Source: an optimization exercise on an open RTL-to-GDS flow (aim: small area, a short achievable clock period and few clock cycles). Production flows keep margins and buffers that such runs may drop. The RTL was checked by simulation tests, not by an equivalence proof against the original design. The series may have gaps, and a smaller design here may also do less where the tests do not look. Power and IR drop assume default switching activity.

Fig. 1: run 1, the clock tree on the layout
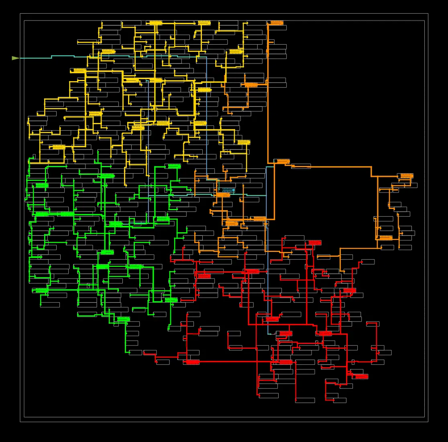
Fig. 2: run 1, cell sizes after repair
The bar under the picture is 50 um long.
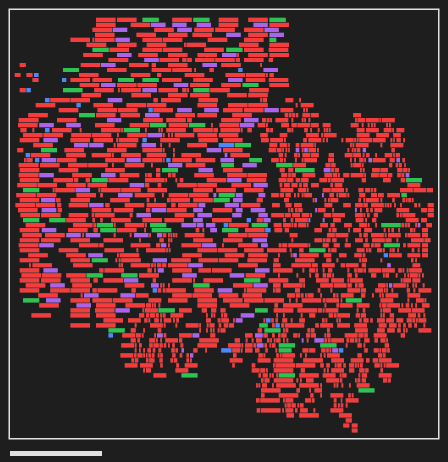
Fig. 3: run 1, signal wires on met1
Supply wires on this layer in grey.
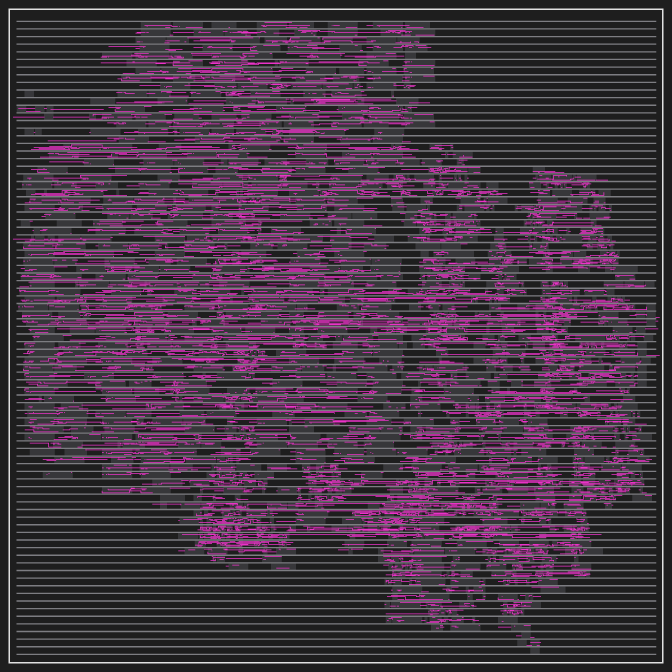
==> flow/config.mk <==
export PLATFORM = sky130hd
export DESIGN_NAME = LASER
export DESIGN_NICKNAME = LASER
export VERILOG_FILES = /design/flow/design.v
export SDC_FILE = /design/flow/constraint.sdc
export NUM_CORES = 4
export LEC_CHECK = 0
export CAP_MARGIN = 20
export CORE_MARGIN = 2
export CORE_UTILIZATION = 40
export SLEW_MARGIN = 20
==> flow/constraint.sdc <==
create_clock -name core_clock -period 10.0 [get_ports {CLK}]
set_input_delay 2.0000 -clock core_clock [delete_from_list [all_inputs] [get_ports {CLK}]]
set_output_delay 2.0000 -clock core_clock [all_outputs]
set_load 0.01 [all_outputs]
==> flow/design.v <==
module LASER (
    input CLK,
    input RST,
    input [3:0] X,
    input [3:0] Y,
    output reg [3:0] C1X,
    output reg [3:0] C1Y,
    output reg [3:0] C2X,
    output reg [3:0] C2Y,
    output reg DONE
);
    reg [3:0] target_x [0:39];  
    reg [3:0] target_y [0:39];
    reg [15:0] input_count;  
    parameter STATE_INPUT          = 4'd0,  
              STATE_INIT           = 4'd1,  
              STATE_ITER_C2_INIT   = 4'd2,  
              STATE_ITER_C2_CALC   = 4'd3,  
              STATE_ITER_C2_UPDATE = 4'd4,
              STATE_ITER_C2_DONE   = 4'd5,
              STATE_ITER_C1_INIT   = 4'd6,
              STATE_ITER_C1_CALC   = 4'd7,
              STATE_ITER_C1_UPDATE = 4'd8,
              STATE_ITER_C1_DONE   = 4'd9,
              STATE_CHECK          = 4'd10,
              STATE_OUTPUT         = 4'd11;
        reg [3:0] state;
        reg [3:0] bestC1X, bestC1Y;
        reg [3:0] bestC2X, bestC2Y; 
        reg [3:0] oldC1X, oldC1Y;
        reg [3:0] oldC2X, oldC2Y;
        reg [3:0] cand_x, cand_y;
        reg [5:0] targ_idx;  
        reg [5:0] temp_count;   
        reg [5:0] best_count;   
        reg [3:0] temp_bestX, temp_bestY;
        function automatic in_circle;  
            input [3:0] cx, cy;  
            input [3:0] tx, ty;  
            reg [3:0] dx, dy;  
            reg [8:0] distance;
            begin
                dx = (tx >= cx) ? (tx - cx) : (cx - tx);
                dy = (ty >= cy) ? (ty - cy) : (cy - ty);
                distance = dx * dx + dy * dy;
                in_circle = (distance <= 9'd16) ? 1'b1 : 1'b0 ;  
            end
        endfunction
        always @(posedge CLK) begin
            if (RST) begin
                state       <= STATE_INPUT;
                input_count <= 0;
                DONE        <= 0;
                C1X         <= 0;
                C1Y         <= 0;
                C2X         <= 0;
                C2Y         <= 0;
                bestC1X     <= 0;
                bestC1Y     <= 0;
                bestC2X     <= 0;
                bestC2Y     <= 0;
                oldC1X      <= 0;
                oldC1Y      <= 0;
                oldC2X      <= 0;
                oldC2Y      <= 0;
            end else begin
                case(state)
                STATE_INPUT: begin  
                    DONE <= 0;
                    target_x[input_count] <= X;
                    target_y[input_count] <= Y;
                    input_count <= input_count + 1;
                    if(input_count == 6'd39) begin
                        input_count <= 0;
                        state <= STATE_INIT;   
                    end
                end
                STATE_INIT: begin
                    bestC1X <= 4'd0; bestC1Y <= 4'd0;
                    bestC2X <= 4'd15; bestC2Y <= 4'd15;
                    oldC1X <= 4'd0; oldC1Y <= 4'd0;
                    oldC2X <= 4'd15; oldC2Y <= 4'd15;  
                    state <= STATE_ITER_C2_INIT;
                end
                STATE_ITER_C2_INIT: begin
                    cand_x <= 2;  
                    cand_y <= 2;
                    targ_idx <= 0;
                    best_count <= 0;
                    temp_count <= 0;
                    temp_bestX <= 0;
                    temp_bestY <= 0;
                    state <= STATE_ITER_C2_CALC;
                end
                STATE_ITER_C2_CALC: begin  
                    if(in_circle(bestC1X, bestC1Y, target_x[targ_idx], target_y[targ_idx]) ||
                       in_circle(cand_x, cand_y, target_x[targ_idx], target_y[targ_idx]))
                        temp_count <= temp_count + 1;
                    targ_idx <= targ_idx + 1;
                    if(targ_idx == 6'd39) state <= STATE_ITER_C2_UPDATE;
                end
                STATE_ITER_C2_UPDATE: begin  
                    if(temp_count > best_count)begin
                        best_count <= temp_count;
                        temp_bestX <= cand_x;
                        temp_bestY <= cand_y;
                    end
                    temp_count <= 0;
                    targ_idx <= 0;
                    if(cand_x < 4'd13) begin 
                        cand_x <= cand_x + 1;
                        state <= STATE_ITER_C2_CALC;
                    end
                    else begin
                        cand_x <= 2;
                        if (cand_y < 4'd13) begin 
                            cand_y <= cand_y + 1;
                            state <= STATE_ITER_C2_CALC;
                        end
                        else begin  
                            bestC2X <= (temp_count > best_count) ? cand_x : temp_bestX;  
                            bestC2Y <= (temp_count > best_count) ? cand_y : temp_bestY;
                            state <= STATE_ITER_C2_DONE;
                        end
                    end
                end
                STATE_ITER_C2_DONE: begin
                    state <= STATE_ITER_C1_INIT;  
                end
                STATE_ITER_C1_INIT: begin
                    cand_x   <= 2;
                    cand_y   <= 2;
                    targ_idx <= 0;
                    best_count <= 0;
                    temp_count <= 0;
                    temp_bestX <= 0;
                    temp_bestY <= 0;
                    state <= STATE_ITER_C1_CALC;
                end
                STATE_ITER_C1_CALC: begin
                    if (in_circle(cand_x, cand_y, target_x[targ_idx], target_y[targ_idx]) ||
                        in_circle(bestC2X, bestC2Y, target_x[targ_idx], target_y[targ_idx]) )
                        temp_count <= temp_count + 1;
                    targ_idx <= targ_idx + 1;
                    if(targ_idx == 6'd39) begin
                        state <= STATE_ITER_C1_UPDATE;
                    end
                end
                STATE_ITER_C1_UPDATE: begin
                    if(temp_count > best_count) begin
                        best_count <= temp_count;
                        temp_bestX <= cand_x;
                        temp_bestY <= cand_y;
                    end
                    temp_count <= 0;
                    targ_idx <= 0;
                    if(cand_x < 4'd13) begin
                        cand_x <= cand_x + 1;
                        state <= STATE_ITER_C1_CALC;
                    end
                    else begin
                        cand_x <= 2;
                        if(cand_y < 4'd13) begin
                            cand_y <= cand_y + 1;
                            state <= STATE_ITER_C1_CALC;
                        end
                        else begin
                            bestC1X <= (temp_count > best_count) ? cand_x : temp_bestX;  
                            bestC1Y <= (temp_count > best_count) ? cand_y : temp_bestY;
                            state <= STATE_ITER_C1_DONE;
                        end
                    end
                end
                STATE_ITER_C1_DONE: begin
                    state <= STATE_CHECK;
                end
                STATE_CHECK: begin
                    if((bestC1X != oldC1X) || (bestC1Y != oldC1Y) ||
                    (bestC2X != oldC2X) || (bestC2Y != oldC2Y)) begin
                        oldC1X <= bestC1X;
                        oldC1Y <= bestC1Y;
                        oldC2X <= bestC2X;
                        oldC2Y <= bestC2Y;
                        state <= STATE_ITER_C2_INIT;
                    end
                    else begin
                        state <= STATE_OUTPUT;
                    end
                end
                STATE_OUTPUT: begin
                    C1X  <= bestC1X;
                    C1Y  <= bestC1Y;
                    C2X  <= bestC2X;
                    C2Y  <= bestC2Y;
                    DONE <= 1;  
                    state <= STATE_INPUT;
                end        
                endcase
            end
        end
endmodule
==> flow/run.sh <==
#!/bin/bash
# synth_recipe.tcl (not shown) runs the flow's synth.tcl, then flattens the netlist and writes it again
# the make line also repeats each setting of config.mk as NAME=value (left out here)
make -C /OpenROAD-flow-scripts/flow DESIGN_CONFIG=/design/flow/config.mk WORK_HOME=/design/flow/orfs CLKGATE_MAP_FILE= SYNTH_SCRIPT=/design/flow/synth_recipe.tcl finish
==> qor.yml, run 1 <==
outcome: "timing/DRC/antenna clean"
cp_max_fo: 33
yosys.area_share.simple: 0.07979
wire_per_inst_um: 20.09
postSynthAreaPerCell_sq_um: 13.87
ys_types: 63
num_antenna_cells: 0
die_x_um: 232.5
period_share: 0.8939
finalCriticalPeriod_ps: 8939
setup_viol: 0
drtIter0Drc: 819
clk_latency_ps: 590
grt_overflow: 0
layout-drive-gt1-share: 0.1332
grt_pass1_vias: 12490
required_ps: 10260
use_met3: 0.02647
port-buffer-count: 26
tightest_slew_ps: 951.5
arrival_ps: 9200
syn-cell-area_sq_mm: 0.02089
slew_headroom: 0.3633
final_common_cell: "edfxtp_1"
ant_nets: 0
hold_buffers: 0
grt_max_degree: 62
ir_drop_uv: 212.4
core_area_sq_mm: 0.05151
synth-seq-cells: 429
grt_pass1_wl_um: 70980
worst_clock_skew_ps: 23.10
hp-class: "reg -> reg"
drc: 0
synth_xor_area_frac: 0.02138
clk_pin_slew_worst_paths_ps: 60
hold_path_depth: 2
tns_ps: 0
antenna_found_initial: 1
crit_path_start_kind: "flip-flop"
power_density_mw_per_mm2: 237.0
post_cts_resized: 0
synth-seq-area-share: 0.5808
Testbench counts for the RTL of run 1, summed over its fixed seeds: cycles 4,342,091.
About Fig. 1:
num sequential: 429
clock sink count: 429
TritonCTS buffer count: 46
H-tree depth: 2

About Fig. 2:
[_2 cells] purple | cells: 129 | most used: mux4_2
[_3 and _4 cells] blue | cells: 23 | most used: buf_4
[_0 and _1 cells] red | cells: 1,366 | most used: edfxtp_1
[_6 and larger] green | cells: 58 | most used: clkbuf_16
design area: 0.02340 sq mm
setup ws final: 1061 ps
Area Growth Syn to Fin: 12.03%
nonclk buf count: 47

About Fig. 3:
nets with wire on the layer: 1,613
wire length on this layer: 19,400 um
longest straight run: 68.5 um
share of all routed wire: 43%
main direction: horizontal
drt total wl: 45,320 um
via count: 12.05k

==> run 1: power breakdown <==
| part | switching [uW] | internal [uW] | total (uW) |
|---|---|---|---|
| combinational | 1050 | 795 | 1840 |
| clock | 701 | 961 | 1660 |
| sequential | 54.1 | 1980 | 2040 |
==> run 1: metal layers <==
| layer | part of all wire | wire, um |
|---|---|---|
| met1 | 0.43 | 19370 |
| met2 | 0.49 | 22340 |
| met3 | 0.043 | 1964 |
| met4 | 0.036 | 1628 |
| met5 | 0.00029 | 13 |
==> run 1: path summary, 6_finish.rpt <==
path / from / endpoint
hold / removal: C1X[1]$_SDFFE_PP0P_ / C1X[1]$_SDFFE_PP0P_
setup reg to reg: flip-flop / temp_count[2]$_SDFFCE_PN0P_
setup / recovery: flip-flop / temp_count[2]$_SDFFCE_PN0P_
hold reg to reg: C1X[1]$_SDFFE_PP0P_ / C1X[1]$_SDFFE_PP0P_
==> run 1: stage by stage <==
| stage | hold slack, ps | setup slack, ps | cells | total power, uW |
|---|---|---|---|---|
| final | 453.6 | 1061 | 2256 | 5545 |
| after global routing | 485.8 | 473.2 | 2256 | 5924 |
| after CTS | 457.3 | 972.3 | 2256 | 5619 |
| after detailed placement | 448.4 | 997.4 | 2173 | 3942 |
| after global placement | 444.5 | 1168 | 2173 | 3880 |
| after floorplan | 469.5 | 2189 | 1506 | 3484 |
==> run 1: flip-flops by register name, indices dropped and copies added, names as in the netlist, 6 cells and up, named ones only <==
name and flops:
best_count 6, input_count 16, targ_idx 6, target_x 160
target_y 160, temp_count 6
==> run 1: Yosys cell counts, types with 26 or more instances <==
cell type | count | area, sq um
mux4_2 | 80 | 1802
nor2_1 | 141 | 529.3
edfxtp_1 | 354 | 10630
a22oi_1 | 32 | 240.2
fa_1 | 45 | 900.9
clkbuf_1 | 30 | 112.6
a21oi_1 | 80 | 400.4
inv_1 | 112 | 420.4
nand2_1 | 87 | 326.6
mux2i_1 | 26 | 260.3
dfxtp_1 | 75 | 1501
ha_1 | 110 | 1376
xnor2_1 | 36 | 315.3
==> run 1: layout make-up <==
class / instances / area, sq um / share of cell area
clock buffers: 65 / 1254 / 0.05358
repair buffers: 47 / 450.4 / 0.01925
multi-input cells: 897 / 8039 / 0.3435
flip-flops and latches: 429 / 12140 / 0.5187
clock inverters: 18 / 217.7 / 0.009304
inverters: 120 / 450.4 / 0.01925
well taps: 680 / 850.8 / 0.03636
Fig. 4: run 1, where the registers sit
The bar under the picture is 50 um long. Other sequential cells in the stronger grey, the rest of the logic in the fainter grey.
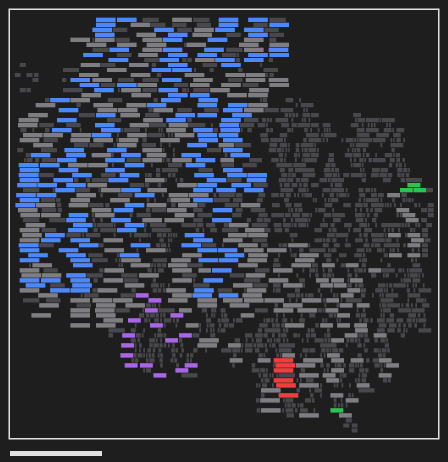

## Run 2: files that changed since run 1, shown whole
==> flow/design.v <==
module LASER (
    input CLK,
    input RST,
    input [3:0] X,
    input [3:0] Y,
    output reg [3:0] C1X,
    output reg [3:0] C1Y,
    output reg [3:0] C2X,
    output reg [3:0] C2Y,
    output reg DONE
);
    reg [3:0] px [0:39];
    reg [4:0] yr [0:39];      
    reg [39:0] pm;            
    reg       run;            
    reg [5:0] in_cnt;
    reg [4:0] cyc;            
    reg       par;            
    reg [5:0] b_cnt;
    reg [3:0] b_x, b_y;
    wire rowcyc = run & (cyc <= 5'd11);
    wire mcyc   = run & (cyc == 5'd16);
    wire ecyc   = run & (cyc == 5'd15);
    wire last_in = ~run & (in_cnt == 6'd39);
    wire same = par ? (b_x == C1X && b_y == C1Y) : (b_x == C2X && b_y == C2Y);
    reg [4:0] delta;
    always @* begin
        if (!run)
            delta = last_in ? 5'd2 : 5'd0;
        else if (cyc <= 5'd10)
            delta = 5'd1;
        else if (cyc == 5'd15)
            delta = {1'b0, b_y} - 5'd13;
        else if (cyc == 5'd16)
            delta = 5'd2 - {1'b0, b_y};
        else
            delta = 5'd0;
    end
    wire [11:0] colbit [0:39];
    wire [39:0] newmask;
    wire [11:0] bx_hot;
    genvar t, c;
    generate
        for (c = 0; c < 12; c = c + 1) begin : bh
            assign bx_hot[c] = (b_x == c + 2);
        end
        for (t = 0; t < 40; t = t + 1) begin : tg
            laser_tfun u_tf (.px(px[t]), .yr(yr[t]), .en(mcyc | ~pm[t]), .col(colbit[t]));
            assign newmask[t] = |(colbit[t] & bx_hot);
        end
    endgenerate
    reg [11-1:0] pa [0:11];
    reg [5:0] cnt [0:11];
    generate
        for (c = 0; c < 12; c = c + 1) begin : pc
            wire [39:0] bits;
            for (t = 0; t < 40; t = t + 1) begin : bb
                assign bits[t] = colbit[t][c];
            end
            wire [11-1:0] part;
            wire [5:0] sum;
            pc40_a u_a (.in(bits), .out(part));
            pc40_b u_b (.in(pa[c]), .out(sum));
            always @(posedge CLK) begin
                pa[c] <= part;
                cnt[c] <= sum;
            end
        end
    endgenerate
    reg [5:0] mc [0:2];
    reg [3:0] mx [0:2];
    generate
        for (c = 0; c < 3; c = c + 1) begin : am
            wire t0 = cnt[4*c+1] > cnt[4*c];
            wire [5:0] c0 = t0 ? cnt[4*c+1] : cnt[4*c];
            wire [1:0] x0 = t0 ? 2'd1 : 2'd0;
            wire t1 = cnt[4*c+3] > cnt[4*c+2];
            wire [5:0] c1 = t1 ? cnt[4*c+3] : cnt[4*c+2];
            wire [1:0] x1 = t1 ? 2'd3 : 2'd2;
            wire t2 = c1 > c0;
            always @(posedge CLK) begin
                mc[c] <= t2 ? c1 : c0;
                mx[c] <= (4*c + 2) + (t2 ? x1 : x0);
            end
        end
    endgenerate
    wire tk3 = mc[1] > mc[0];
    wire [5:0] m3c = tk3 ? mc[1] : mc[0];
    wire [3:0] m3x = tk3 ? mx[1] : mx[0];
    wire tk4 = mc[2] > m3c;
    wire [5:0] rmc = tk4 ? mc[2] : m3c;
    wire [3:0] rmx = tk4 ? mx[2] : m3x;
    reg vB, vC, vD, fB, fC, fD;
    reg [3:0] rB, rC, rD;
    wire take = vD & (fD | (rmc > b_cnt));
    wire m00 = (Y == 4'd0 && X <= 4'd4) || (Y <= 4'd2 && X <= 4'd3) ||
               (Y == 4'd3 && X <= 4'd2) || (Y == 4'd4 && X == 4'd0);
    integer i;
    always @(posedge CLK) begin
        px[0] <= run ? px[39] : X;
        yr[0] <= (run ? yr[39] : {1'b0, Y}) - delta;
        pm[0] <= run ? (mcyc ? newmask[39] : pm[39]) : m00;
        for (i = 1; i < 40; i = i + 1) begin
            px[i] <= px[i-1];
            yr[i] <= yr[i-1] - delta;
            pm[i] <= mcyc ? newmask[i-1] : pm[i-1];
        end
        vB <= rowcyc;
        fB <= (cyc == 5'd0);
        rB <= cyc[3:0] + 4'd2;
        vC <= vB; fC <= fB; rC <= rB;
        vD <= vC; fD <= fC; rD <= rC;
        if (take) begin
            b_cnt <= rmc;
            b_x <= rmx;
            b_y <= rD;
        end
        if (RST) begin
            run <= 1'b0;
            in_cnt <= 6'd0;
            DONE <= 1'b0;
        end else if (!run) begin
            DONE <= 1'b0;
            in_cnt <= in_cnt + 6'd1;
            if (last_in) begin
                in_cnt <= 6'd0;
                run <= 1'b1;
                cyc <= 5'd0;
                par <= 1'b0;
                C1X <= 4'd0;  C1Y <= 4'd0;
                C2X <= 4'd15; C2Y <= 4'd15;
            end
        end else begin
            cyc <= cyc + 5'd1;
            if (ecyc) begin
                par <= ~par;
                if (par) begin C1X <= b_x; C1Y <= b_y; end
                else     begin C2X <= b_x; C2Y <= b_y; end
                if (same) begin
                    DONE <= 1'b1;
                    run <= 1'b0;
                end
            end
            if (mcyc)
                cyc <= 5'd0;
        end
    end
endmodule
module laser_tfun(px, yr, en, col);
  input [3:0] px;
  wire [3:0] px;
  input [4:0] yr;
  wire [4:0] yr;
  input en;
  wire en;
  output [11:0] col;
  wire [11:0] col;
  wire _0_;
  wire _10_;
  wire _11_;
  wire _12_;
  wire _13_;
  wire _14_;
  wire _15_;
  wire _16_;
  wire _17_;
  wire _18_;
  wire _19_;
  wire _1_;
  wire _20_;
  wire _21_;
  wire _22_;
  wire _23_;
  wire _24_;
  wire _25_;
  wire _26_;
  wire _27_;
  wire _28_;
  wire _29_;
  wire _2_;
  wire _30_;
  wire _31_;
  wire _32_;
  wire _33_;
  wire _34_;
  wire _35_;
  wire _36_;
  wire _37_;
  wire _38_;
  wire _39_;
  wire _3_;
  wire _40_;
  wire _41_;
  wire _42_;
  wire _43_;
  wire _44_;
  wire _45_;
  wire _46_;
  wire _47_;
  wire _48_;
  wire _49_;
  wire _4_;
  wire _50_;
  wire _51_;
  wire _52_;
  wire _53_;
  wire _54_;
  wire _55_;
  wire _56_;
  wire _57_;
  wire _5_;
  wire _6_;
  wire _7_;
  wire _8_;
  wire _9_;
  assign _54_ = _27_ & ~(_55_);
  assign _53_ = _54_ | _30_;
  assign _52_ = _35_ ? _19_ : _9_;
  assign _51_ = _52_ | _53_;
  assign col[7] = ~((_56_ & px[2]) | _51_);
  assign _50_ = px[2] | px[3];
  assign _49_ = ~(px[2] & px[3]);
  assign _48_ = _49_ | ~(_29_);
  assign _47_ = ~(_48_ & _50_);
  assign _46_ = _4_ | ~(_17_);
  assign _45_ = _20_ & ~(_46_);
  assign _44_ = _45_ | _47_;
  assign col[6] = _26_ & ~(_44_);
  assign _43_ = ~((_50_ | _7_) & _49_);
  assign _42_ = _55_ | ~(_11_);
  assign _41_ = ~((_42_ | _13_) & _14_);
  assign col[5] = ~(_41_ | _43_);
  assign _40_ = ~((_57_ & _6_) | px[2]);
  assign _39_ = _49_ & _2_;
  assign col[4] = _39_ & ~(_40_);
  assign _38_ = ~((_19_ & _12_) | _35_);
  assign _37_ = ~((_56_ & _19_) | _53_);
  assign col[3] = _37_ & ~(_38_);
  assign _36_ = ~((_29_ | px[2]) & px[3]);
  assign col[2] = _36_ & _15_;
  assign col[1] = _35_ & ~(_10_);
  assign col[0] = _8_ & ~(_1_);
  assign col[11] = _37_ & ~(_36_);
  assign _35_ = ~px[3];
  assign _34_ = ~((yr[1] | yr[0]) & yr[2]);
  assign _33_ = ~(yr[4] | yr[3]);
  assign _32_ = yr[4] & yr[3];
  assign _31_ = ~((_32_ & yr[2]) | (_33_ & _34_));
  assign _30_ = _31_ | ~(en);
  assign _29_ = px[1] | px[0];
  assign _28_ = yr[1] | yr[0];
  assign _27_ = yr[2] & ~(_28_);
  assign _26_ = ~((_27_ & _29_) | _30_);
  assign _25_ = ~px[0];
  assign _24_ = ~(yr[1] | yr[0]);
  assign _23_ = _25_ & ~(_24_);
  assign _22_ = yr[0] & ~(yr[2]);
  assign _21_ = yr[1] ? _22_ : yr[2];
  assign _20_ = _21_ | _23_;
  assign _19_ = ~px[2];
  assign _18_ = ~(px[1] & px[0]);
  assign _17_ = _19_ ? px[1] : _18_;
  assign _16_ = _20_ & ~(_17_);
  assign _15_ = _26_ & ~(_16_);
  assign col[10] = _15_ & ~(_35_);
  assign _14_ = ~((_18_ & _27_) | _30_);
  assign _13_ = ~((_28_ & px[0]) | _21_);
  assign _12_ = ~px[1];
  assign _11_ = px[2] ? _12_ : _29_;
  assign _10_ = ~((_11_ | _13_) & _14_);
  assign _9_ = px[2] & px[1];
  assign _8_ = ~((_9_ & px[0]) | px[3]);
  assign col[9] = ~(_8_ | _10_);
  assign _7_ = ~_18_;
  assign _6_ = ~((_7_ & px[3]) | (_20_ & _29_));
  assign _5_ = en & ~(_31_);
  assign _4_ = px[1] & ~(px[0]);
  assign _3_ = _27_ & ~(_4_);
  assign _2_ = _5_ & ~(_3_);
  assign _1_ = ~((_6_ | _19_) & _2_);
  assign _0_ = _9_ | px[3];
  assign col[8] = _0_ & ~(_1_);
  assign _57_ = px[1] | px[3];
  assign _56_ = ~((_57_ | px[0]) & (_13_ | _7_));
  assign _55_ = px[0] & ~(px[1]);
endmodule
module pc40_a (input [39:0] in, output [10:0] out);
    wire a1, a2, a3, a4, a5, a6, a7, a8, a9, a10, a11, a12, a13, a14, a15, a16;
    wire a17, a18, a19, a20, a21, a22, a23, a24, a25, a26, a27, a28, a29, a30, a31, a32;
    wire a33, a34, a35, a36, a37, a38, a39, a40, a41, a42, a43, a44, a45, a46, a47, a48;
    wire a49, a50, a51, a52, a53, a54, a55, a56, a57, a58;
    assign a1 = in[0] ^ in[1] ^ in[2];
    assign a2 = (in[0] & in[1]) | (in[0] & in[2]) | (in[1] & in[2]);
    assign a3 = in[3] ^ in[4] ^ in[5];
    assign a4 = (in[3] & in[4]) | (in[3] & in[5]) | (in[4] & in[5]);
    assign a5 = in[6] ^ in[7] ^ in[8];
    assign a6 = (in[6] & in[7]) | (in[6] & in[8]) | (in[7] & in[8]);
    assign a7 = in[9] ^ in[10] ^ in[11];
    assign a8 = (in[9] & in[10]) | (in[9] & in[11]) | (in[10] & in[11]);
    assign a9 = in[12] ^ in[13] ^ in[14];
    assign a10 = (in[12] & in[13]) | (in[12] & in[14]) | (in[13] & in[14]);
    assign a11 = in[15] ^ in[16] ^ in[17];
    assign a12 = (in[15] & in[16]) | (in[15] & in[17]) | (in[16] & in[17]);
    assign a13 = in[18] ^ in[19] ^ in[20];
    assign a14 = (in[18] & in[19]) | (in[18] & in[20]) | (in[19] & in[20]);
    assign a15 = in[21] ^ in[22] ^ in[23];
    assign a16 = (in[21] & in[22]) | (in[21] & in[23]) | (in[22] & in[23]);
    assign a17 = in[24] ^ in[25] ^ in[26];
    assign a18 = (in[24] & in[25]) | (in[24] & in[26]) | (in[25] & in[26]);
    assign a19 = in[27] ^ in[28] ^ in[29];
    assign a20 = (in[27] & in[28]) | (in[27] & in[29]) | (in[28] & in[29]);
    assign a21 = in[30] ^ in[31] ^ in[32];
    assign a22 = (in[30] & in[31]) | (in[30] & in[32]) | (in[31] & in[32]);
    assign a23 = in[33] ^ in[34] ^ in[35];
    assign a24 = (in[33] & in[34]) | (in[33] & in[35]) | (in[34] & in[35]);
    assign a25 = in[36] ^ in[37] ^ in[38];
    assign a26 = (in[36] & in[37]) | (in[36] & in[38]) | (in[37] & in[38]);
    assign a27 = a1 ^ a3 ^ a5;
    assign a28 = (a1 & a3) | (a1 & a5) | (a3 & a5);
    assign a29 = a7 ^ a9 ^ a11;
    assign a30 = (a7 & a9) | (a7 & a11) | (a9 & a11);
    assign a31 = a13 ^ a15 ^ a17;
    assign a32 = (a13 & a15) | (a13 & a17) | (a15 & a17);
    assign a33 = a19 ^ a21 ^ a23;
    assign a34 = (a19 & a21) | (a19 & a23) | (a21 & a23);
    assign a35 = a2 ^ a4 ^ a6;
    assign a36 = (a2 & a4) | (a2 & a6) | (a4 & a6);
    assign a37 = a8 ^ a10 ^ a12;
    assign a38 = (a8 & a10) | (a8 & a12) | (a10 & a12);
    assign a39 = a14 ^ a16 ^ a18;
    assign a40 = (a14 & a16) | (a14 & a18) | (a16 & a18);
    assign a41 = a20 ^ a22 ^ a24;
    assign a42 = (a20 & a22) | (a20 & a24) | (a22 & a24);
    assign a43 = a27 ^ a29 ^ a31;
    assign a44 = (a27 & a29) | (a27 & a31) | (a29 & a31);
    assign a45 = a33 ^ a25 ^ in[39];
    assign a46 = (a33 & a25) | (a33 & in[39]) | (a25 & in[39]);
    assign a47 = a28 ^ a30 ^ a32;
    assign a48 = (a28 & a30) | (a28 & a32) | (a30 & a32);
    assign a49 = a34 ^ a35 ^ a37;
    assign a50 = (a34 & a35) | (a34 & a37) | (a35 & a37);
    assign a51 = a39 ^ a41 ^ a26;
    assign a52 = (a39 & a41) | (a39 & a26) | (a41 & a26);
    assign a53 = a36 ^ a38 ^ a40;
    assign a54 = (a36 & a38) | (a36 & a40) | (a38 & a40);
    assign a55 = a44 ^ a46 ^ a47;
    assign a56 = (a44 & a46) | (a44 & a47) | (a46 & a47);
    assign a57 = a48 ^ a50 ^ a52;
    assign a58 = (a48 & a50) | (a48 & a52) | (a50 & a52);
    assign out = {a54, a58, a42, a53, a57, a56, a51, a49, a55, a45, a43};
endmodule
module pc40_b (input [10:0] in, output [5:0] out);
    wire b1, b2, b3, b4, b5, b6, b7, b8, b9, b10, b11, b12, b13, b14, b15, b16;
    wire b17, b18;
    assign b1 = in[2] ^ in[3] ^ in[4];
    assign b2 = (in[2] & in[3]) | (in[2] & in[4]) | (in[3] & in[4]);
    assign b3 = in[5] ^ in[6] ^ in[7];
    assign b4 = (in[5] & in[6]) | (in[5] & in[7]) | (in[6] & in[7]);
    assign b5 = b2 ^ b3 ^ in[8];
    assign b6 = (b2 & b3) | (b2 & in[8]) | (b3 & in[8]);
    assign b7 = b4 ^ in[9] ^ in[10];
    assign b8 = (b4 & in[9]) | (b4 & in[10]) | (in[9] & in[10]);
    assign b9 = in[0] ^ in[1];
    assign b10 = in[0] & in[1];
    assign b11 = b1 ^ b10;
    assign b12 = b1 & b10;
    assign b13 = b5 ^ b12;
    assign b14 = b5 & b12;
    assign b15 = b6 ^ b7 ^ b14;
    assign b16 = (b6 & b7) | (b6 & b14) | (b7 & b14);
    assign b17 = b8 ^ b16;
    assign b18 = b8 & b16;
    assign out = {b18, b17, b15, b13, b11, b9};
endmodule
==> flow/config.mk <==
export PLATFORM = sky130hd
export DESIGN_NAME = LASER
export DESIGN_NICKNAME = LASER
export VERILOG_FILES = /design/flow/design.v
export SDC_FILE = /design/flow/constraint.sdc
export NUM_CORES = 4
export LEC_CHECK = 0
export ABC_AREA = 1
export CAP_MARGIN = 30
export CORE_MARGIN = 2
export CORE_UTILIZATION = 40
export SLEW_MARGIN = 20
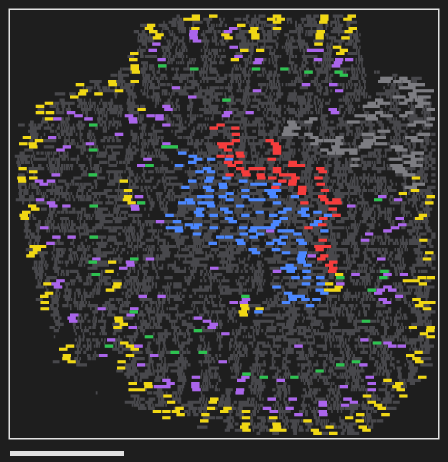
Fig. 5. Where the registers sit (run 2).
The bar under the picture is 100 um long. Other sequential cells in the stronger grey, the rest of the logic in the fainter grey.
[`cnt`] red | sequential cells: 72
[`px`] purple | sequential cells: 160 | where: widely spread
[`pa`] blue | sequential cells: 132 | where: centre
[`yr`] yellow | sequential cells: 200 | where: widely spread
[`pm`] green | sequential cells: 40 | where: widely spread

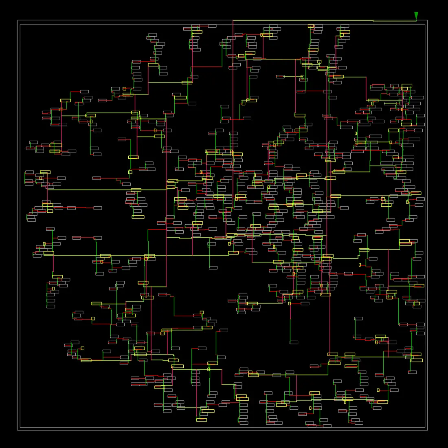
Fig. 6. Clock nets (run 2).
clock sink count: 693
TritonCTS buffer count: 87
num sequential: 693

==> run 2 against run 1 <==
Compared with the run above:
- synthesized cell count grew to 5.1 times the previous value
- count of clock-buffer cells in the layout grew 50
- critical path type unchanged
- sequential share of layout area shrank 28 points
- routed wire length grew to 4.4 times the previous value
- still clean
- first-iteration DRC count grew to 6.1 times the previous value
- flip-flop and latch count grew 264
- clock skew grew 12 ps
- final cell count grew to 4.3 times the previous value
==> qor.yml, run 2 <==
outcome: "timing/DRC/antenna clean"
port-buffer-count: 26
layout-drive-gt1-share: 0.03611
grt_pass1_vias: 49360
post_cts_resized: 0
final_common_cell: "nand2_1"
antenna_found_initial: 9
largest_register_ffs: 200
ir_drop_uv: 276.4
cts-htree-levels: 3
finalCriticalPeriod_ps: 5259
tns_ps: 0
required_ps: 10570
core_area_sq_mm: 0.1356
worst_clock_skew_ps: 34.61
arrival_ps: 5830
yosysMostFrequentCell: "nand2_1"
ant_nets: 0
synth-seq-area-share: 0.2601
clk_latency_ps: 720
vias: 50680
hold_path_depth: 0
post-place-ws_ps: 4788
timing.rr.end: "pa[3][2]$_DFF_P_"
drc: 0
syn-cell-area_sq_mm: 0.05472
power_density_mw_per_mm2: 273.4
die_x_um: 373.9
crit_start: "cyc[1]$_SDFFCE_PP0P_"
ff_latch_area_sq_mm: 0.01423
crit_path_start_kind: "flip-flop"
synthTopCellsByArea: "dfxtp_1, fa_1, nand2_1"
yosysTopAreaCellShare: 0.2404
grt_pass1_wl_um: 298500
setup_viol: 0
cp_max_fo: 23
slew_headroom: 0.3134
holdPathEnd: "fC$_DFF_P_"
synth_common_cells: "nand2_1, inv_1, nor2_1"
grt_overflow: 0
r2r_start: "cyc[1]$_SDFFCE_PP0P_"
synth_top_area_cell: "dfxtp_1"
clk_pin_slew_worst_paths_ps: 60
dp.cells: 9428
drtIter0Drc: 5018
largest-register: "yr"
layout_setup_ws_ps: 4741
routed_wirelength_um: 198300
synth-seq-cells: 693
wire_per_inst_um: 20.67
syn_to_final_growth_pct: 9.862
top_regs: "yr (200), px (160), pa (132)"
Testbench counts for the RTL of run 2, summed over its fixed seeds: cycles 15,420.
## run 2: how the worst max path moves through the flow
stage,endpoint
after global routing,b_y[1]$_DFFE_PP_
after global placement,pa[3][2]$_DFF_P_
final,pa[3][2]$_DFF_P_
after detailed placement,pa[4][2]$_DFF_P_
after floorplan,yr[11][4]$_DFF_P_
after CTS,pa[4][2]$_DFF_P_
## run 2: cell type report
cell class	instances	share of cell area
multi-input cells	5653	0.5879
flip-flops and latches	693	0.2368
inverters	1245	0.07780
clock buffers	115	0.03998
well taps	1781	0.03707
clock inverters	47	0.01138
repair buffers	56	0.009074
diodes	1	0.00004163
## run 2: worst max-delay path, stage by stage (launching register included)
cell      delay (ps)
edfxtp_1         460
inv_1            140
ha_1             250
nand4_4          680
buf_4            580
nand2_1          230
nand2_1          100
nor2_1           260
nand2_1          110
inv_1             80
nand2_1           70
fa_1             520
inv_1             70
fa_1             530
fa_1             550
fa_1             490
## run 2: logic make-up after synthesis
| group | Yosys count | synth area share |
|---|---|---|
| simple gates | 4089 | 0.3175 |
| compound gates | 647 | 0.06199 |
| fa+ha+maj | 738 | 0.2302 |
| xor+xnor | 178 | 0.03398 |
| mux | 1 | 0.0001829 |
| buf+inv | 1375 | 0.09606 |
| flops | 693 | 0.2601 |
## run 2: where the power goes
group          internal (uW)  switching, uW  total, uW
registers               3520            464       3980
logic                   3150           5890       9040
clock network           2030           1390       3410
total                   8690           7740      16400
## run 2: metrics by stage
stage	hold slack (ps)	cell area, sq um	total power (uW)
floorplan	309.6	54720	9599
global placement	310.7	56940	12750
detailed placement	312.1	57030	12900
CTS	319.8	60120	16360
global route	313.1	60120	17640
finish	313.9	60120	16440
## run 2: layer usage
| layer | track usage | vias to the layer above | routed length [um] |
|---|---|---|---|
| met4 | 0.1177 | 4 | 8768 |
| met2 | 0.4589 | 2199 | 89890 |
| met3 | 0.04717 | 452 | 16490 |
| met5 | 0 | - | 31 |
| met1 | 0.3681 | 23720 | 83080 |
| li1 | - | 24310 | - |
Fig. 7: run 2, the clock tree on the layout
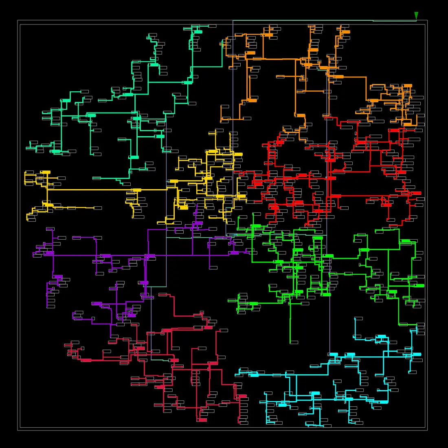

==> inputs of run 3 (changes only) <==
--- a/flow/config.mk
+++ b/flow/config.mk
@@ -10,3 +10,4 @@
 export CORE_MARGIN = 2
 export CORE_UTILIZATION = 40
+export SETUP_SLACK_MARGIN = 5
 export SLEW_MARGIN = 20
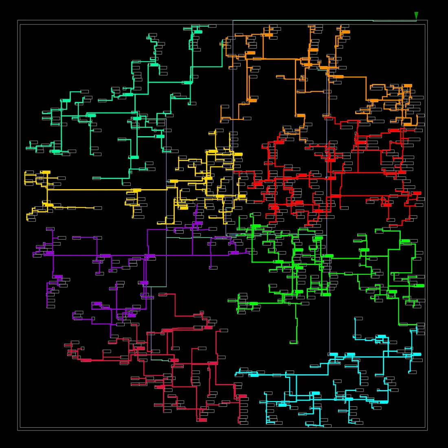
Fig. 8. The clock tree on the layout (run 3).
H-tree depth: 3
Root Driver: clkbuf_16

==> run 3 against run 2 <==
Compared with the run above:
- maximum frequency is 9.6% higher
- routed wire length rose by 0.87%
- worst hold slack about the same
- highest routed layer unchanged
- register-to-register slack gained 460 ps
- worst setup slack gained 460 ps
- flip-flop and latch count did not move
- clock power about the same
- largest cell class unchanged
- total power up 0.31%
==> qor.yml, run 3 <==
required_ps: 10590
final_common_cell: "nand2_1"
crit_path_start_kind: "flip-flop"
slew_headroom: 0.3075
drtIter0Drc: 5057
port-buffer-count: 26
core_area_sq_mm: 0.1356
synth-seq-area-share: 0.2601
post_cts_resized: 1
top_regs: "yr (200), px (160), pa (132)"
layout-drive-gt1-share: 0.03774
wire_per_inst_um: 20.84
timing.rr.end: "pa[8][2]$_DFF_P_"
hold_buffers: 0
hold_path_depth: 0
grt_pass1_vias: 49430
worst_clock_skew_ps: 37.67
r2r_start: "cyc[3]$_SDFFCE_PP0P_"
clk_latency_ps: 720
hp-class: "reg -> reg"
arrival_ps: 5380
largest-register: "yr"
syn-cell-area_sq_mm: 0.05472
cts_buffers: 87
grt_overflow: 0
vias: 50900
outcome: "timing/DRC/antenna clean"
routed_wirelength_um: 200000
min_from: "fB$_DFF_P_"
drc: 0
tightest_slew_ps: 1039
cp_max_fo: 6
clk_pin_slew_worst_paths_ps: 60
num_antenna_cells: 0
postSynthAreaPerCell_sq_um: 7.087
syn_to_final_growth_pct: 10.09
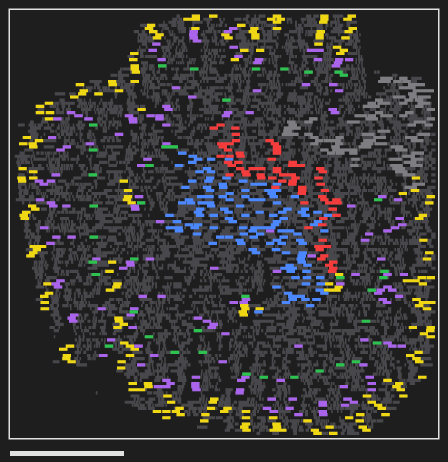
Fig. 9. Where the registers sit (run 3).
The bar under the picture is 100 um long. Other sequential cells in the stronger grey, the rest of the logic in the fainter grey.
[`pa`] blue | sequential cells: 132 | where: centre
[`pm`] green | sequential cells: 40 | where: widely spread
[`yr`] yellow | sequential cells: 200 | where: widely spread
[`cnt`] red | sequential cells: 72
[`px`] purple | sequential cells: 160 | where: widely spread
not coloured: 89

==> run 3: how the worst max path moves through the flow <==
stage / to / slack (ps) / cells past startpoint
after floorplan: yr[11][4]$_DFF_P_ / 5470 / 14
after global placement: pa[3][2]$_DFF_P_ / 4810 / 15
after detailed placement: pa[4][2]$_DFF_P_ / 4790 / 13
after CTS: yr[30][4]$_DFF_P_ / 4920 / 14
after global routing: b_y[1]$_DFFE_PP_ / 4890 / 23
final: pa[8][2]$_DFF_P_ / 5200 / 13
==> run 3: cells by family (layout without fill, tap and decap cells) <==
logic type	Yosys count	count (layout)	share of synthesized area
simple gates	4089	4090	0.3175
mux	1	1	0.0001829
buf+inv	1375	1469	0.09606
compound gates	647	648	0.06199
xor+xnor	178	178	0.03398
fa+ha+maj	738	738	0.2302
flops	693	693	0.2601
==> run 3: where the power goes <==
part	total (uW)	switching, uW	internal (uW)	leakage (uW)
Clock	3410	1380	2030	0.00149
Combinational	9090	5930	3160	0.0239
Sequential	3990	468	3520	0.00581
Total	16500	7790	8700	0.0312
==> run 3: final cells by class <==
cell class | instances | share of cell area
multi-input combinational | 5655 | 0.5876
sequential | 693 | 0.2363
inverter | 1245 | 0.07764
clock buffer | 115 | 0.03990
tap | 1781 | 0.03699
clock inverter | 47 | 0.01136
timing repair buffer | 62 | 0.01022
==> run 3: layer usage <==
layer / GRT usage / share of wire / vias up
li1: - / - / 24340
met1: 0.3709 / 0.42 / 23920
met2: 0.4608 / 0.45 / 2198
met3: 0.04910 / 0.086 / 439
met4: 0.1169 / 0.042 / 2
met5: 0 / 0.000065 / -
==> run 3: critical path, stage by stage (launching register included) <==
cell	delay (ps)
edfxtp_1	480
nor2_2	540
nand4_4	160
buf_12	190
buf_4	200
nand2_1	200
nand3b_1	130
a21oi_1	210
nand2_1	160
fa_1	580
fa_1	770
inv_1	100
fa_1	420
fa_1	480
==> run 3: stage by stage <==
step / worst slack [ps] / instance area (sq um) / hold slack (ps) / util / cells
5_1_grt: 4891 / 60240 / 313.1 / 0.4441 / 9598
2_1_floorplan: 5473 / 54720 / 309.6 / - / 7721
3_3_place_gp: 4808 / 56940 / 310.7 / 0.4198 / 9425
4_1_cts: 4921 / 60170 / 319.8 / 0.4436 / 9594
6_report: 5204 / 60240 / 313.6 / 0.4441 / 9598
3_5_place_dp: 4788 / 57030 / 312.1 / 0.4204 / 9428
Fig. 10: run 3, routed clock nets over the placement
The bar under the picture is 100 um long.
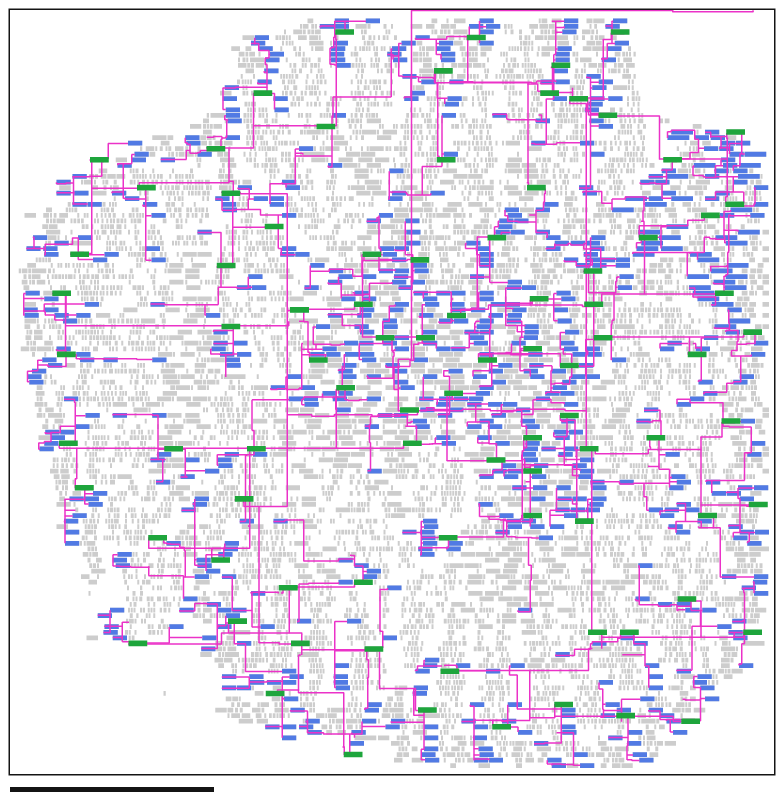

==> inputs of run 4 (changes only) <==
--- a/flow/design.v
+++ b/flow/design.v
@@ -22,19 +22,25 @@
     wire mcyc   = run & (cyc == 5'd16);
     wire ecyc   = run & (cyc == 5'd15);
+    wire clr    = run & (cyc == 5'd12);    
     wire last_in = ~run & (in_cnt == 6'd39);
     wire same = par ? (b_x == C1X && b_y == C1Y) : (b_x == C2X && b_y == C2Y);
     reg [4:0] delta;
+    reg [4:0] delta_n;
+    wire [3:0] b_y_n;         
     always @* begin
-        if (!run)
-            delta = last_in ? 5'd2 : 5'd0;
-        else if (cyc <= 5'd10)
-            delta = 5'd1;
+        if (RST)
+            delta_n = 5'd0;
+        else if (!run)
+            delta_n = last_in ? 5'd1 : (in_cnt == 6'd38) ? 5'd2 : 5'd0;
+        else if (cyc <= 5'd9 || cyc == 5'd16)
+            delta_n = 5'd1;
+        else if (cyc == 5'd14)
+            delta_n = {1'b0, b_y_n} - 5'd13;
         else if (cyc == 5'd15)
-            delta = {1'b0, b_y} - 5'd13;
-        else if (cyc == 5'd16)
-            delta = 5'd2 - {1'b0, b_y};
+            delta_n = same ? 5'd0 : 5'd2 - {1'b0, b_y};
         else
-            delta = 5'd0;
+            delta_n = 5'd0;
     end
+    always @(posedge CLK) delta <= delta_n;
     wire [11:0] colbit [0:39];
     wire [39:0] newmask;
@@ -46,5 +52,5 @@
         end
         for (t = 0; t < 40; t = t + 1) begin : tg
-            laser_tfun u_tf (.px(px[t]), .yr(yr[t]), .en(mcyc | ~pm[t]), .col(colbit[t]));
+            laser_tfun u_tf (.px(px[t]), .yr(yr[t]), .en(~pm[t]), .col(colbit[t]));
             assign newmask[t] = |(colbit[t] & bx_hot);
         end
@@ -85,13 +91,16 @@
         end
     endgenerate
-    wire tk3 = mc[1] > mc[0];
-    wire [5:0] m3c = tk3 ? mc[1] : mc[0];
-    wire [3:0] m3x = tk3 ? mx[1] : mx[0];
-    wire tk4 = mc[2] > m3c;
-    wire [5:0] rmc = tk4 ? mc[2] : m3c;
-    wire [3:0] rmx = tk4 ? mx[2] : m3x;
     reg vB, vC, vD, fB, fC, fD;
     reg [3:0] rB, rC, rD;
-    wire take = vD & (fD | (rmc > b_cnt));
+    wire g01 = mc[1] > mc[0];
+    wire g02 = mc[2] > mc[0];
+    wire g12 = mc[2] > mc[1];
+    wire w0 = (fD | (mc[0] > b_cnt)) & ~g01 & ~g02;
+    wire w1 = (fD | (mc[1] > b_cnt)) & g01 & ~g12;
+    wire w2 = (fD | (mc[2] > b_cnt)) & g02 & g12;
+    wire take = vD & (w0 | w1 | w2);
+    wire [5:0] rmc = w0 ? mc[0] : w1 ? mc[1] : mc[2];
+    wire [3:0] rmx = w0 ? mx[0] : w1 ? mx[1] : mx[2];
+    assign b_y_n = take ? rD : b_y;
     wire m00 = (Y == 4'd0 && X <= 4'd4) || (Y <= 4'd2 && X <= 4'd3) ||
                (Y == 4'd3 && X <= 4'd2) || (Y == 4'd4 && X == 4'd0);
@@ -100,9 +109,9 @@
         px[0] <= run ? px[39] : X;
         yr[0] <= (run ? yr[39] : {1'b0, Y}) - delta;
-        pm[0] <= run ? (mcyc ? newmask[39] : pm[39]) : m00;
+        pm[0] <= run ? (mcyc ? newmask[39] : pm[39] & ~clr) : m00;
         for (i = 1; i < 40; i = i + 1) begin
             px[i] <= px[i-1];
             yr[i] <= yr[i-1] - delta;
-            pm[i] <= mcyc ? newmask[i-1] : pm[i-1];
+            pm[i] <= mcyc ? newmask[i-1] : pm[i-1] & ~clr;
         end
         vB <= rowcyc;
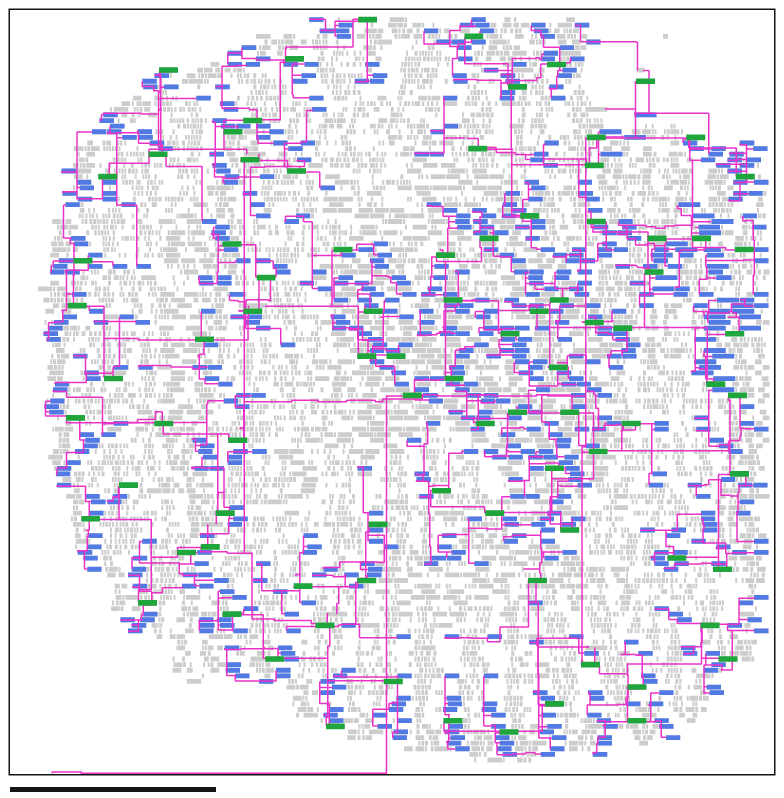
Fig. 11. Routed clock nets over the placement (run 4).
The bar under the picture is 100 um long.
[clock wires] magenta | length: 10,600 um
[clock drivers] green | count: 87
[flip-flops] blue | count: 698
routed clock nets: 88

==> run 4 against run 3 <==
Compared with the run above:
- critical endpoint is now pa[7][2]$_DFF_P_
- synthesized cell count shrank 3.9%
- largest power group unchanged
- largest cell class unchanged
- combinational power shrank 2.4%
- still clean on timing, DRC and antenna
- first-iteration DRC count shrank 7.1%
- sequential share of layout area grew 0.70 points
==> qor.yml, run 4 <==
wl_met3_um: 14500
hp-class: "reg -> reg"
power_uw: 16100
synth_top_area_cell: "dfxtp_1"
largest-register: "yr"
fin_hold_ws_ps: 325.2
core_area_sq_mm: 0.1335
setup_viol: 0
pwr-share-clk: 0.202
final_util: 0.4406
power_density_mw_per_mm2: 273.8
hold_buffers: 0
largest_register_ffs: 200
grt_max_degree: 41
comb_power_share: 0.551
cts_buffers: 87
wl_met2_um: 82870
slew_headroom: 0.3241
syn-cell-area_sq_mm: 0.05372
synthTopCellsByArea: "dfxtp_1, fa_1, nand2_1"
port-buffer-count: 26
post_cts_resized: 0
tns_ps: 0
vias: 48550
fin_cells: 9251
crit_start: "yr[0][2]$_DFF_P_"
synth-seq-area-share: 0.2661
ff_latch_area_sq_mm: 0.01430
multi_input_area_sq_mm: 0.03359
synth-seq-cells: 698
swShare: 0.4791
arrival_ps: 4570
ir_drop_uv: 366.9
grt_pass1_wl_um: 280500
routed.top_layer: "met4"
grt_pass1_vias: 46630
layout_setup_ws_ps: 6053
routed_wirelength_um: 186500
wire_per_inst_um: 20.16
antenna_found_initial: 2
crit_path_start_kind: "flip-flop"
syn_to_final_growth_pct: 9.444
tightest_slew_ps: 1013
cts-htree-levels: 3
outcome: "timing/DRC/antenna clean"
synth_common_cells: "nand2_1, inv_1, nor2_1"
postSynthAreaPerCell_sq_um: 7.238
post-place-ws_ps: 5591
worst_clock_skew_ps: 81.85
Testbench counts for the RTL of run 4, summed over its fixed seeds: cycles 15,420.
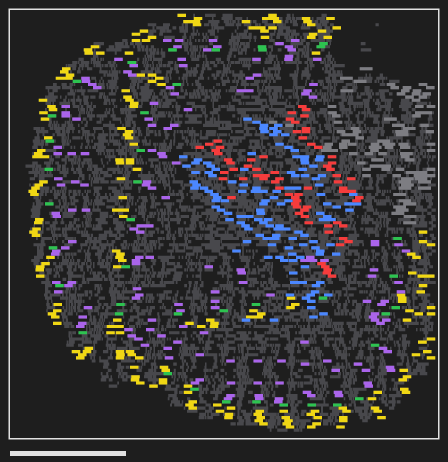
Fig. 12. Where the registers sit (run 4).
The bar under the picture is 100 um long. Other sequential cells in the stronger grey, the rest of the logic in the fainter grey.
[`px`] purple | sequential cells: 160 | where: widely spread
[`yr`] yellow | sequential cells: 200 | where: widely spread
[`cnt`] red | sequential cells: 72
[`pm`] green | sequential cells: 40 | where: widely spread
[`pa`] blue | sequential cells: 132
not coloured: 94

[run 4: cell count changes in the layout (fill, tap and decap cells not counted), moves of 43 or more]
cell	previous run	this run
nand4_1	160	49
fa_1	448	404
and2_1	68	11
o21ai_0	286	396
ha_1	289	354
nand3_1	785	445
a21oi_1	294	459
nand2_1	1964	1467
xnor2_1	47	90
inv_1	1236	1356
[run 4: cell families (layout without fill, tap and decap cells)]
| logic type | Yosys count | after routing | synth area share |
|---|---|---|---|
| AND/OR/NAND/NOR | 3103 | 3103 | 0.2399 |
| buffers and inverters | 1534 | 1594 | 0.1096 |
| AO/OA/AOI/OAI | 1112 | 1112 | 0.1160 |
| adder cells (fa/ha/maj) | 758 | 758 | 0.2330 |
| flip-flops | 698 | 698 | 0.2661 |
| XOR/XNOR | 217 | 217 | 0.03538 |
| multiplexers | 1 | 1 | 0.0001863 |
[run 4: critical path, stage by stage, from the launching register on]
cell     delay (ps)
dfxtp_1         470
inv_1           180
nand3_1          90
o21ai_0         110
a21oi_1         230
o21ai_0         190
nand2_1         110
nand3_1         170
fa_1            610
inv_1            70
fa_1            450
fa_1            680
fa_1            450
[run 4: worst max-delay path by stage]
stage,to,slack (ps)
2_1_floorplan,yr[10][3]$_DFF_P_,5610
3_3_place_gp,C2Y[0]$_SDFFCE_PN1P_,5600
3_5_place_dp,C2X[2]$_SDFFCE_PN1P_,5590
4_1_cts,mc[0][0]$_DFF_P_,6010
5_1_grt,pa[1][2]$_DFF_P_,5850
6_report,pa[7][2]$_DFF_P_,6050
[run 4: layer usage]
layer | global-route usage | up-vias
met3 | 0.04239 | 386
li1 | - | 23320
met5 | 0 | -
met2 | 0.4311 | 2007
met1 | 0.3640 | 22830
met4 | 0.1130 | 0
[run 4: cell type report]
type,count,area share
Multi-Input combinational cell,5191,0.5713
Timing Repair Buffer,64,0.009533
Tap cell,1768,0.03762
Clock inverter,41,0.008980
Sequential cell,698,0.2432
Clock buffer,116,0.04162
Inverter,1373,0.08765
[run 4: power groups by stage]
stage	Sequential [uW]	Clock [uW]	Combinational (uW)
3_3_place_gp	4020	0	8540
4_1_cts	3970	3320	8710
6_report	3980	3250	8870
3_5_place_dp	4020	0	8660
2_1_floorplan	3840	0	5520
5_1_grt	4040	3420	9910
Fig. 13: run 4, signal wires on met1
Supply wires on this layer in grey.
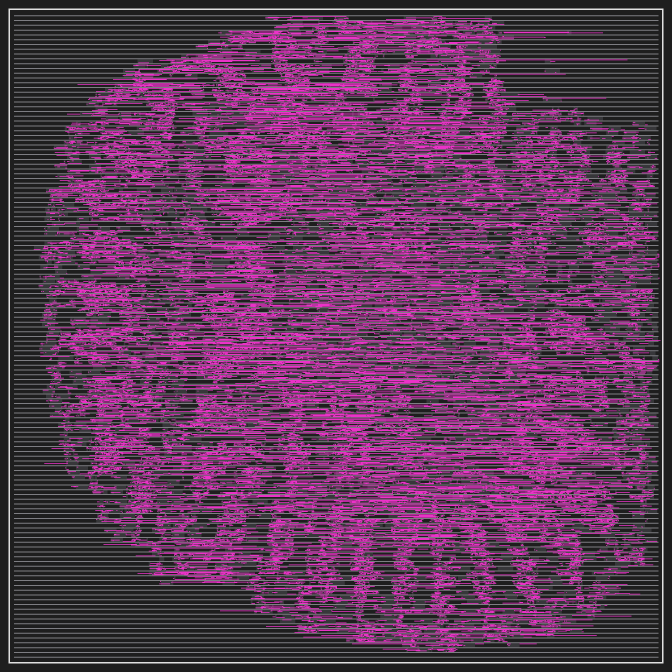

==> inputs of run 5 (changes only) <==
--- a/flow/design.v
+++ b/flow/design.v
@@ -56,5 +56,5 @@
         end
     endgenerate
-    reg [11-1:0] pa [0:11];
+    reg [13-1:0] pa [0:11];
     reg [5:0] cnt [0:11];
     generate
@@ -64,5 +64,5 @@
                 assign bits[t] = colbit[t][c];
             end
-            wire [11-1:0] part;
+            wire [13-1:0] part;
             wire [5:0] sum;
             pc40_a u_a (.in(bits), .out(part));
@@ -294,9 +294,9 @@
   assign _55_ = px[0] & ~(px[1]);
 endmodule
-module pc40_a (input [39:0] in, output [10:0] out);
+module pc40_a (input [39:0] in, output [12:0] out);
     wire a1, a2, a3, a4, a5, a6, a7, a8, a9, a10, a11, a12, a13, a14, a15, a16;
     wire a17, a18, a19, a20, a21, a22, a23, a24, a25, a26, a27, a28, a29, a30, a31, a32;
     wire a33, a34, a35, a36, a37, a38, a39, a40, a41, a42, a43, a44, a45, a46, a47, a48;
-    wire a49, a50, a51, a52, a53, a54, a55, a56, a57, a58;
+    wire a49, a50, a51, a52, a53, a54;
     assign a1 = in[0] ^ in[1] ^ in[2];
     assign a2 = (in[0] & in[1]) | (in[0] & in[2]) | (in[1] & in[2]);
@@ -353,31 +353,31 @@
     assign a53 = a36 ^ a38 ^ a40;
     assign a54 = (a36 & a38) | (a36 & a40) | (a38 & a40);
-    assign a55 = a44 ^ a46 ^ a47;
-    assign a56 = (a44 & a46) | (a44 & a47) | (a46 & a47);
-    assign a57 = a48 ^ a50 ^ a52;
-    assign a58 = (a48 & a50) | (a48 & a52) | (a50 & a52);
-    assign out = {a54, a58, a42, a53, a57, a56, a51, a49, a55, a45, a43};
+    assign out = {a54, a42, a53, a52, a50, a48, a51, a49, a47, a46, a44, a45, a43};
 endmodule
-module pc40_b (input [10:0] in, output [5:0] out);
+module pc40_b (input [12:0] in, output [5:0] out);
     wire b1, b2, b3, b4, b5, b6, b7, b8, b9, b10, b11, b12, b13, b14, b15, b16;
-    wire b17, b18;
+    wire b17, b18, b19, b20, b21, b22;
     assign b1 = in[2] ^ in[3] ^ in[4];
     assign b2 = (in[2] & in[3]) | (in[2] & in[4]) | (in[3] & in[4]);
-    assign b3 = in[5] ^ in[6] ^ in[7];
-    assign b4 = (in[5] & in[6]) | (in[5] & in[7]) | (in[6] & in[7]);
-    assign b5 = b2 ^ b3 ^ in[8];
-    assign b6 = (b2 & b3) | (b2 & in[8]) | (b3 & in[8]);
-    assign b7 = b4 ^ in[9] ^ in[10];
-    assign b8 = (b4 & in[9]) | (b4 & in[10]) | (in[9] & in[10]);
-    assign b9 = in[0] ^ in[1];
-    assign b10 = in[0] & in[1];
-    assign b11 = b1 ^ b10;
-    assign b12 = b1 & b10;
-    assign b13 = b5 ^ b12;
-    assign b14 = b5 & b12;
-    assign b15 = b6 ^ b7 ^ b14;
-    assign b16 = (b6 & b7) | (b6 & b14) | (b7 & b14);
-    assign b17 = b8 ^ b16;
-    assign b18 = b8 & b16;
-    assign out = {b18, b17, b15, b13, b11, b9};
+    assign b3 = in[7] ^ in[8] ^ in[9];
+    assign b4 = (in[7] & in[8]) | (in[7] & in[9]) | (in[8] & in[9]);
+    assign b5 = b1 ^ in[5] ^ in[6];
+    assign b6 = (b1 & in[5]) | (b1 & in[6]) | (in[5] & in[6]);
+    assign b7 = b2 ^ b3 ^ in[10];
+    assign b8 = (b2 & b3) | (b2 & in[10]) | (b3 & in[10]);
+    assign b9 = b6 ^ b7 ^ in[11];
+    assign b10 = (b6 & b7) | (b6 & in[11]) | (b7 & in[11]);
+    assign b11 = b8 ^ b4 ^ in[12];
+    assign b12 = (b8 & b4) | (b8 & in[12]) | (b4 & in[12]);
+    assign b13 = in[0] ^ in[1];
+    assign b14 = in[0] & in[1];
+    assign b15 = b5 ^ b14;
+    assign b16 = b5 & b14;
+    assign b17 = b9 ^ b16;
+    assign b18 = b9 & b16;
+    assign b19 = b10 ^ b11 ^ b18;
+    assign b20 = (b10 & b11) | (b10 & b18) | (b11 & b18);
+    assign b21 = b12 ^ b20;
+    assign b22 = b12 & b20;
+    assign out = {b22, b21, b19, b17, b15, b13};
 endmodule
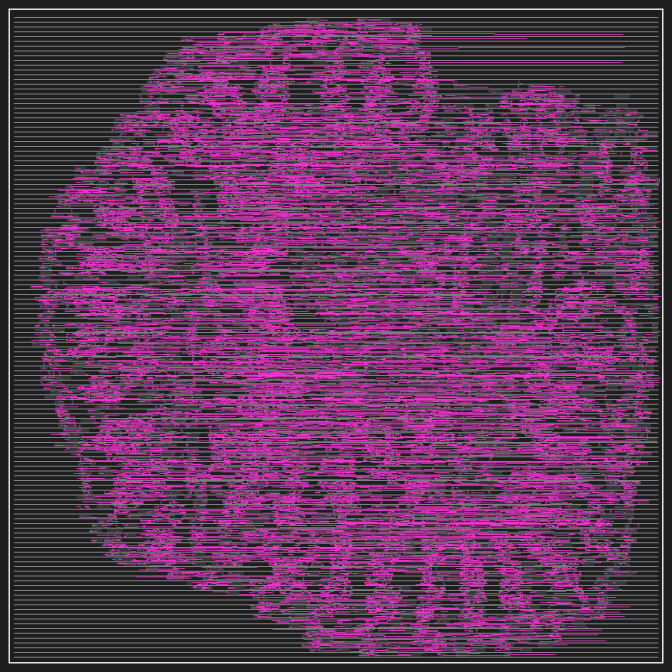
Fig. 14. Signal wires on met1 (run 5).
Supply wires on this layer in grey.
wire length on this layer: 79.3 mm
nets with wire on the layer: 7,821
share of all routed wire: 43%
main direction: horizontal

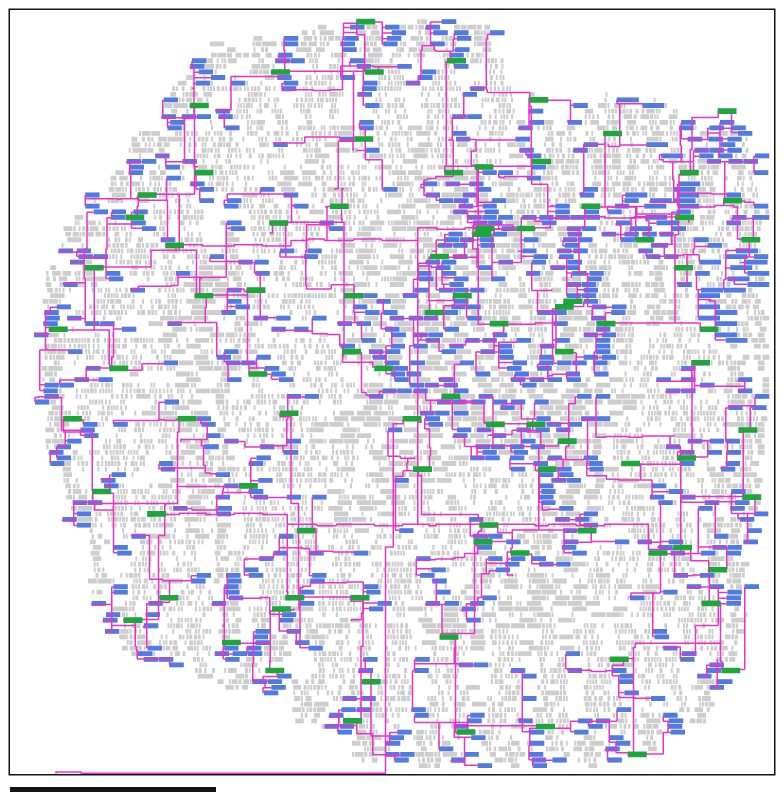
Fig. 15. Routed clock nets over the placement (run 5).
The bar under the picture is 100 um long.
[flip-flops] blue | count: 722
[clock drivers] green | count: 88
[clock wires] magenta | length: 11,100 um
routed clock nets: 89
flops lie: widely spread
Clock Skew: 60.36 ps
clock latency at the later pin of the worst-skew pair: 730 ps
Power Clock: 3430 uW

==> run 5 against run 4 <==
Compared with the run above:
- synthesized area rose by 0.54%
- clock power rose by 6%
- utilization rose by 0.22 points
- register-to-register slack improved by 310 ps
- non-clock buffer count fell by 8
- final cell count fell by 0.85%
- first-iteration DRC count rose by 2.3%
- critical path type is now in -> reg
- largest cell class unchanged
- highest routed layer is now met5
==> qor.yml, run 5 <==
outcome: "timing/DRC/antenna clean"
r2r_start: "cyc[0]$_SDFFCE_PP0P_"
drtIter0Drc: 4806
crit_start: "RST"
wl_met1_um: 79260
finalCriticalPeriod_ps: 3725
placed_cell_area_sq_mm: 0.05613
cp_slowest_stage_delay_ps: 600
power_uw: 16020
cts.sinks: 722
tns_ps: 0
syn_to_final_growth_pct: 9.673
crit_end: "C2Y[1]$_SDFFCE_PN1P_"
period_share: 0.3725
post_cts_resized: 0
layout-drive-gt1-share: 0.03998
cts_root_buf: "clkbuf_16"
largest_register_ffs: 200
pwr-share-clk: 0.214
fin_hold_ws_ps: 323.2
die_x_um: 371.5
vias: 47850
routed.top_layer: "met5"
antenna_found_initial: 7
grt_pass1_vias: 45850
cts_buffers: 88
grt_max_degree: 45
p_int_uw: 8617
clk_pin_slew_worst_paths_ps: 60
top_regs: "yr (200), px (160), pa (156)"
largest-register: "yr"
drc: 0
p_seq_frac: 0.259
synth-seq-cells: 722
timing.rr.end: "pm[7]$_DFF_P_"
core_area_sq_mm: 0.1338
slew_headroom: 0.3236
final_common_cell: "nand2_1"
Testbench counts for the RTL of run 5, summed over its fixed seeds: cycles 15,420.
## run 5: cell types whose count changed after synthesis, sizes merged, moves of 27 or more
cell	delta
o21ai	-74
nor3	-47
ha	-44
a21oi	+42
fa	+44
nor2	+61
nand3	-27
xor2	-33
clkbuf	-36
## run 5: critical path: cells and delay by family
| family | cells | cell delay, ps |
|---|---|---|
| buffers and inverters | 3 | 830 |
| AND/OR/NAND/NOR | 1 | 450 |
| AO/OA/AOI/OAI | 2 | 780 |
## run 5: routing by layer
layer	global-route usage	vias to the layer above
met3	0.04620	411
met4	0.1196	6
met5	0	-
met2	0.4279	1938
met1	0.3531	22450
li1	-	23040
## run 5: final cells by class
type	instances	area, sq um
fill	13620	74550
multi-input combinational	5093	33480
sequential	722	14780
inverter	1371	5151
clock buffer	121	2497
tap	1768	2212
clock inverter	41	600.6
timing repair buffer	56	518.0
## run 5: how the worst min path moves through the flow
stage	start	to	slack (ps)	cells after the start
final	rB[3]$_DFF_P_	rC[3]$_DFF_P_	320	0
after global routing	rB[1]$_DFF_P_	rC[1]$_DFF_P_	330	0
after CTS	rB[3]$_DFF_P_	rC[3]$_DFF_P_	320	0
after detailed placement	rC[3]$_DFF_P_	rD[3]$_DFF_P_	310	0
after global placement	rC[2]$_DFF_P_	rD[2]$_DFF_P_	310	0
after floorplan	fB$_DFF_P_	fC$_DFF_P_	310	0
## run 5: cell families after synthesis
family / count (synthesis) / synth area share
muxes: 1 / 0.0001853
buffers and inverters: 1505 / 0.1074
and+or+nand+nor: 3083 / 0.2381
xor gates and xnor gates: 169 / 0.02740
DFF: 722 / 0.2735
AOI/OAI and AO/OA: 1082 / 0.1155
adders and majority gates: 758 / 0.2379
## run 5: power by group through the flow
stage | Sequential, uW | Combinational (uW) | Clock (uW)
2_1_floorplan | 3990 | 5280 | 0
3_3_place_gp | 4210 | 8090 | 0
3_5_place_dp | 4200 | 8280 | 0
4_1_cts | 4150 | 8320 | 3490
5_1_grt | 4210 | 9410 | 3600
6_report | 4150 | 8440 | 3430
## run 5: per-stage QoR
stage	worst slack (ps)	std cells	util
2_1_floorplan	5610	7320	-
3_3_place_gp	5557	9004	0.4190
3_5_place_dp	5531	9007	0.4195
4_1_cts	6238	9169	0.4427
5_1_grt	6066	9172	0.4428
6_report	6275	9172	0.4428
Fig. 16: run 5, clock nets
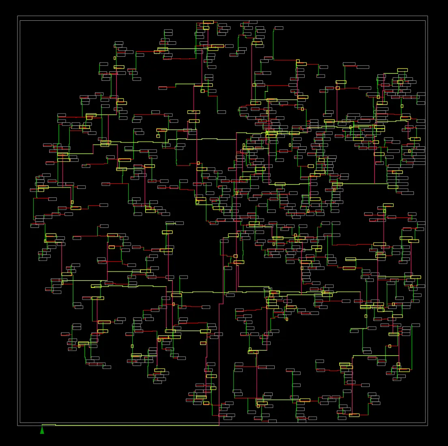

==> run 6: a larger rewrite; changed files in full <==
==> flow/design.v <==
module LASER (
    input CLK,
    input RST,
    input [3:0] X,
    input [3:0] Y,
    output reg [3:0] C1X,
    output reg [3:0] C1Y,
    output reg [3:0] C2X,
    output reg [3:0] C2Y,
    output reg DONE
);
    reg [3:0] px [0:39];      
    reg [4:0] yr [0:39];      
    reg [39:0] pm;            
    reg       run;            
    reg [5:0] in_cnt;
    reg [4:0] cyc;            
    reg       par;            
    reg [5:0] b_cnt;
    reg [3:0] b_x, b_y;
    wire rowcyc = run & (cyc <= 5'd11);
    wire mcyc   = run & (cyc == 5'd16);
    wire ecyc   = run & (cyc == 5'd15);
    wire clr    = run & (cyc == 5'd12);    
    wire last_in = ~run & (in_cnt == 6'd39);
    wire same = par ? (b_x == C1X && b_y == C1Y) : (b_x == C2X && b_y == C2Y);
    reg [4:0] ndelta;         
    reg [4:0] delta_n;
    wire [3:0] b_y_n;         
    always @* begin
        if (RST)
            delta_n = 5'd0;
        else if (!run)
            delta_n = last_in ? 5'd1 : (in_cnt == 6'd38) ? 5'd2 : 5'd0;
        else if (cyc <= 5'd9 || cyc == 5'd16)
            delta_n = 5'd1;
        else if (cyc == 5'd14)
            delta_n = {1'b0, b_y_n} - 5'd13;
        else if (cyc == 5'd15)
            delta_n = same ? 5'd0 : 5'd2 - {1'b0, b_y};
        else
            delta_n = 5'd0;
    end
    always @(posedge CLK) ndelta <= -delta_n;
    genvar t, c;
    wire [4:0] yr_in [0:39];
    generate
        for (t = 0; t < 40; t = t + 1) begin : ys
            wire [4:0] a = (t == 0) ? (run ? yr[39] : {1'b0, Y}) : yr[(t + 39) % 40];
            laser_add5 u_add (.a(a), .b(ndelta), .s(yr_in[t]));
        end
    endgenerate
    wire [11:0] colbit [0:39];
    wire [39:0] newmask;
    wire [11:0] bx_hot;
    generate
        for (c = 0; c < 12; c = c + 1) begin : bh
            assign bx_hot[c] = (b_x == c + 2);
        end
        for (t = 0; t < 40; t = t + 1) begin : tg
            laser_tfun u_tf (.px(px[t]), .yr(yr[t]), .en(~pm[t]), .col(colbit[t]));
            assign newmask[t] = |(colbit[t] & bx_hot);
        end
    endgenerate
    reg [13-1:0] pa [0:11];
    reg [5:0] cnt [0:11];
    generate
        for (c = 0; c < 12; c = c + 1) begin : pc
            wire [39:0] bits;
            for (t = 0; t < 40; t = t + 1) begin : bb
                assign bits[t] = colbit[t][c];
            end
            wire [13-1:0] part;
            wire [5:0] sum;
            pc40_a u_a (.in(bits), .out(part));
            pc40_b u_b (.in(pa[c]), .out(sum));
            always @(posedge CLK) begin
                pa[c] <= part;
                cnt[c] <= sum;
            end
        end
    endgenerate
    reg [5:0] mc [0:2];
    reg [3:0] mx [0:2];
    generate
        for (c = 0; c < 3; c = c + 1) begin : am
            wire t0 = cnt[4*c+1] > cnt[4*c];
            wire [5:0] c0 = t0 ? cnt[4*c+1] : cnt[4*c];
            wire [1:0] x0 = t0 ? 2'd1 : 2'd0;
            wire t1 = cnt[4*c+3] > cnt[4*c+2];
            wire [5:0] c1 = t1 ? cnt[4*c+3] : cnt[4*c+2];
            wire [1:0] x1 = t1 ? 2'd3 : 2'd2;
            wire t2 = c1 > c0;
            always @(posedge CLK) begin
                mc[c] <= t2 ? c1 : c0;
                mx[c] <= (4*c + 2) + (t2 ? x1 : x0);
            end
        end
    endgenerate
    reg vB, vC, vD, fB, fC, fD;
    reg [3:0] rB, rC, rD;
    wire g01 = mc[1] > mc[0];
    wire g02 = mc[2] > mc[0];
    wire g12 = mc[2] > mc[1];
    wire w0 = (fD | (mc[0] > b_cnt)) & ~g01 & ~g02;
    wire w1 = (fD | (mc[1] > b_cnt)) & g01 & ~g12;
    wire w2 = (fD | (mc[2] > b_cnt)) & g02 & g12;
    wire take = vD & (w0 | w1 | w2);
    wire [5:0] rmc = w0 ? mc[0] : w1 ? mc[1] : mc[2];
    wire [3:0] rmx = w0 ? mx[0] : w1 ? mx[1] : mx[2];
    assign b_y_n = take ? rD : b_y;
    wire m00 = (Y == 4'd0 && X <= 4'd4) || (Y <= 4'd2 && X <= 4'd3) ||
               (Y == 4'd3 && X <= 4'd2) || (Y == 4'd4 && X == 4'd0);
    integer i;
    always @(posedge CLK) begin
        px[0] <= run ? px[39] : (X ^ {1'b0, X[3:1]});    
        yr[0] <= yr_in[0];
        pm[0] <= run ? (mcyc ? newmask[39] : pm[39] & ~clr) : m00;
        for (i = 1; i < 40; i = i + 1) begin
            px[i] <= px[i-1];
            yr[i] <= yr_in[i];
            pm[i] <= mcyc ? newmask[i-1] : pm[i-1] & ~clr;
        end
        vB <= rowcyc;
        fB <= (cyc == 5'd0);
        rB <= cyc[3:0] + 4'd2;
        vC <= vB; fC <= fB; rC <= rB;
        vD <= vC; fD <= fC; rD <= rC;
        if (take) begin
            b_cnt <= rmc;
            b_x <= rmx;
            b_y <= rD;
        end
        if (RST) begin
            run <= 1'b0;
            in_cnt <= 6'd0;
            DONE <= 1'b0;
        end else if (!run) begin
            DONE <= 1'b0;
            in_cnt <= last_in ? 6'd0 : in_cnt + 6'd1;
            if (last_in)
                run <= 1'b1;
        end else if (ecyc && same) begin
            DONE <= 1'b1;
            run <= 1'b0;
        end
        if (last_in) begin
            cyc <= 5'd0;
            par <= 1'b0;
            C1X <= 4'd0;  C1Y <= 4'd0;
            C2X <= 4'd15; C2Y <= 4'd15;
        end else begin
            cyc <= mcyc ? 5'd0 : cyc + 5'd1;
            if (ecyc) begin
                par <= ~par;
                if (par) begin C1X <= b_x; C1Y <= b_y; end
                else     begin C2X <= b_x; C2Y <= b_y; end
            end
        end
    end
endmodule
module laser_tfun(px, yr, en, col);
  input [3:0] px;
  wire [3:0] px;
  input [4:0] yr;
  wire [4:0] yr;
  input en;
  wire en;
  output [11:0] col;
  wire [11:0] col;
  wire _0_;
  wire _10_;
  wire _11_;
  wire _12_;
  wire _13_;
  wire _14_;
  wire _15_;
  wire _16_;
  wire _17_;
  wire _18_;
  wire _19_;
  wire _1_;
  wire _20_;
  wire _21_;
  wire _22_;
  wire _23_;
  wire _24_;
  wire _25_;
  wire _26_;
  wire _27_;
  wire _28_;
  wire _29_;
  wire _2_;
  wire _30_;
  wire _31_;
  wire _32_;
  wire _33_;
  wire _34_;
  wire _35_;
  wire _36_;
  wire _37_;
  wire _38_;
  wire _39_;
  wire _3_;
  wire _40_;
  wire _41_;
  wire _42_;
  wire _43_;
  wire _44_;
  wire _4_;
  wire _5_;
  wire _6_;
  wire _7_;
  wire _8_;
  wire _9_;
  assign col[0] = _1_ & ~(_23_);
  assign col[11] = px[3] & ~(_23_);
  assign _22_ = ~px[2];
  assign _21_ = yr[1] | yr[0];
  assign _20_ = yr[4] | yr[3];
  assign _19_ = ~((_21_ & yr[2]) | _20_);
  assign _18_ = ~(yr[3] & yr[2]);
  assign _17_ = yr[4] & ~(_18_);
  assign _16_ = ~((_17_ | _19_) & en);
  assign _15_ = ~px[0];
  assign _14_ = ~(yr[1] & yr[0]);
  assign _13_ = yr[2] ? yr[1] : _14_;
  assign _12_ = ~px[1];
  assign _11_ = ~((_21_ | _15_) & _12_);
  assign _10_ = ~((_13_ | _15_) & _11_);
  assign _9_ = _21_ & ~(_15_);
  assign _8_ = ~(_9_ | _13_);
  assign _7_ = ~((_8_ & _10_) | _16_);
  assign _6_ = ~(yr[1] | yr[0]);
  assign _5_ = ~((_6_ | px[0]) & _13_);
  assign _4_ = yr[2] & ~(_21_);
  assign _3_ = ~((_5_ & _12_) | _4_);
  assign _2_ = ~((_3_ | _22_) & _7_);
  assign col[10] = px[3] & ~(_2_);
  assign _1_ = ~px[3];
  assign _0_ = ~((_3_ | px[2]) & _7_);
  assign _44_ = _15_ & ~(_21_);
  assign _43_ = px[1] | ~(px[2]);
  assign _42_ = _43_ | ~(_44_);
  assign col[9] = ~((_42_ & _1_) | _0_);
  assign _41_ = px[0] & ~(_13_);
  assign _40_ = _11_ & ~(_41_);
  assign _39_ = ~((_12_ | _15_) & _4_);
  assign _38_ = _39_ & ~(_16_);
  assign _37_ = ~((_40_ | px[2]) & _38_);
  assign _36_ = _13_ & ~(_9_);
  assign _35_ = _43_ | ~(_36_);
  assign col[8] = ~((_35_ & _1_) | _37_);
  assign _34_ = ~((px[1] | _15_) & _4_);
  assign _33_ = ~((_34_ & px[2]) | (_36_ & px[1]));
  assign _32_ = _33_ | _16_;
  assign _31_ = px[0] & ~(_21_);
  assign _30_ = px[2] & ~(_5_);
  assign _29_ = ~((_30_ | _15_) & (_31_ | _12_));
  assign col[7] = ~((_29_ & _1_) | _32_);
  assign _28_ = ~((_21_ & _12_) | _30_);
  assign _27_ = _8_ & _11_;
  assign _26_ = ~((_44_ & px[1]) | px[2]);
  assign _25_ = _26_ | _16_;
  assign _24_ = _25_ | _27_;
  assign col[6] = ~((_28_ & _1_) | _24_);
  assign col[5] = ~((_28_ & px[3]) | _24_);
  assign col[4] = ~((_29_ & px[3]) | _32_);
  assign col[3] = ~((_35_ & px[3]) | _37_);
  assign col[2] = ~((_42_ & px[3]) | _0_);
  assign col[1] = _1_ & ~(_2_);
  assign _23_ = ~((_40_ | _22_) & _38_);
endmodule
module laser_add5 (input [4:0] a, input [4:0] b, output [4:0] s);
    wire c0 = a[0] & b[0];
    wire c1 = (a[1] & b[1]) | (a[1] & c0) | (b[1] & c0);
    wire c2 = (a[2] & b[2]) | (a[2] & c1) | (b[2] & c1);
    wire c3 = (a[3] & b[3]) | (a[3] & c2) | (b[3] & c2);
    assign s = {a[4] ^ b[4] ^ c3, a[3] ^ b[3] ^ c2, a[2] ^ b[2] ^ c1, a[1] ^ b[1] ^ c0, a[0] ^ b[0]};
endmodule
module pc40_a (input [39:0] in, output [12:0] out);
    wire a1, a2, a3, a4, a5, a6, a7, a8, a9, a10, a11, a12, a13, a14, a15, a16;
    wire a17, a18, a19, a20, a21, a22, a23, a24, a25, a26, a27, a28, a29, a30, a31, a32;
    wire a33, a34, a35, a36, a37, a38, a39, a40, a41, a42, a43, a44, a45, a46, a47, a48;
    wire a49, a50, a51, a52, a53, a54;
    assign a1 = in[0] ^ in[1] ^ in[2];
    assign a2 = (in[0] & in[1]) | (in[0] & in[2]) | (in[1] & in[2]);
    assign a3 = in[3] ^ in[4] ^ in[5];
    assign a4 = (in[3] & in[4]) | (in[3] & in[5]) | (in[4] & in[5]);
    assign a5 = in[6] ^ in[7] ^ in[8];
    assign a6 = (in[6] & in[7]) | (in[6] & in[8]) | (in[7] & in[8]);
    assign a7 = in[9] ^ in[10] ^ in[11];
    assign a8 = (in[9] & in[10]) | (in[9] & in[11]) | (in[10] & in[11]);
    assign a9 = in[12] ^ in[13] ^ in[14];
    assign a10 = (in[12] & in[13]) | (in[12] & in[14]) | (in[13] & in[14]);
    assign a11 = in[15] ^ in[16] ^ in[17];
    assign a12 = (in[15] & in[16]) | (in[15] & in[17]) | (in[16] & in[17]);
    assign a13 = in[18] ^ in[19] ^ in[20];
    assign a14 = (in[18] & in[19]) | (in[18] & in[20]) | (in[19] & in[20]);
    assign a15 = in[21] ^ in[22] ^ in[23];
    assign a16 = (in[21] & in[22]) | (in[21] & in[23]) | (in[22] & in[23]);
    assign a17 = in[24] ^ in[25] ^ in[26];
    assign a18 = (in[24] & in[25]) | (in[24] & in[26]) | (in[25] & in[26]);
    assign a19 = in[27] ^ in[28] ^ in[29];
    assign a20 = (in[27] & in[28]) | (in[27] & in[29]) | (in[28] & in[29]);
    assign a21 = in[30] ^ in[31] ^ in[32];
    assign a22 = (in[30] & in[31]) | (in[30] & in[32]) | (in[31] & in[32]);
    assign a23 = in[33] ^ in[34] ^ in[35];
    assign a24 = (in[33] & in[34]) | (in[33] & in[35]) | (in[34] & in[35]);
    assign a25 = in[36] ^ in[37] ^ in[38];
    assign a26 = (in[36] & in[37]) | (in[36] & in[38]) | (in[37] & in[38]);
    assign a27 = a1 ^ a3 ^ a5;
    assign a28 = (a1 & a3) | (a1 & a5) | (a3 & a5);
    assign a29 = a7 ^ a9 ^ a11;
    assign a30 = (a7 & a9) | (a7 & a11) | (a9 & a11);
    assign a31 = a13 ^ a15 ^ a17;
    assign a32 = (a13 & a15) | (a13 & a17) | (a15 & a17);
    assign a33 = a19 ^ a21 ^ a23;
    assign a34 = (a19 & a21) | (a19 & a23) | (a21 & a23);
    assign a35 = a2 ^ a4 ^ a6;
    assign a36 = (a2 & a4) | (a2 & a6) | (a4 & a6);
    assign a37 = a8 ^ a10 ^ a12;
    assign a38 = (a8 & a10) | (a8 & a12) | (a10 & a12);
    assign a39 = a14 ^ a16 ^ a18;
    assign a40 = (a14 & a16) | (a14 & a18) | (a16 & a18);
    assign a41 = a20 ^ a22 ^ a24;
    assign a42 = (a20 & a22) | (a20 & a24) | (a22 & a24);
    assign a43 = a27 ^ a29 ^ a31;
    assign a44 = (a27 & a29) | (a27 & a31) | (a29 & a31);
    assign a45 = a33 ^ a25 ^ in[39];
    assign a46 = (a33 & a25) | (a33 & in[39]) | (a25 & in[39]);
    assign a47 = a28 ^ a30 ^ a32;
    assign a48 = (a28 & a30) | (a28 & a32) | (a30 & a32);
    assign a49 = a34 ^ a35 ^ a37;
    assign a50 = (a34 & a35) | (a34 & a37) | (a35 & a37);
    assign a51 = a39 ^ a41 ^ a26;
    assign a52 = (a39 & a41) | (a39 & a26) | (a41 & a26);
    assign a53 = a36 ^ a38 ^ a40;
    assign a54 = (a36 & a38) | (a36 & a40) | (a38 & a40);
    assign out = {a54, a42, a53, a52, a50, a48, a51, a49, a47, a46, a44, a45, a43};
endmodule
module pc40_b (input [12:0] in, output [5:0] out);
    wire b1, b2, b3, b4, b5, b6, b7, b8, b9, b10, b11, b12, b13, b14, b15, b16;
    wire b17, b18, b19, b20, b21, b22;
    assign b1 = in[2] ^ in[3] ^ in[4];
    assign b2 = (in[2] & in[3]) | (in[2] & in[4]) | (in[3] & in[4]);
    assign b3 = in[7] ^ in[8] ^ in[9];
    assign b4 = (in[7] & in[8]) | (in[7] & in[9]) | (in[8] & in[9]);
    assign b5 = b1 ^ in[5] ^ in[6];
    assign b6 = (b1 & in[5]) | (b1 & in[6]) | (in[5] & in[6]);
    assign b7 = b2 ^ b3 ^ in[10];
    assign b8 = (b2 & b3) | (b2 & in[10]) | (b3 & in[10]);
    assign b9 = b6 ^ b7 ^ in[11];
    assign b10 = (b6 & b7) | (b6 & in[11]) | (b7 & in[11]);
    assign b11 = b8 ^ b4 ^ in[12];
    assign b12 = (b8 & b4) | (b8 & in[12]) | (b4 & in[12]);
    assign b13 = in[0] ^ in[1];
    assign b14 = in[0] & in[1];
    assign b15 = b5 ^ b14;
    assign b16 = b5 & b14;
    assign b17 = b9 ^ b16;
    assign b18 = b9 & b16;
    assign b19 = b10 ^ b11 ^ b18;
    assign b20 = (b10 & b11) | (b10 & b18) | (b11 & b18);
    assign b21 = b12 ^ b20;
    assign b22 = b12 & b20;
    assign out = {b22, b21, b19, b17, b15, b13};
endmodule
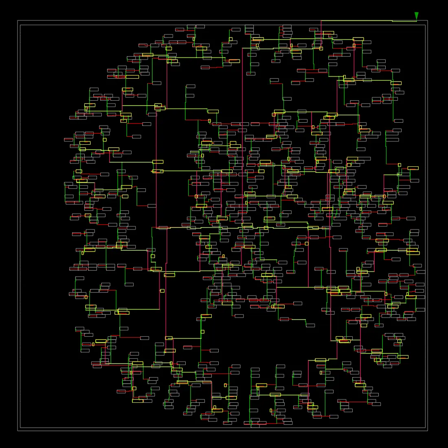
Fig. 17. Clock nets (run 6).
TritonCTS buffer count: 83
num sequential: 722

==> run 6 against run 5 <==
Compared with the run above:
- worst setup slack got worse by 65 ps
- sequential share of layout area up 1.9 points
- final cell count fell by 14%
- sequential power fell by 7.5%
- non-clock buffer count down 1
- synthesized area fell by 8.8%
- count of clock-buffer cells in the layout decreased by 7
- first-iteration DRC count fell by 18%
- worst hold slack improved by 3.8 ps
- clock power fell by 9.3%
- highest routed layer is now met4
==> qor.yml, run 6 <==
grt_max_degree: 41
grt_pass1_wl_um: 237700
crit_path_start_kind: "flip-flop"
p_clk_uw: 3110
setup_viol: 0
required_ps: 10550
p_seq_frac: 0.334
core_area_sq_mm: 0.1220
ant_nets: 0
final_common_cell: "nand2_1"
crit_chain: "inv_1 -> ha_1 -> nand2_1 -> nor2_1 -> o21ai_0 -> o211ai_1 -> nand2_1 -> o21ai_0 -> ha_1 -> inv_1 -> o21bai_1 -> a21o_1 -> a21oi_1 -> nor2_1 -> a211oi_1 -> a31oi_1 -> inv_1 -> o21ai_0"
hp-class: "reg -> reg"
layout_setup_ws_ps: 6209
cts-htree-levels: 3
cp_slowest_cell: "a31oi_1"
comb_power_share: 0.396
power_density_mw_per_mm2: 212.2
outcome: "timing/DRC/antenna clean"
largest-register: "yr"
synth-seq-cells: 722
drc: 0
finalCriticalPeriod_ps: 3791
largest_register_ffs: 200
hold_buffers: 0
track_usage: 0.2459
wire_per_inst_um: 19.59
ys_types: 61
critical_path.top_delay_family: "compound AO/OA/AOI/OAI gates"
antenna_found_initial: 1
ir_drop_uv: 221.6
tns_ps: 0
cp_num_buf_inv: 3
clk_latency_ps: 680
p_int_uw: 6844
grt_pass1_vias: 40160
syn_to_final_growth_pct: 9.970
arrival_ps: 4340
synth-seq-area-share: 0.2956
synth_top_area_cell: "dfxtp_1"
yosysMostFrequentCell: "nand2_1"
layout-drive-gt1-share: 0.05361
clk_pin_slew_worst_paths_ps: 60
sequentialPower_uw: 3840
period_share: 0.3791
port-buffer-count: 26
top_regs: "yr (200), px (160), pa (156)"
postSynthAreaPerCell_sq_um: 7.962
die_x_um: 354.8
slew_headroom: 0.3091
syn-cell-area_sq_mm: 0.04923
swShare: 0.4044
combinationalPower_uw: 4550
yosysTopAreaCellShare: 0.2895
cts_root_buf: "clkbuf_16"
switchingPower_uw: 4648
routed_wirelength_um: 155000
pwr-share-clk: 0.271
cp_slowest_stage_delay_ps: 600
tightest_slew_ps: 1033
Testbench counts for the RTL of run 6, summed over its fixed seeds: cycles 15,420.
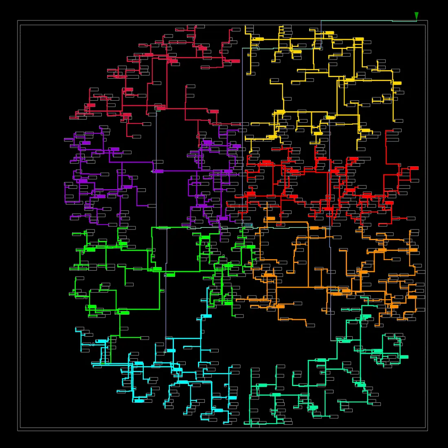
Fig. 18. The clock tree on the layout (run 6).
clock sink count: 722

-- run 6: cell count changes after synthesis, moves of 29 or more --
cell	change
o21ai_1	+95
buf_2	-50
nand4_1	+62
o21ai_0	-33
inv_1	-215
nor2_1	-485
xor2_1	-86
a31oi_1	+35
ha_1	-114
nand3_1	-116
fa_1	+80
nand2_1	-295
a22oi_1	+29
-- run 6: metal layers --
layer	wire length, um	vias to the layer above	global-route usage	part of all wire
met5	0	-	0	0
met4	6167	0	0.09610	0.040
met3	10700	258	0.04410	0.069
met2	70160	1534	0.3942	0.45
met1	67980	19590	0.3298	0.44
li1	-	19750	-	-
-- run 6: layout make-up --
class                      count  area [sq um]
sequential                   722         14570
tap                         1625          2033
timing repair buffer          55         483.0
clock buffer                 114          2397
fill                       12080         67890
clock inverter                40         377.9
antenna                        2         5.005
inverter                    1170          4394
multi-input combinational   4185         29890
-- run 6: cell families (layout without fill, tap and decap cells) --
| logic type | count (synthesis) | count (layout) | synth area share |
|---|---|---|---|
| AND/OR/NAND/NOR | 2217 | 2217 | 0.1934 |
| buffers and inverters | 1277 | 1379 | 0.09893 |
| AO/OA/AOI/OAI | 1151 | 1151 | 0.1310 |
| adder cells (fa/ha/maj) | 724 | 724 | 0.2645 |
| flip-flops | 722 | 722 | 0.2956 |
| XOR/XNOR | 93 | 93 | 0.01654 |
| other | 0 | 2 | 0 |
-- run 6: path summary, 6_finish.rpt --
| kind | startpoint | endpoint | slack [ps] | cells past startpoint |
|---|---|---|---|---|
| setup / recovery | cnt[4][5]$_DFF_P_ | mx[1][0]$_DFF_P_ | 6210 | 18 |
| hold / removal | rB[3]$_DFF_P_ | rC[3]$_DFF_P_ | 330 | 0 |
| setup reg to reg | cnt[4][5]$_DFF_P_ | mx[1][0]$_DFF_P_ | 6210 | 18 |
| hold reg to reg | rB[3]$_DFF_P_ | rC[3]$_DFF_P_ | 330 | 0 |
-- run 6: through the flow --
step / area (sq um) / hold slack (ps) / instances / util / power [uW]
global route: 54140 / 332.4 / 7911 / 0.4436 / 12400
CTS: 54120 / 328.7 / 7908 / 0.4435 / 11480
detailed placement: 51350 / 314.7 / 7754 / 0.4207 / 8321
floorplan: 49230 / 309.6 / 6184 / - / 6874
finish: 54140 / 327.0 / 7913 / 0.4437 / 11490
global placement: 51320 / 311.0 / 7752 / 0.4205 / 8230
Fig. 19: run 6, routed clock nets over the placement
The bar under the picture is 100 um long.
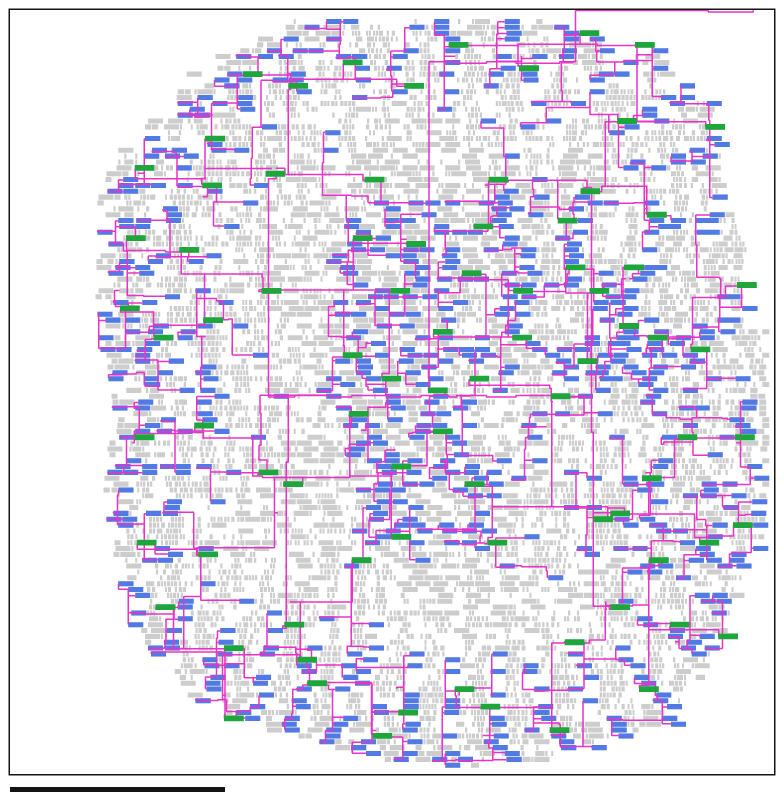

==> inputs of run 7 (changes only) <==
--- a/flow/design.v
+++ b/flow/design.v
@@ -22,7 +22,7 @@
     wire mcyc   = run & (cyc == 5'd16);
     wire ecyc   = run & (cyc == 5'd15);
+    wire dcyc   = run & (cyc == 5'd14);    
     wire clr    = run & (cyc == 5'd12);    
     wire last_in = ~run & (in_cnt == 6'd39);
-    wire same = par ? (b_x == C1X && b_y == C1Y) : (b_x == C2X && b_y == C2Y);
     reg [4:0] ndelta;         
     reg [4:0] delta_n;
@@ -36,7 +36,7 @@
             delta_n = 5'd1;
         else if (cyc == 5'd14)
-            delta_n = {1'b0, b_y_n} - 5'd13;
+            delta_n = same ? 5'd0 : {1'b0, b_y_n} - 5'd13;
         else if (cyc == 5'd15)
-            delta_n = same ? 5'd0 : 5'd2 - {1'b0, b_y};
+            delta_n = 5'd2 - {1'b0, b_y};
         else
             delta_n = 5'd0;
@@ -47,15 +47,18 @@
     generate
         for (t = 0; t < 40; t = t + 1) begin : ys
-            wire [4:0] a = (t == 0) ? (run ? yr[39] : {1'b0, Y}) : yr[(t + 39) % 40];
-            laser_add5 u_add (.a(a), .b(ndelta), .s(yr_in[t]));
+            wire [4:0] s;
+            laser_add5 u_add (.a(yr[(t + 39) % 40]), .b(ndelta), .s(s));
+            if (t == 0) begin : in0
+                wire [4:0] ny = last_in ? {1'b0, Y} - 5'd2 : {1'b0, Y};
+                assign yr_in[t] = run ? s : ny;
+            end else begin : nx
+                assign yr_in[t] = s;
+            end
         end
     endgenerate
     wire [11:0] colbit [0:39];
     wire [39:0] newmask;
-    wire [11:0] bx_hot;
+    reg [11:0] bx_hot;        
     generate
-        for (c = 0; c < 12; c = c + 1) begin : bh
-            assign bx_hot[c] = (b_x == c + 2);
-        end
         for (t = 0; t < 40; t = t + 1) begin : tg
             laser_tfun u_tf (.px(px[t]), .yr(yr[t]), .en(~pm[t]), .col(colbit[t]));
@@ -85,14 +88,13 @@
     generate
         for (c = 0; c < 3; c = c + 1) begin : am
-            wire t0 = cnt[4*c+1] > cnt[4*c];
-            wire [5:0] c0 = t0 ? cnt[4*c+1] : cnt[4*c];
-            wire [1:0] x0 = t0 ? 2'd1 : 2'd0;
-            wire t1 = cnt[4*c+3] > cnt[4*c+2];
-            wire [5:0] c1 = t1 ? cnt[4*c+3] : cnt[4*c+2];
-            wire [1:0] x1 = t1 ? 2'd3 : 2'd2;
-            wire t2 = c1 > c0;
+            wire [5:0] v0 = cnt[4*c], v1 = cnt[4*c+1], v2 = cnt[4*c+2], v3 = cnt[4*c+3];
+            wire g01 = v1 > v0, g02 = v2 > v0, g03 = v3 > v0;
+            wire g12 = v2 > v1, g13 = v3 > v1, g23 = v3 > v2;
+            wire w0 = ~g01 & ~g02 & ~g03;
+            wire w1 = g01 & ~g12 & ~g13;
+            wire w2 = g02 & g12 & ~g23;
             always @(posedge CLK) begin
-                mc[c] <= t2 ? c1 : c0;
-                mx[c] <= (4*c + 2) + (t2 ? x1 : x0);
+                mc[c] <= w0 ? v0 : w1 ? v1 : w2 ? v2 : v3;
+                mx[c] <= w0 ? (4*c + 2) : w1 ? (4*c + 3) : w2 ? (4*c + 4) : (4*c + 5);
             end
         end
@@ -110,4 +112,6 @@
     wire [3:0] rmx = w0 ? mx[0] : w1 ? mx[1] : mx[2];
     assign b_y_n = take ? rD : b_y;
+    wire [3:0] b_x_n = take ? rmx : b_x;
+    wire same = par ? (b_x_n == C1X && b_y_n == C1Y) : (b_x_n == C2X && b_y_n == C2Y);
     wire m00 = (Y == 4'd0 && X <= 4'd4) || (Y <= 4'd2 && X <= 4'd3) ||
                (Y == 4'd3 && X <= 4'd2) || (Y == 4'd4 && X == 4'd0);
@@ -130,4 +134,6 @@
             b_cnt <= rmc;
             b_x <= rmx;
+            for (i = 0; i < 12; i = i + 1)
+                bx_hot[i] <= (rmx == i + 2);
             b_y <= rD;
         end
@@ -141,5 +147,5 @@
             if (last_in)
                 run <= 1'b1;
-        end else if (ecyc && same) begin
+        end else if (dcyc && same) begin
             DONE <= 1'b1;
             run <= 1'b0;
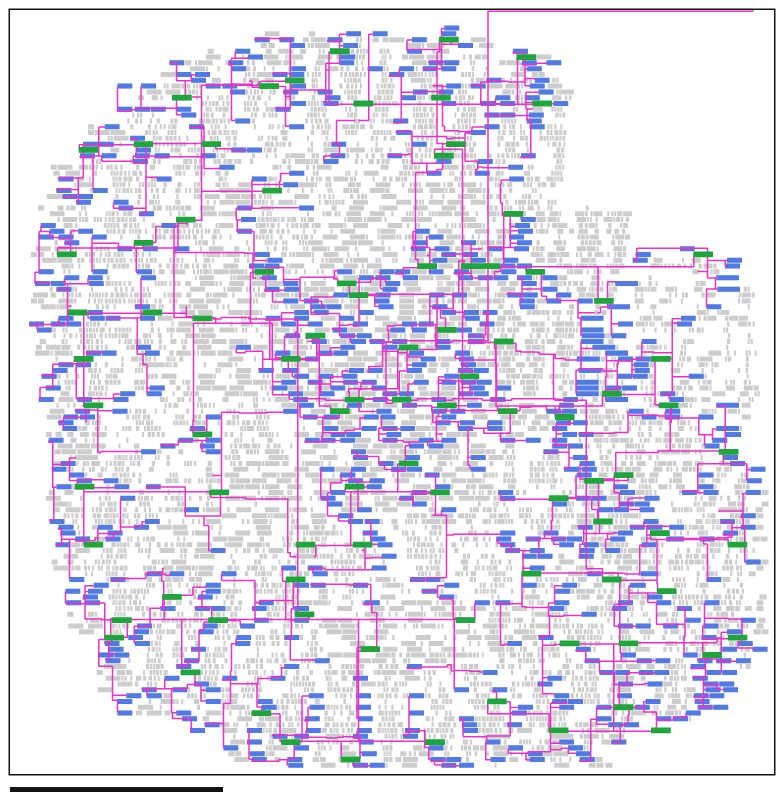
Fig. 20. Routed clock nets over the placement (run 7).
The bar under the picture is 100 um long.
[flip-flops] blue | count: 734
[clock wires] magenta | length: 11,100 um
[clock drivers] green | count: 88
flops lie: widely spread
Power Clock: 3340 uW
clock latency at the later pin of the worst-skew pair: 680 ps

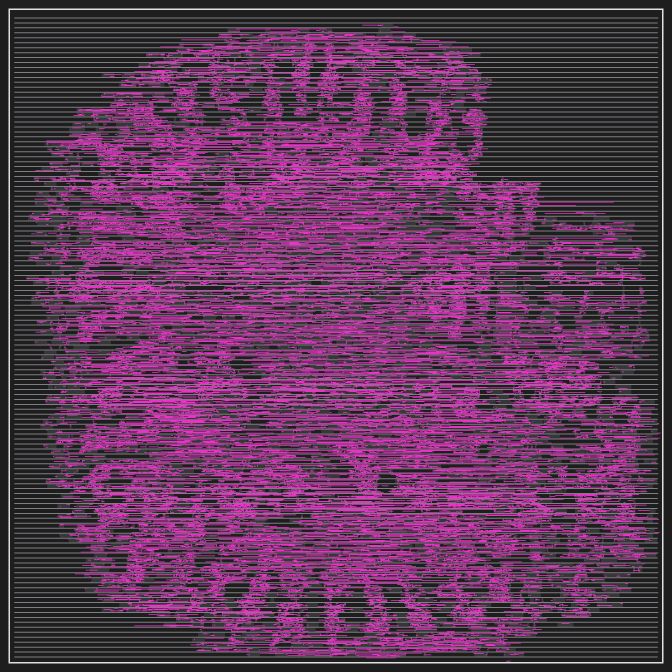
Fig. 21. Signal wires on met1 (run 7).
Supply wires on this layer in grey.
wire length on this layer: 75.4 mm
nets with wire on the layer: 6,726
longest straight run: 71.8 um
main direction: horizontal
share of all routed wire: 44%

==> run 7 against run 6 <==
Compared with the run above:
- flip-flop and latch count is 12 higher
- maximum frequency is 1.8% lower
- utilization is 0.20 points higher
- routed wire length is 12% higher
- sequential share of layout area hardly changed
- still clean
- final area is 2.0% higher
- synthesized cell count is 0.84% lower
==> qor.yml, run 7 <==
crit_path_start_kind: "flip-flop"
postSynthAreaPerCell_sq_um: 8.173
largest-register: "yr"
tns_ps: 0
ys_types: 57
grt_overflow: 0
outcome: "timing/DRC/antenna clean"
arrival_ps: 4430
clk_pin_slew_worst_paths_ps: 60
wl_met2_um: 74720
synth_top_area_cell: "dfxtp_1"
crit_chain: "inv_1 -> ha_1 -> a21oi_1 -> nand3_1 -> nand2_1 -> nand3_4 -> nand3_4 -> nand2_4 -> inv_2 -> nand2_1 -> nand3b_1 -> nand2_1 -> nor2_1 -> nand3_2 -> nand3_1 -> nand2_1 -> nand2_1 -> nand2_1 -> nand2_1 -> ha_1 -> nand2_1 -> o21ai_1 -> nand2_1"
synthTopCellsByArea: "dfxtp_1, fa_1, inv_1"
finalCriticalPeriod_ps: 3862
cp_max_fo: 21
timing.rr.end: "ndelta[4]$_DFF_P_"
vias: 42570
hp-class: "reg -> reg"
port-buffer-count: 26
grt_pass1_wl_um: 260300
synth-seq-area-share: 0.2968
critical_path.most_common_cell: "nand2_1"
syn_to_final_growth_pct: 10.23
grt_pass1_vias: 41580
reg2reg_setup_slack_ps: 6140
core_area_sq_mm: 0.1240
final_common_cell: "inv_1"
crit_start: "mc[1][5]$_DFF_P_"
setup_viol: 0
yosysTopAreaCellShare: 0.2860
cts_buffers: 88
cp_slowest_stage_delay_ps: 430
routed_wirelength_um: 173300
reg2reg_depth: 23
required_ps: 10570
die_x_um: 358.0
tightest_slew_ps: 1059
drc: 0
period_share: 0.3862
fin_hold_ws_ps: 319.2
critical_path.top_delay_family: "simple AND/OR/NAND/NOR gates"
antenna_found_initial: 2
Testbench counts for the RTL of run 7, summed over its fixed seeds: cycles 15,260.
## run 7: logic make-up after synthesis
group / share of synthesized area
simple gates: 0.1656
buf+inv: 0.09632
compound gates: 0.1523
fa+ha+maj: 0.2738
flops: 0.2968
xor+xnor: 0.01520
## run 7: routing by layer
| layer | vias to the layer above | global-route usage |
|---|---|---|
| met3 | 429 | 0.05099 |
| met4 | 4 | 0.1278 |
| li1 | 19930 | - |
| met2 | 1939 | 0.4126 |
| met5 | - | 0.002963 |
| met1 | 20260 | 0.3725 |
## run 7: area by class of cell
cell class | instances | area, sq um
Antenna cell | 1 | 2.502
Clock buffer | 119 | 2520
Clock inverter | 41 | 478.0
Fill cell | 12200 | 68710
Inverter | 1169 | 4389
Multi-Input combinational cell | 4116 | 30420
Sequential cell | 734 | 14880
Tap cell | 1637 | 2048
Timing Repair Buffer | 58 | 500.5
## run 7: metrics by stage
stage / std cells / util / worst slack, ps
after detailed placement: 7714 / 0.4215 / 6043
after global routing: 7874 / 0.4457 / 5597
final: 7875 / 0.4457 / 6138
after CTS: 7874 / 0.4457 / 6030
after floorplan: 6132 / - / 6613
after global placement: 7713 / 0.4214 / 6056
## run 7: where the power goes
group | internal (uW) | switching, uW | total (uW) | leakage [uW]
combinational | 1500 | 2690 | 4190 | 0.0183
sequential | 3450 | 428 | 3880 | 0.00613
clock | 1940 | 1400 | 3340 | 0.00144
## run 7: worst min-delay path by stage
stage,from,endpoint,slack [ps],cells past startpoint
after global routing,vC$_DFF_P_,vD$_DFF_P_,330,0
after detailed placement,rB[2]$_DFF_P_,rC[2]$_DFF_P_,310,0
after CTS,vC$_DFF_P_,vD$_DFF_P_,320,0
after floorplan,fB$_DFF_P_,fC$_DFF_P_,310,0
final,vC$_DFF_P_,vD$_DFF_P_,320,0
after global placement,rC[3]$_DFF_P_,rD[3]$_DFF_P_,310,0
Fig. 22: run 7, the clock tree on the layout
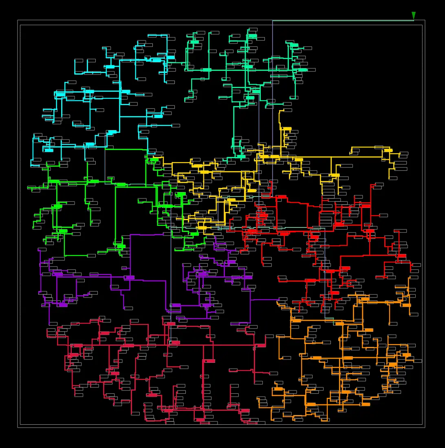

==> inputs of run 8 (changes only) <==
==> flow/flow/run.sh (new file) <==
#!/bin/bash
# Own flow: the standard layout (standard.sh, unchanged synthesis), only
# with a larger setup repair margin, so that the resizer keeps shortening
# paths that already meet the 10 ns clock. Each tool's output goes to
# standard.log (make) in this folder; ORFS's own logs stay under orfs/logs.
set -euo pipefail
sed -e 's/SETUP_SLACK_MARGIN=[0-9.]*/SETUP_SLACK_MARGIN=6.6/' standard.sh > standard_margin.sh
bash standard_margin.sh > standard.log 2>&1
==> flow/standard.sh (new file) <==
#!/bin/bash
# synth_recipe.tcl (not shown) runs the flow's synth.tcl, then flattens the netlist and writes it again
# the make line also repeats each setting of config.mk as NAME=value (left out here)
make -C /OpenROAD-flow-scripts/flow DESIGN_CONFIG=/design/flow/config.mk WORK_HOME=/design/flow/orfs CLKGATE_MAP_FILE= SYNTH_SCRIPT=/design/flow/synth_recipe.tcl "${@:-finish}"
removed: flow/run.sh
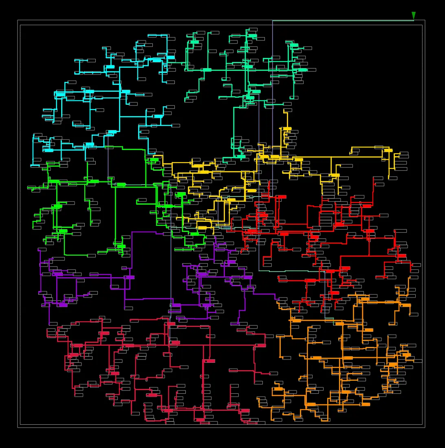
Fig. 23. The clock tree on the layout (run 8).
clock sink count: 734
TritonCTS buffer count: 88
num sequential: 734

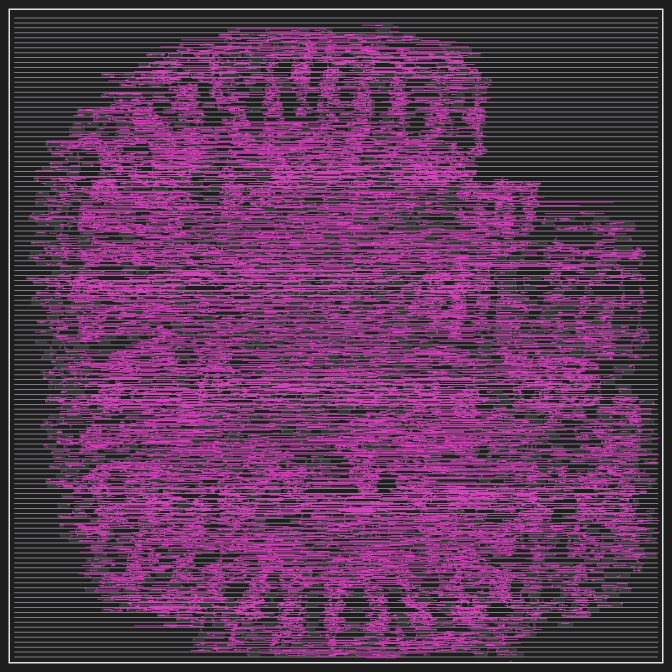
Fig. 24. Signal wires on met1 (run 8).
Supply wires on this layer in grey.
main direction: horizontal
nets with wire on the layer: 6,763
share of all routed wire: 43%
wire length on this layer: 75.8 mm
longest straight run: 88.1 um

==> run 8 against run 7 <==
Compared with the run above:
- clock power about the same
- worst setup slack gained 500 ps
- maximum frequency is 15% higher
- highest routed layer unchanged
- final cell count increased by 0.55%
- via count grew 0.82%
- die area stayed put
- register-to-register slack gained 500 ps
- non-clock buffer count up 43
- synthesized area stayed put
- still clean
- total power increased by 2.9%
- critical endpoint is now pa[9][0]$_DFF_P_
==> qor.yml, run 8 <==
arrival_ps: 3920
power_uw: 11730
wire_per_inst_um: 22.16
yosysTopAreaCellShare: 0.2860
post-place-ws_ps: 6043
fin_hold_ws_ps: 321.5
grt_max_degree: 41
postSynthAreaPerCell_sq_um: 8.173
grt_pass1_wl_um: 261400
synthAdderAreaFrac: 0.2738
yosysMostFrequentCell: "inv_1"
cp_num_buf_inv: 3
num_antenna_cells: 0
synthTopCellsByArea: "dfxtp_1, fa_1, inv_1"
tightest_slew_ps: 1036
synth_xor_area_frac: 0.01520
yosys.area_share.simple: 0.1656
ff_latch_area_sq_mm: 0.01495
critical_path.top_delay_family: "adder cells"
synth_top_area_cell: "dfxtp_1"
syn-cell-area_sq_mm: 0.05012
synth_common_cells: "inv_1, nand2_1, dfxtp_1"
period_share: 0.3362
crit_path_start_kind: "flip-flop"
power_density_mw_per_mm2: 205.3
outcome: "timing/DRC/antenna clean"
slew_headroom: 0.3084
required_ps: 10560
top_regs: "yr (200), px (160), pa (156)"
grt_overflow: 0
die_x_um: 358.0
cts-htree-levels: 3
clk_pin_slew_worst_paths_ps: 70
drtIter0Drc: 4417
placed_cell_area_sq_mm: 0.05225
cp_slowest_stage_delay_ps: 610
synth_compound_area_frac: 0.1523
core_area_sq_mm: 0.1240
reg2reg_setup_slack_ps: 6640
hold_buffers: 0
largest-register: "yr"
synth-seq-cells: 734
synth_top_family_by_area: "adder cells"
syn_to_final_growth_pct: 14.01
cp_max_fo: 4
tns_ps: 0
largest_register_ffs: 200
synth-seq-area-share: 0.2968
hp-class: "reg -> reg"
worst_clock_skew_ps: 26.77
synthMuxAreaShare: 0
antenna_found_initial: 1
## run 8: cell count changes in the layout (fill, tap and decap cells not counted), sizes merged
cell and change:
buf +43, clkbuf +2, clkdlybuf4s15 +2, clkdlybuf4s50 -17
clkinv -1, clkinvlp +1, diode -1, dlygate4sd2 +13
nand3 +1
## run 8: logic make-up (layout without fill, tap and decap cells)
kind of cell    count (synthesis)  after routing
flops                         734            734
fa+ha+maj                     780            780
simple gates                 1979           1980
buf+inv                      1282           1430
compound gates               1270           1270
xor+xnor                       87             87
## run 8: repair_timing
action,4_1_cts,5_1_grt
gates resized for setup,189,409
setup buffers,5,38
hold endpoints to repair,0,0
gates cloned,0,1
setup endpoints to repair,144,154
pin swaps,20,108
## run 8: worst max path at each step
stage / slack [ps] / startpoint / to
after floorplan: 6610 / ndelta[1]$_DFF_P_ / yr[10][4]$_DFF_P_
after global placement: 6060 / mc[0][5]$_DFF_P_ / ndelta[4]$_DFF_P_
after detailed placement: 6040 / mc[1][5]$_DFF_P_ / ndelta[4]$_DFF_P_
after CTS: 6480 / b_cnt[3]$_DFFE_PN_ / ndelta[4]$_DFF_P_
after global routing: 6470 / yr[11][0]$_DFF_P_ / pa[10][0]$_DFF_P_
final: 6640 / yr[10][1]$_DFF_P_ / pa[9][0]$_DFF_P_
## run 8: worst reg2reg max path: cells and delay by family (launching register included)
kind	cells	cell delay, ps
compound gates	3	730
fa+ha+maj	3	1620
buf+inv	3	260
flops	1	320
simple gates	3	330
## run 8: report_power, final
group | switching, uW | leakage [uW] | internal [uW]
Combinational | 2820 | 0.0188 | 1670
Clock | 1410 | 0.00144 | 1940
Sequential | 447 | 0.00614 | 3450
Total | 4670 | 0.0263 | 7060
## run 8: metal layers
layer	GRT usage	vias up	part of all wire
li1	-	20050	-
met1	0.3723	20630	0.43
met2	0.4175	1800	0.44
met3	0.05293	432	0.080
met4	0.1210	2	0.050
met5	0.002963	-	0.00029
## run 8: area by class of cell
type	count	share of cell area
clock buffers	119	0.04410
clock inverters	41	0.008365
inverters	1169	0.07714
multi-input cells	4117	0.5582
flip-flops and latches	734	0.2617
well taps	1637	0.03585
repair buffers	101	0.01461
Fig. 25: run 8, routed clock nets over the placement
The bar under the picture is 100 um long.
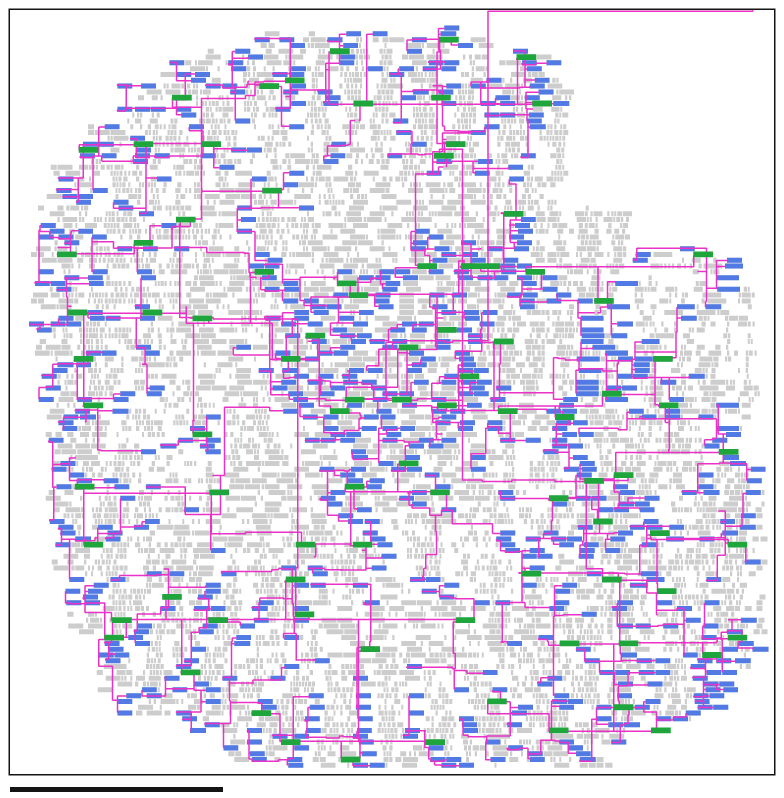

==> inputs of run 9 (changes only) <==
--- a/flow/design.v
+++ b/flow/design.v
@@ -15,32 +15,55 @@
     reg       run;            
     reg [5:0] in_cnt;
-    reg [4:0] cyc;            
+    reg [3:0] cyc;            
+    reg       tail;           
+    reg [1:0] rec;            
+    reg [3:0] sy;             
+    reg       bad;            
     reg       par;            
     reg [5:0] b_cnt;
     reg [3:0] b_x, b_y;
-    wire rowcyc = run & (cyc <= 5'd11);
-    wire mcyc   = run & (cyc == 5'd16);
-    wire ecyc   = run & (cyc == 5'd15);
-    wire dcyc   = run & (cyc == 5'd14);    
-    wire clr    = run & (cyc == 5'd12);    
+    integer i;
+    reg vB, vC, fB, fC;       
+    reg [3:0] rB, rC;         
+    function gt6;
+        input [5:0] a, b;
+        integer k;
+        reg g;
+        begin
+            g = 1'b0;
+            for (k = 0; k < 6; k = k + 1)
+                g = (a[k] & ~b[k]) | ((a[k] | ~b[k]) & g);
+            gt6 = g;
+        end
+    endfunction
+    wire norm   = run & (rec == 2'd0);
+    wire issue  = norm & (cyc <= 4'd11);           
+    wire mcyc   = norm & (cyc == 4'd12) | run & (rec == 2'd2);
+    wire clr    = norm & (cyc == 4'd11) | run & (rec == 2'd1);    
+    wire tcyc   = norm & tail;
     wire last_in = ~run & (in_cnt == 6'd39);
-    reg [4:0] ndelta;         
-    reg [4:0] delta_n;
-    wire [3:0] b_y_n;         
+    wire miss;                
+    reg [4:0] ndelta;
+    reg [4:0] nd_n;
+    wire take;
     always @* begin
         if (RST)
-            delta_n = 5'd0;
+            nd_n = 5'd0;
         else if (!run)
-            delta_n = last_in ? 5'd1 : (in_cnt == 6'd38) ? 5'd2 : 5'd0;
-        else if (cyc <= 5'd9 || cyc == 5'd16)
-            delta_n = 5'd1;
-        else if (cyc == 5'd14)
-            delta_n = same ? 5'd0 : {1'b0, b_y_n} - 5'd13;
-        else if (cyc == 5'd15)
-            delta_n = 5'd2 - {1'b0, b_y};
-        else
-            delta_n = 5'd0;
+            nd_n = last_in ? -5'd1 : (in_cnt == 6'd38) ? -5'd2 : 5'd0;
+        else if (rec == 2'd1)        
+            nd_n = {1'b0, b_y} - 5'd2;
+        else if (rec == 2'd2)
+            nd_n = -5'd1;
+        else if (tail && miss)       
+            nd_n = take ? 5'd3 - {1'b0, rC} : 5'd3 - {1'b0, b_y};
+        else if (cyc <= 4'd9 || cyc == 4'd12)
+            nd_n = -5'd1;
+        else if (cyc == 4'd10)       
+            nd_n = take ? 5'd13 - {1'b0, rC} : 5'd13 - {1'b0, b_y};
+        else                         
+            nd_n = {1'b0, sy} - 5'd2;
     end
-    always @(posedge CLK) ndelta <= -delta_n;
+    always @(posedge CLK) ndelta <= nd_n;
     genvar t, c;
     wire [4:0] yr_in [0:39];
@@ -67,7 +90,8 @@
     endgenerate
     reg [13-1:0] pa [0:11];
-    reg [5:0] cnt [0:11];
+    reg [5:0] pc [0:5];       
+    reg       ph [0:5];       
     generate
-        for (c = 0; c < 12; c = c + 1) begin : pc
+        for (c = 0; c < 12; c = c + 1) begin : pcnt
             wire [39:0] bits;
             for (t = 0; t < 40; t = t + 1) begin : bb
@@ -78,43 +102,58 @@
             pc40_a u_a (.in(bits), .out(part));
             pc40_b u_b (.in(pa[c]), .out(sum));
+            always @(posedge CLK) pa[c] <= part;
+        end
+        for (c = 0; c < 6; c = c + 1) begin : pair
+            wire [5:0] s0 = pcnt[2*c].sum, s1 = pcnt[2*c+1].sum;
+            wire hi = gt6(s1, s0);
             always @(posedge CLK) begin
-                pa[c] <= part;
-                cnt[c] <= sum;
+                pc[c] <= hi ? s1 : s0;
+                ph[c] <= hi;
             end
         end
     endgenerate
-    reg [5:0] mc [0:2];
-    reg [3:0] mx [0:2];
+    wire [5:0] w;
     generate
-        for (c = 0; c < 3; c = c + 1) begin : am
-            wire [5:0] v0 = cnt[4*c], v1 = cnt[4*c+1], v2 = cnt[4*c+2], v3 = cnt[4*c+3];
-            wire g01 = v1 > v0, g02 = v2 > v0, g03 = v3 > v0;
-            wire g12 = v2 > v1, g13 = v3 > v1, g23 = v3 > v2;
-            wire w0 = ~g01 & ~g02 & ~g03;
-            wire w1 = g01 & ~g12 & ~g13;
-            wire w2 = g02 & g12 & ~g23;
-            always @(posedge CLK) begin
-                mc[c] <= w0 ? v0 : w1 ? v1 : w2 ? v2 : v3;
-                mx[c] <= w0 ? (4*c + 2) : w1 ? (4*c + 3) : w2 ? (4*c + 4) : (4*c + 5);
+        for (c = 0; c < 6; c = c + 1) begin : win
+            wire [5:0] beats_lo, beats_hi;
+            for (t = 0; t < 6; t = t + 1) begin : cmp
+                if (t < c) begin : lo
+                    assign beats_lo[t] = gt6(pc[c], pc[t]);
+                    assign beats_hi[t] = 1'b1;
+                end else if (t > c) begin : hi
+                    assign beats_lo[t] = 1'b1;
+                    assign beats_hi[t] = ~gt6(pc[t], pc[c]);
+                end else begin : eq
+                    assign beats_lo[t] = 1'b1;
+                    assign beats_hi[t] = 1'b1;
+                end
+            end
+            assign w[c] = (fC | gt6(pc[c], b_cnt)) & (&beats_lo) & (&beats_hi);
+        end
+    endgenerate
+    assign take = vC & (|w);
+    reg [5:0] rmc;
+    reg [3:0] rmx;
+    always @* begin
+        rmc = 6'd0;
+        rmx = 4'd0;
+        for (i = 0; i < 6; i = i + 1)
+            if (w[i]) begin
+                rmc = rmc | pc[i];
+                rmx = rmx | (2 * i + 2 + ph[i]);
             end
+    end
+    wire [3:0] ox = par ? C1X : C2X;
+    wire [3:0] oy = par ? C1Y : C2Y;
+    wire [5:0] same_w;
+    generate
+        for (c = 0; c < 6; c = c + 1) begin : sm
+            assign same_w[c] = w[c] & ((2 * c + 2 + ph[c]) == ox) & (rC == oy);
         end
     endgenerate
-    reg vB, vC, vD, fB, fC, fD;
-    reg [3:0] rB, rC, rD;
-    wire g01 = mc[1] > mc[0];
-    wire g02 = mc[2] > mc[0];
-    wire g12 = mc[2] > mc[1];
-    wire w0 = (fD | (mc[0] > b_cnt)) & ~g01 & ~g02;
-    wire w1 = (fD | (mc[1] > b_cnt)) & g01 & ~g12;
-    wire w2 = (fD | (mc[2] > b_cnt)) & g02 & g12;
-    wire take = vD & (w0 | w1 | w2);
-    wire [5:0] rmc = w0 ? mc[0] : w1 ? mc[1] : mc[2];
-    wire [3:0] rmx = w0 ? mx[0] : w1 ? mx[1] : mx[2];
-    assign b_y_n = take ? rD : b_y;
-    wire [3:0] b_x_n = take ? rmx : b_x;
-    wire same = par ? (b_x_n == C1X && b_y_n == C1Y) : (b_x_n == C2X && b_y_n == C2Y);
+    wire same = take ? (|same_w) : (b_x == ox && b_y == oy);
+    assign miss = bad | take;
     wire m00 = (Y == 4'd0 && X <= 4'd4) || (Y <= 4'd2 && X <= 4'd3) ||
                (Y == 4'd3 && X <= 4'd2) || (Y == 4'd4 && X == 4'd0);
-    integer i;
     always @(posedge CLK) begin
         px[0] <= run ? px[39] : (X ^ {1'b0, X[3:1]});    
@@ -126,9 +165,9 @@
             pm[i] <= mcyc ? newmask[i-1] : pm[i-1] & ~clr;
         end
-        vB <= rowcyc;
-        fB <= (cyc == 5'd0);
-        rB <= cyc[3:0] + 4'd2;
-        vC <= vB; fC <= fB; rC <= rB;
-        vD <= vC; fD <= fC; rD <= rC;
+        vB <= issue;
+        fB <= (cyc == 4'd0);
+        rB <= cyc + 4'd2;
+        vC <= vB & ~(rec == 2'd1);    
+        fC <= fB; rC <= rB;
         if (take) begin
             b_cnt <= rmc;
@@ -136,5 +175,11 @@
             for (i = 0; i < 12; i = i + 1)
                 bx_hot[i] <= (rmx == i + 2);
-            b_y <= rD;
+            b_y <= rC;
+        end
+        if (cyc == 4'd10) begin
+            sy <= take ? rC : b_y;
+            bad <= 1'b0;
+        end else if (cyc == 4'd11 || cyc == 4'd12) begin
+            bad <= bad | take;
         end
         if (RST) begin
@@ -147,19 +192,33 @@
             if (last_in)
                 run <= 1'b1;
-        end else if (dcyc && same) begin
+        end else if (tcyc && same) begin
             DONE <= 1'b1;
             run <= 1'b0;
         end
         if (last_in) begin
-            cyc <= 5'd0;
+            cyc <= 4'd0;
+            tail <= 1'b0;
+            rec <= 2'd0;
             par <= 1'b0;
             C1X <= 4'd0;  C1Y <= 4'd0;
             C2X <= 4'd15; C2Y <= 4'd15;
         end else begin
-            cyc <= mcyc ? 5'd0 : cyc + 5'd1;
-            if (ecyc) begin
+            if (rec == 2'd1) begin
+                rec <= 2'd2;
+            end else if (rec == 2'd2) begin
+                rec <= 2'd0;
+                cyc <= 4'd0;
+                tail <= 1'b0;
+            end else if (tcyc && miss) begin
+                rec <= 2'd1;
+                tail <= 1'b0;
+            end else begin
+                cyc <= (cyc == 4'd12) ? 4'd0 : cyc + 4'd1;
+                tail <= (cyc == 4'd12);
+            end
+            if (tcyc) begin
                 par <= ~par;
-                if (par) begin C1X <= b_x; C1Y <= b_y; end
-                else     begin C2X <= b_x; C2Y <= b_y; end
+                if (par) begin C1X <= take ? rmx : b_x; C1Y <= take ? rC : b_y; end
+                else     begin C2X <= take ? rmx : b_x; C2Y <= take ? rC : b_y; end
             end
         end
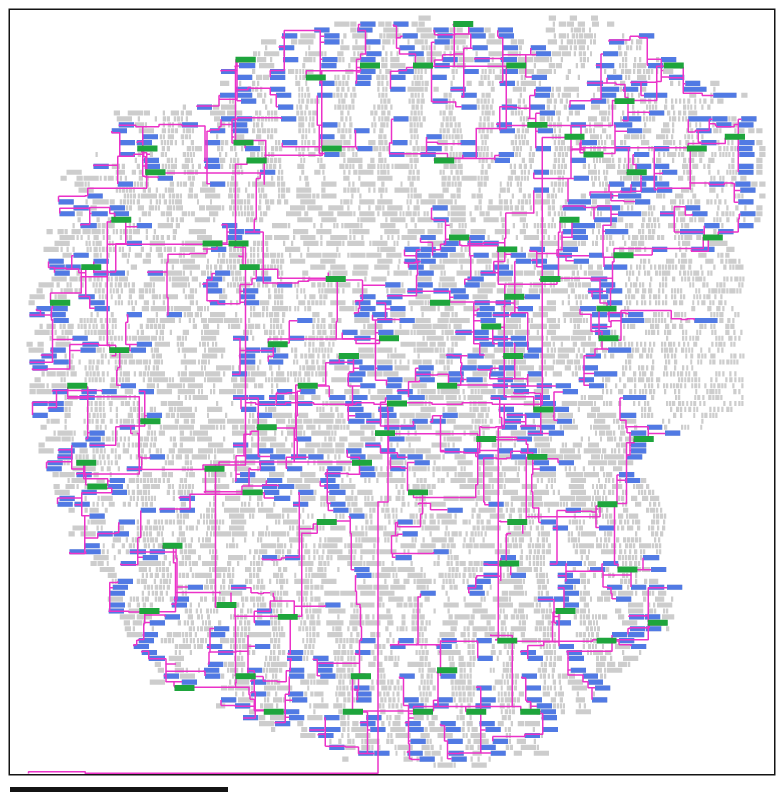
Fig. 26. Routed clock nets over the placement (run 9).
The bar under the picture is 100 um long.
[clock drivers] green | count: 82
[flip-flops] blue | count: 678
[clock wires] magenta | length: 9,690 um
flops lie: widely spread
routed clock nets: 83

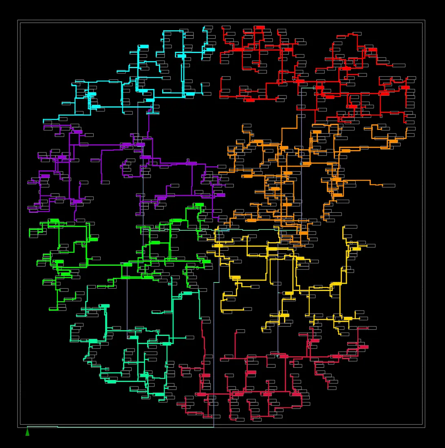
Fig. 27. The clock tree on the layout (run 9).
TritonCTS buffer count: 82
num sequential: 678

==> run 9 against run 8 <==
Compared with the run above:
- now fails the layout checks on antenna violations
- synthesized area fell by 4.2%
- sequential share of layout area fell by 1.0 points
- routed wire length is 5.4% lower
- clock skew is 17 ps higher
- maximum frequency shrank 3.4%
- worst hold slack lost 1.7 ps
- sequential power shrank 9.0%
- first-iteration DRC count increased by 1.2%
- synthesized cell count is essentially flat
- total power increased by 1.7%
- combinational power increased by 16%
- final cell count is 0.71% lower
- critical path type unchanged
- critical endpoint is now pc[1][3]$_DFF_P_
- highest routed layer unchanged
==> qor.yml, run 9 <==
drtIter0Drc: 4469
clk_latency_ps: 700
p_clk_uw: 3190
grt_overflow: 0
syn_to_final_growth_pct: 14.86
yosysTopAreaCellShare: 0.2734
critical_path.top_delay_family: "adder cells"
comb_power_share: 0.435
antenna_found_initial: 3
arrival_ps: 4070
largest-register: "yr"
ir_drop_uv: 227.4
slew_headroom: 0.2130
clk_pin_slew_worst_paths_ps: 70
synthTopCellsByArea: "dfxtp_1, fa_1, nand2_1"
required_ps: 10590
largest_register_ffs: 200
maxPowerGroup: "combinational logic"
crit_path_start_kind: "flip-flop"
tns_ps: 0
die_x_um: 350.5
routed_wirelength_um: 165900
p_seq_frac: 0.297
outcome: "finished with violations"
fillers: 11780
ant_nets: 1
violatedChecks: "antenna violations"
ys_types: 59
p_int_uw: 7105
synth-seq-area-share: 0.2871
Testbench counts for the RTL of run 9, summed over its fixed seeds: cycles 13,874.
==> run 9: worst paths after layout <==
path | startpoint | endpoint | slack (ps) | cells after the start
worst min register to register | rB[1]$_DFF_P_ | rC[1]$_DFF_P_ | 320 | 0
worst min-delay path | rB[1]$_DFF_P_ | rC[1]$_DFF_P_ | 320 | 0
worst max-delay path | pa[2][9]$_DFF_P_ | pc[1][3]$_DFF_P_ | 6520 | 12
worst max register to register | pa[2][9]$_DFF_P_ | pc[1][3]$_DFF_P_ | 6520 | 12
==> run 9: kinds of logic (layout without fill, tap and decap cells) <==
logic type,Yosys count,in the layout,share of synthesized area
fa+ha+maj,639,639,0.2490
buf+inv,1322,1426,0.1043
compound gates,1272,1278,0.1586
other cells,0,6,0
simple gates,2121,2121,0.1824
mux,1,1,0.0002084
xor+xnor,101,101,0.01842
flops,678,678,0.2871
==> run 9: layer usage <==
| layer | track usage | up-vias | routed length (um) |
|---|---|---|---|
| met5 | 0 | - | 13 |
| li1 | - | 19870 | - |
| met2 | 0.4218 | 2122 | 74750 |
| met1 | 0.3434 | 20540 | 66720 |
| met3 | 0.05832 | 420 | 15480 |
| met4 | 0.1309 | 2 | 8921 |
==> run 9: worst register-to-register path, stage by stage (launching register included) <==
cell,delay [ps]
dfxtp_2,320
fa_1,550
fa_1,440
fa_1,460
ha_2,200
fa_2,530
inv_2,60
nor2_2,100
a21oi_2,60
a221oi_4,320
o22ai_4,170
nand2_1,100
o21ai_1,60
==> run 9: layout make-up <==
class                      instances  area (sq um)  area share
clock buffer                     110          2359     0.04275
inverter                        1194          4491     0.08139
timing repair buffer              81         686.9     0.01245
clock inverter                    41         563.0     0.01020
sequential                       678         13870      0.2514
multi-input combinational       4140         31170      0.5650
tap                             1612          2017     0.03656
antenna                            6         15.01   0.0002721
==> run 9: metrics by stage <==
step / setup slack (ps) / std cells / util / hold WS [ps] / cell area, sq um
3_5_place_dp: 6237 / 7675 / 0.4197 / 313.5 / 50150
5_1_grt: 6420 / 7856 / 0.4616 / 329.5 / 55160
6_report: 6518 / 7862 / 0.4617 / 319.8 / 55170
3_3_place_gp: 6291 / 7675 / 0.4197 / 313.0 / 50150
4_1_cts: 6567 / 7841 / 0.4510 / 322.8 / 53890
2_1_floorplan: 6613 / 6134 / - / 309.6 / 48170

## afterwards: timing with drivers on the ports
The results above use ideal ports. As a check the final layouts listed here were re-extracted and re-timed, cells and wires unchanged.
Step 1, drivers: a clkbuf_16 drives CLK and a buf_2 each remaining input, both assumed.
Step 2, shift: input delay + t, output delay - t, t = (earliest + latest rising clock arrival at the registers) / 2. This alone moves slack from input paths to output paths.
Three values: ideal ports, drivers, drivers and shift; two values: the first two.
| run | t (ns) | slack for setup (ns) | hold slack, ns | slew at the worst register clock pin (ns) | worst data-port slew with drivers (ns) |
|---|---|---|---|---|---|
| run 1 | 0.631 | 1.061 / 1.061 / 1.061 | 0.454 / 0.454 / 0.454 | 0.06 / 0.06 | 0.03 |
| run 2 | 0.786 | 4.741 / 4.741 / 4.741 | 0.314 / 0.314 / 0.314 | 0.07 / 0.07 | 0.11 |
| run 3 | 0.784 | 5.204 / 5.204 / 5.204 | 0.314 / 0.314 / 0.314 | 0.07 / 0.07 | 0.13 |
| run 4 | 0.783 | 6.053 / 6.053 / 5.605 | 0.325 / 0.325 / 0.325 | 0.06 / 0.06 | 0.10 |
| run 5 | 0.770 | 6.275 / 6.224 / 5.495 | 0.323 / 0.323 / 0.323 | 0.07 / 0.07 | 0.11 |
| run 6 | 0.736 | 6.209 / 6.209 / 5.736 | 0.327 / 0.327 / 0.327 | 0.07 / 0.07 | 0.04 |
| run 7 | 0.744 | 6.138 / 6.138 / 6.138 | 0.319 / 0.319 / 0.319 | 0.07 / 0.07 | 0.11 |
| run 8 | 0.744 | 6.638 / 6.580 / 6.196 | 0.321 / 0.321 / 0.321 | 0.07 / 0.07 | 0.11 |
| run 9 | 0.748 | 6.518 / 6.518 / 6.264 | 0.320 / 0.320 / 0.320 | 0.07 / 0.07 | 0.03 |
The setup slack of run 5, which loses most, moves by -0.051 ns with the drivers and by -0.780 ns with both steps.
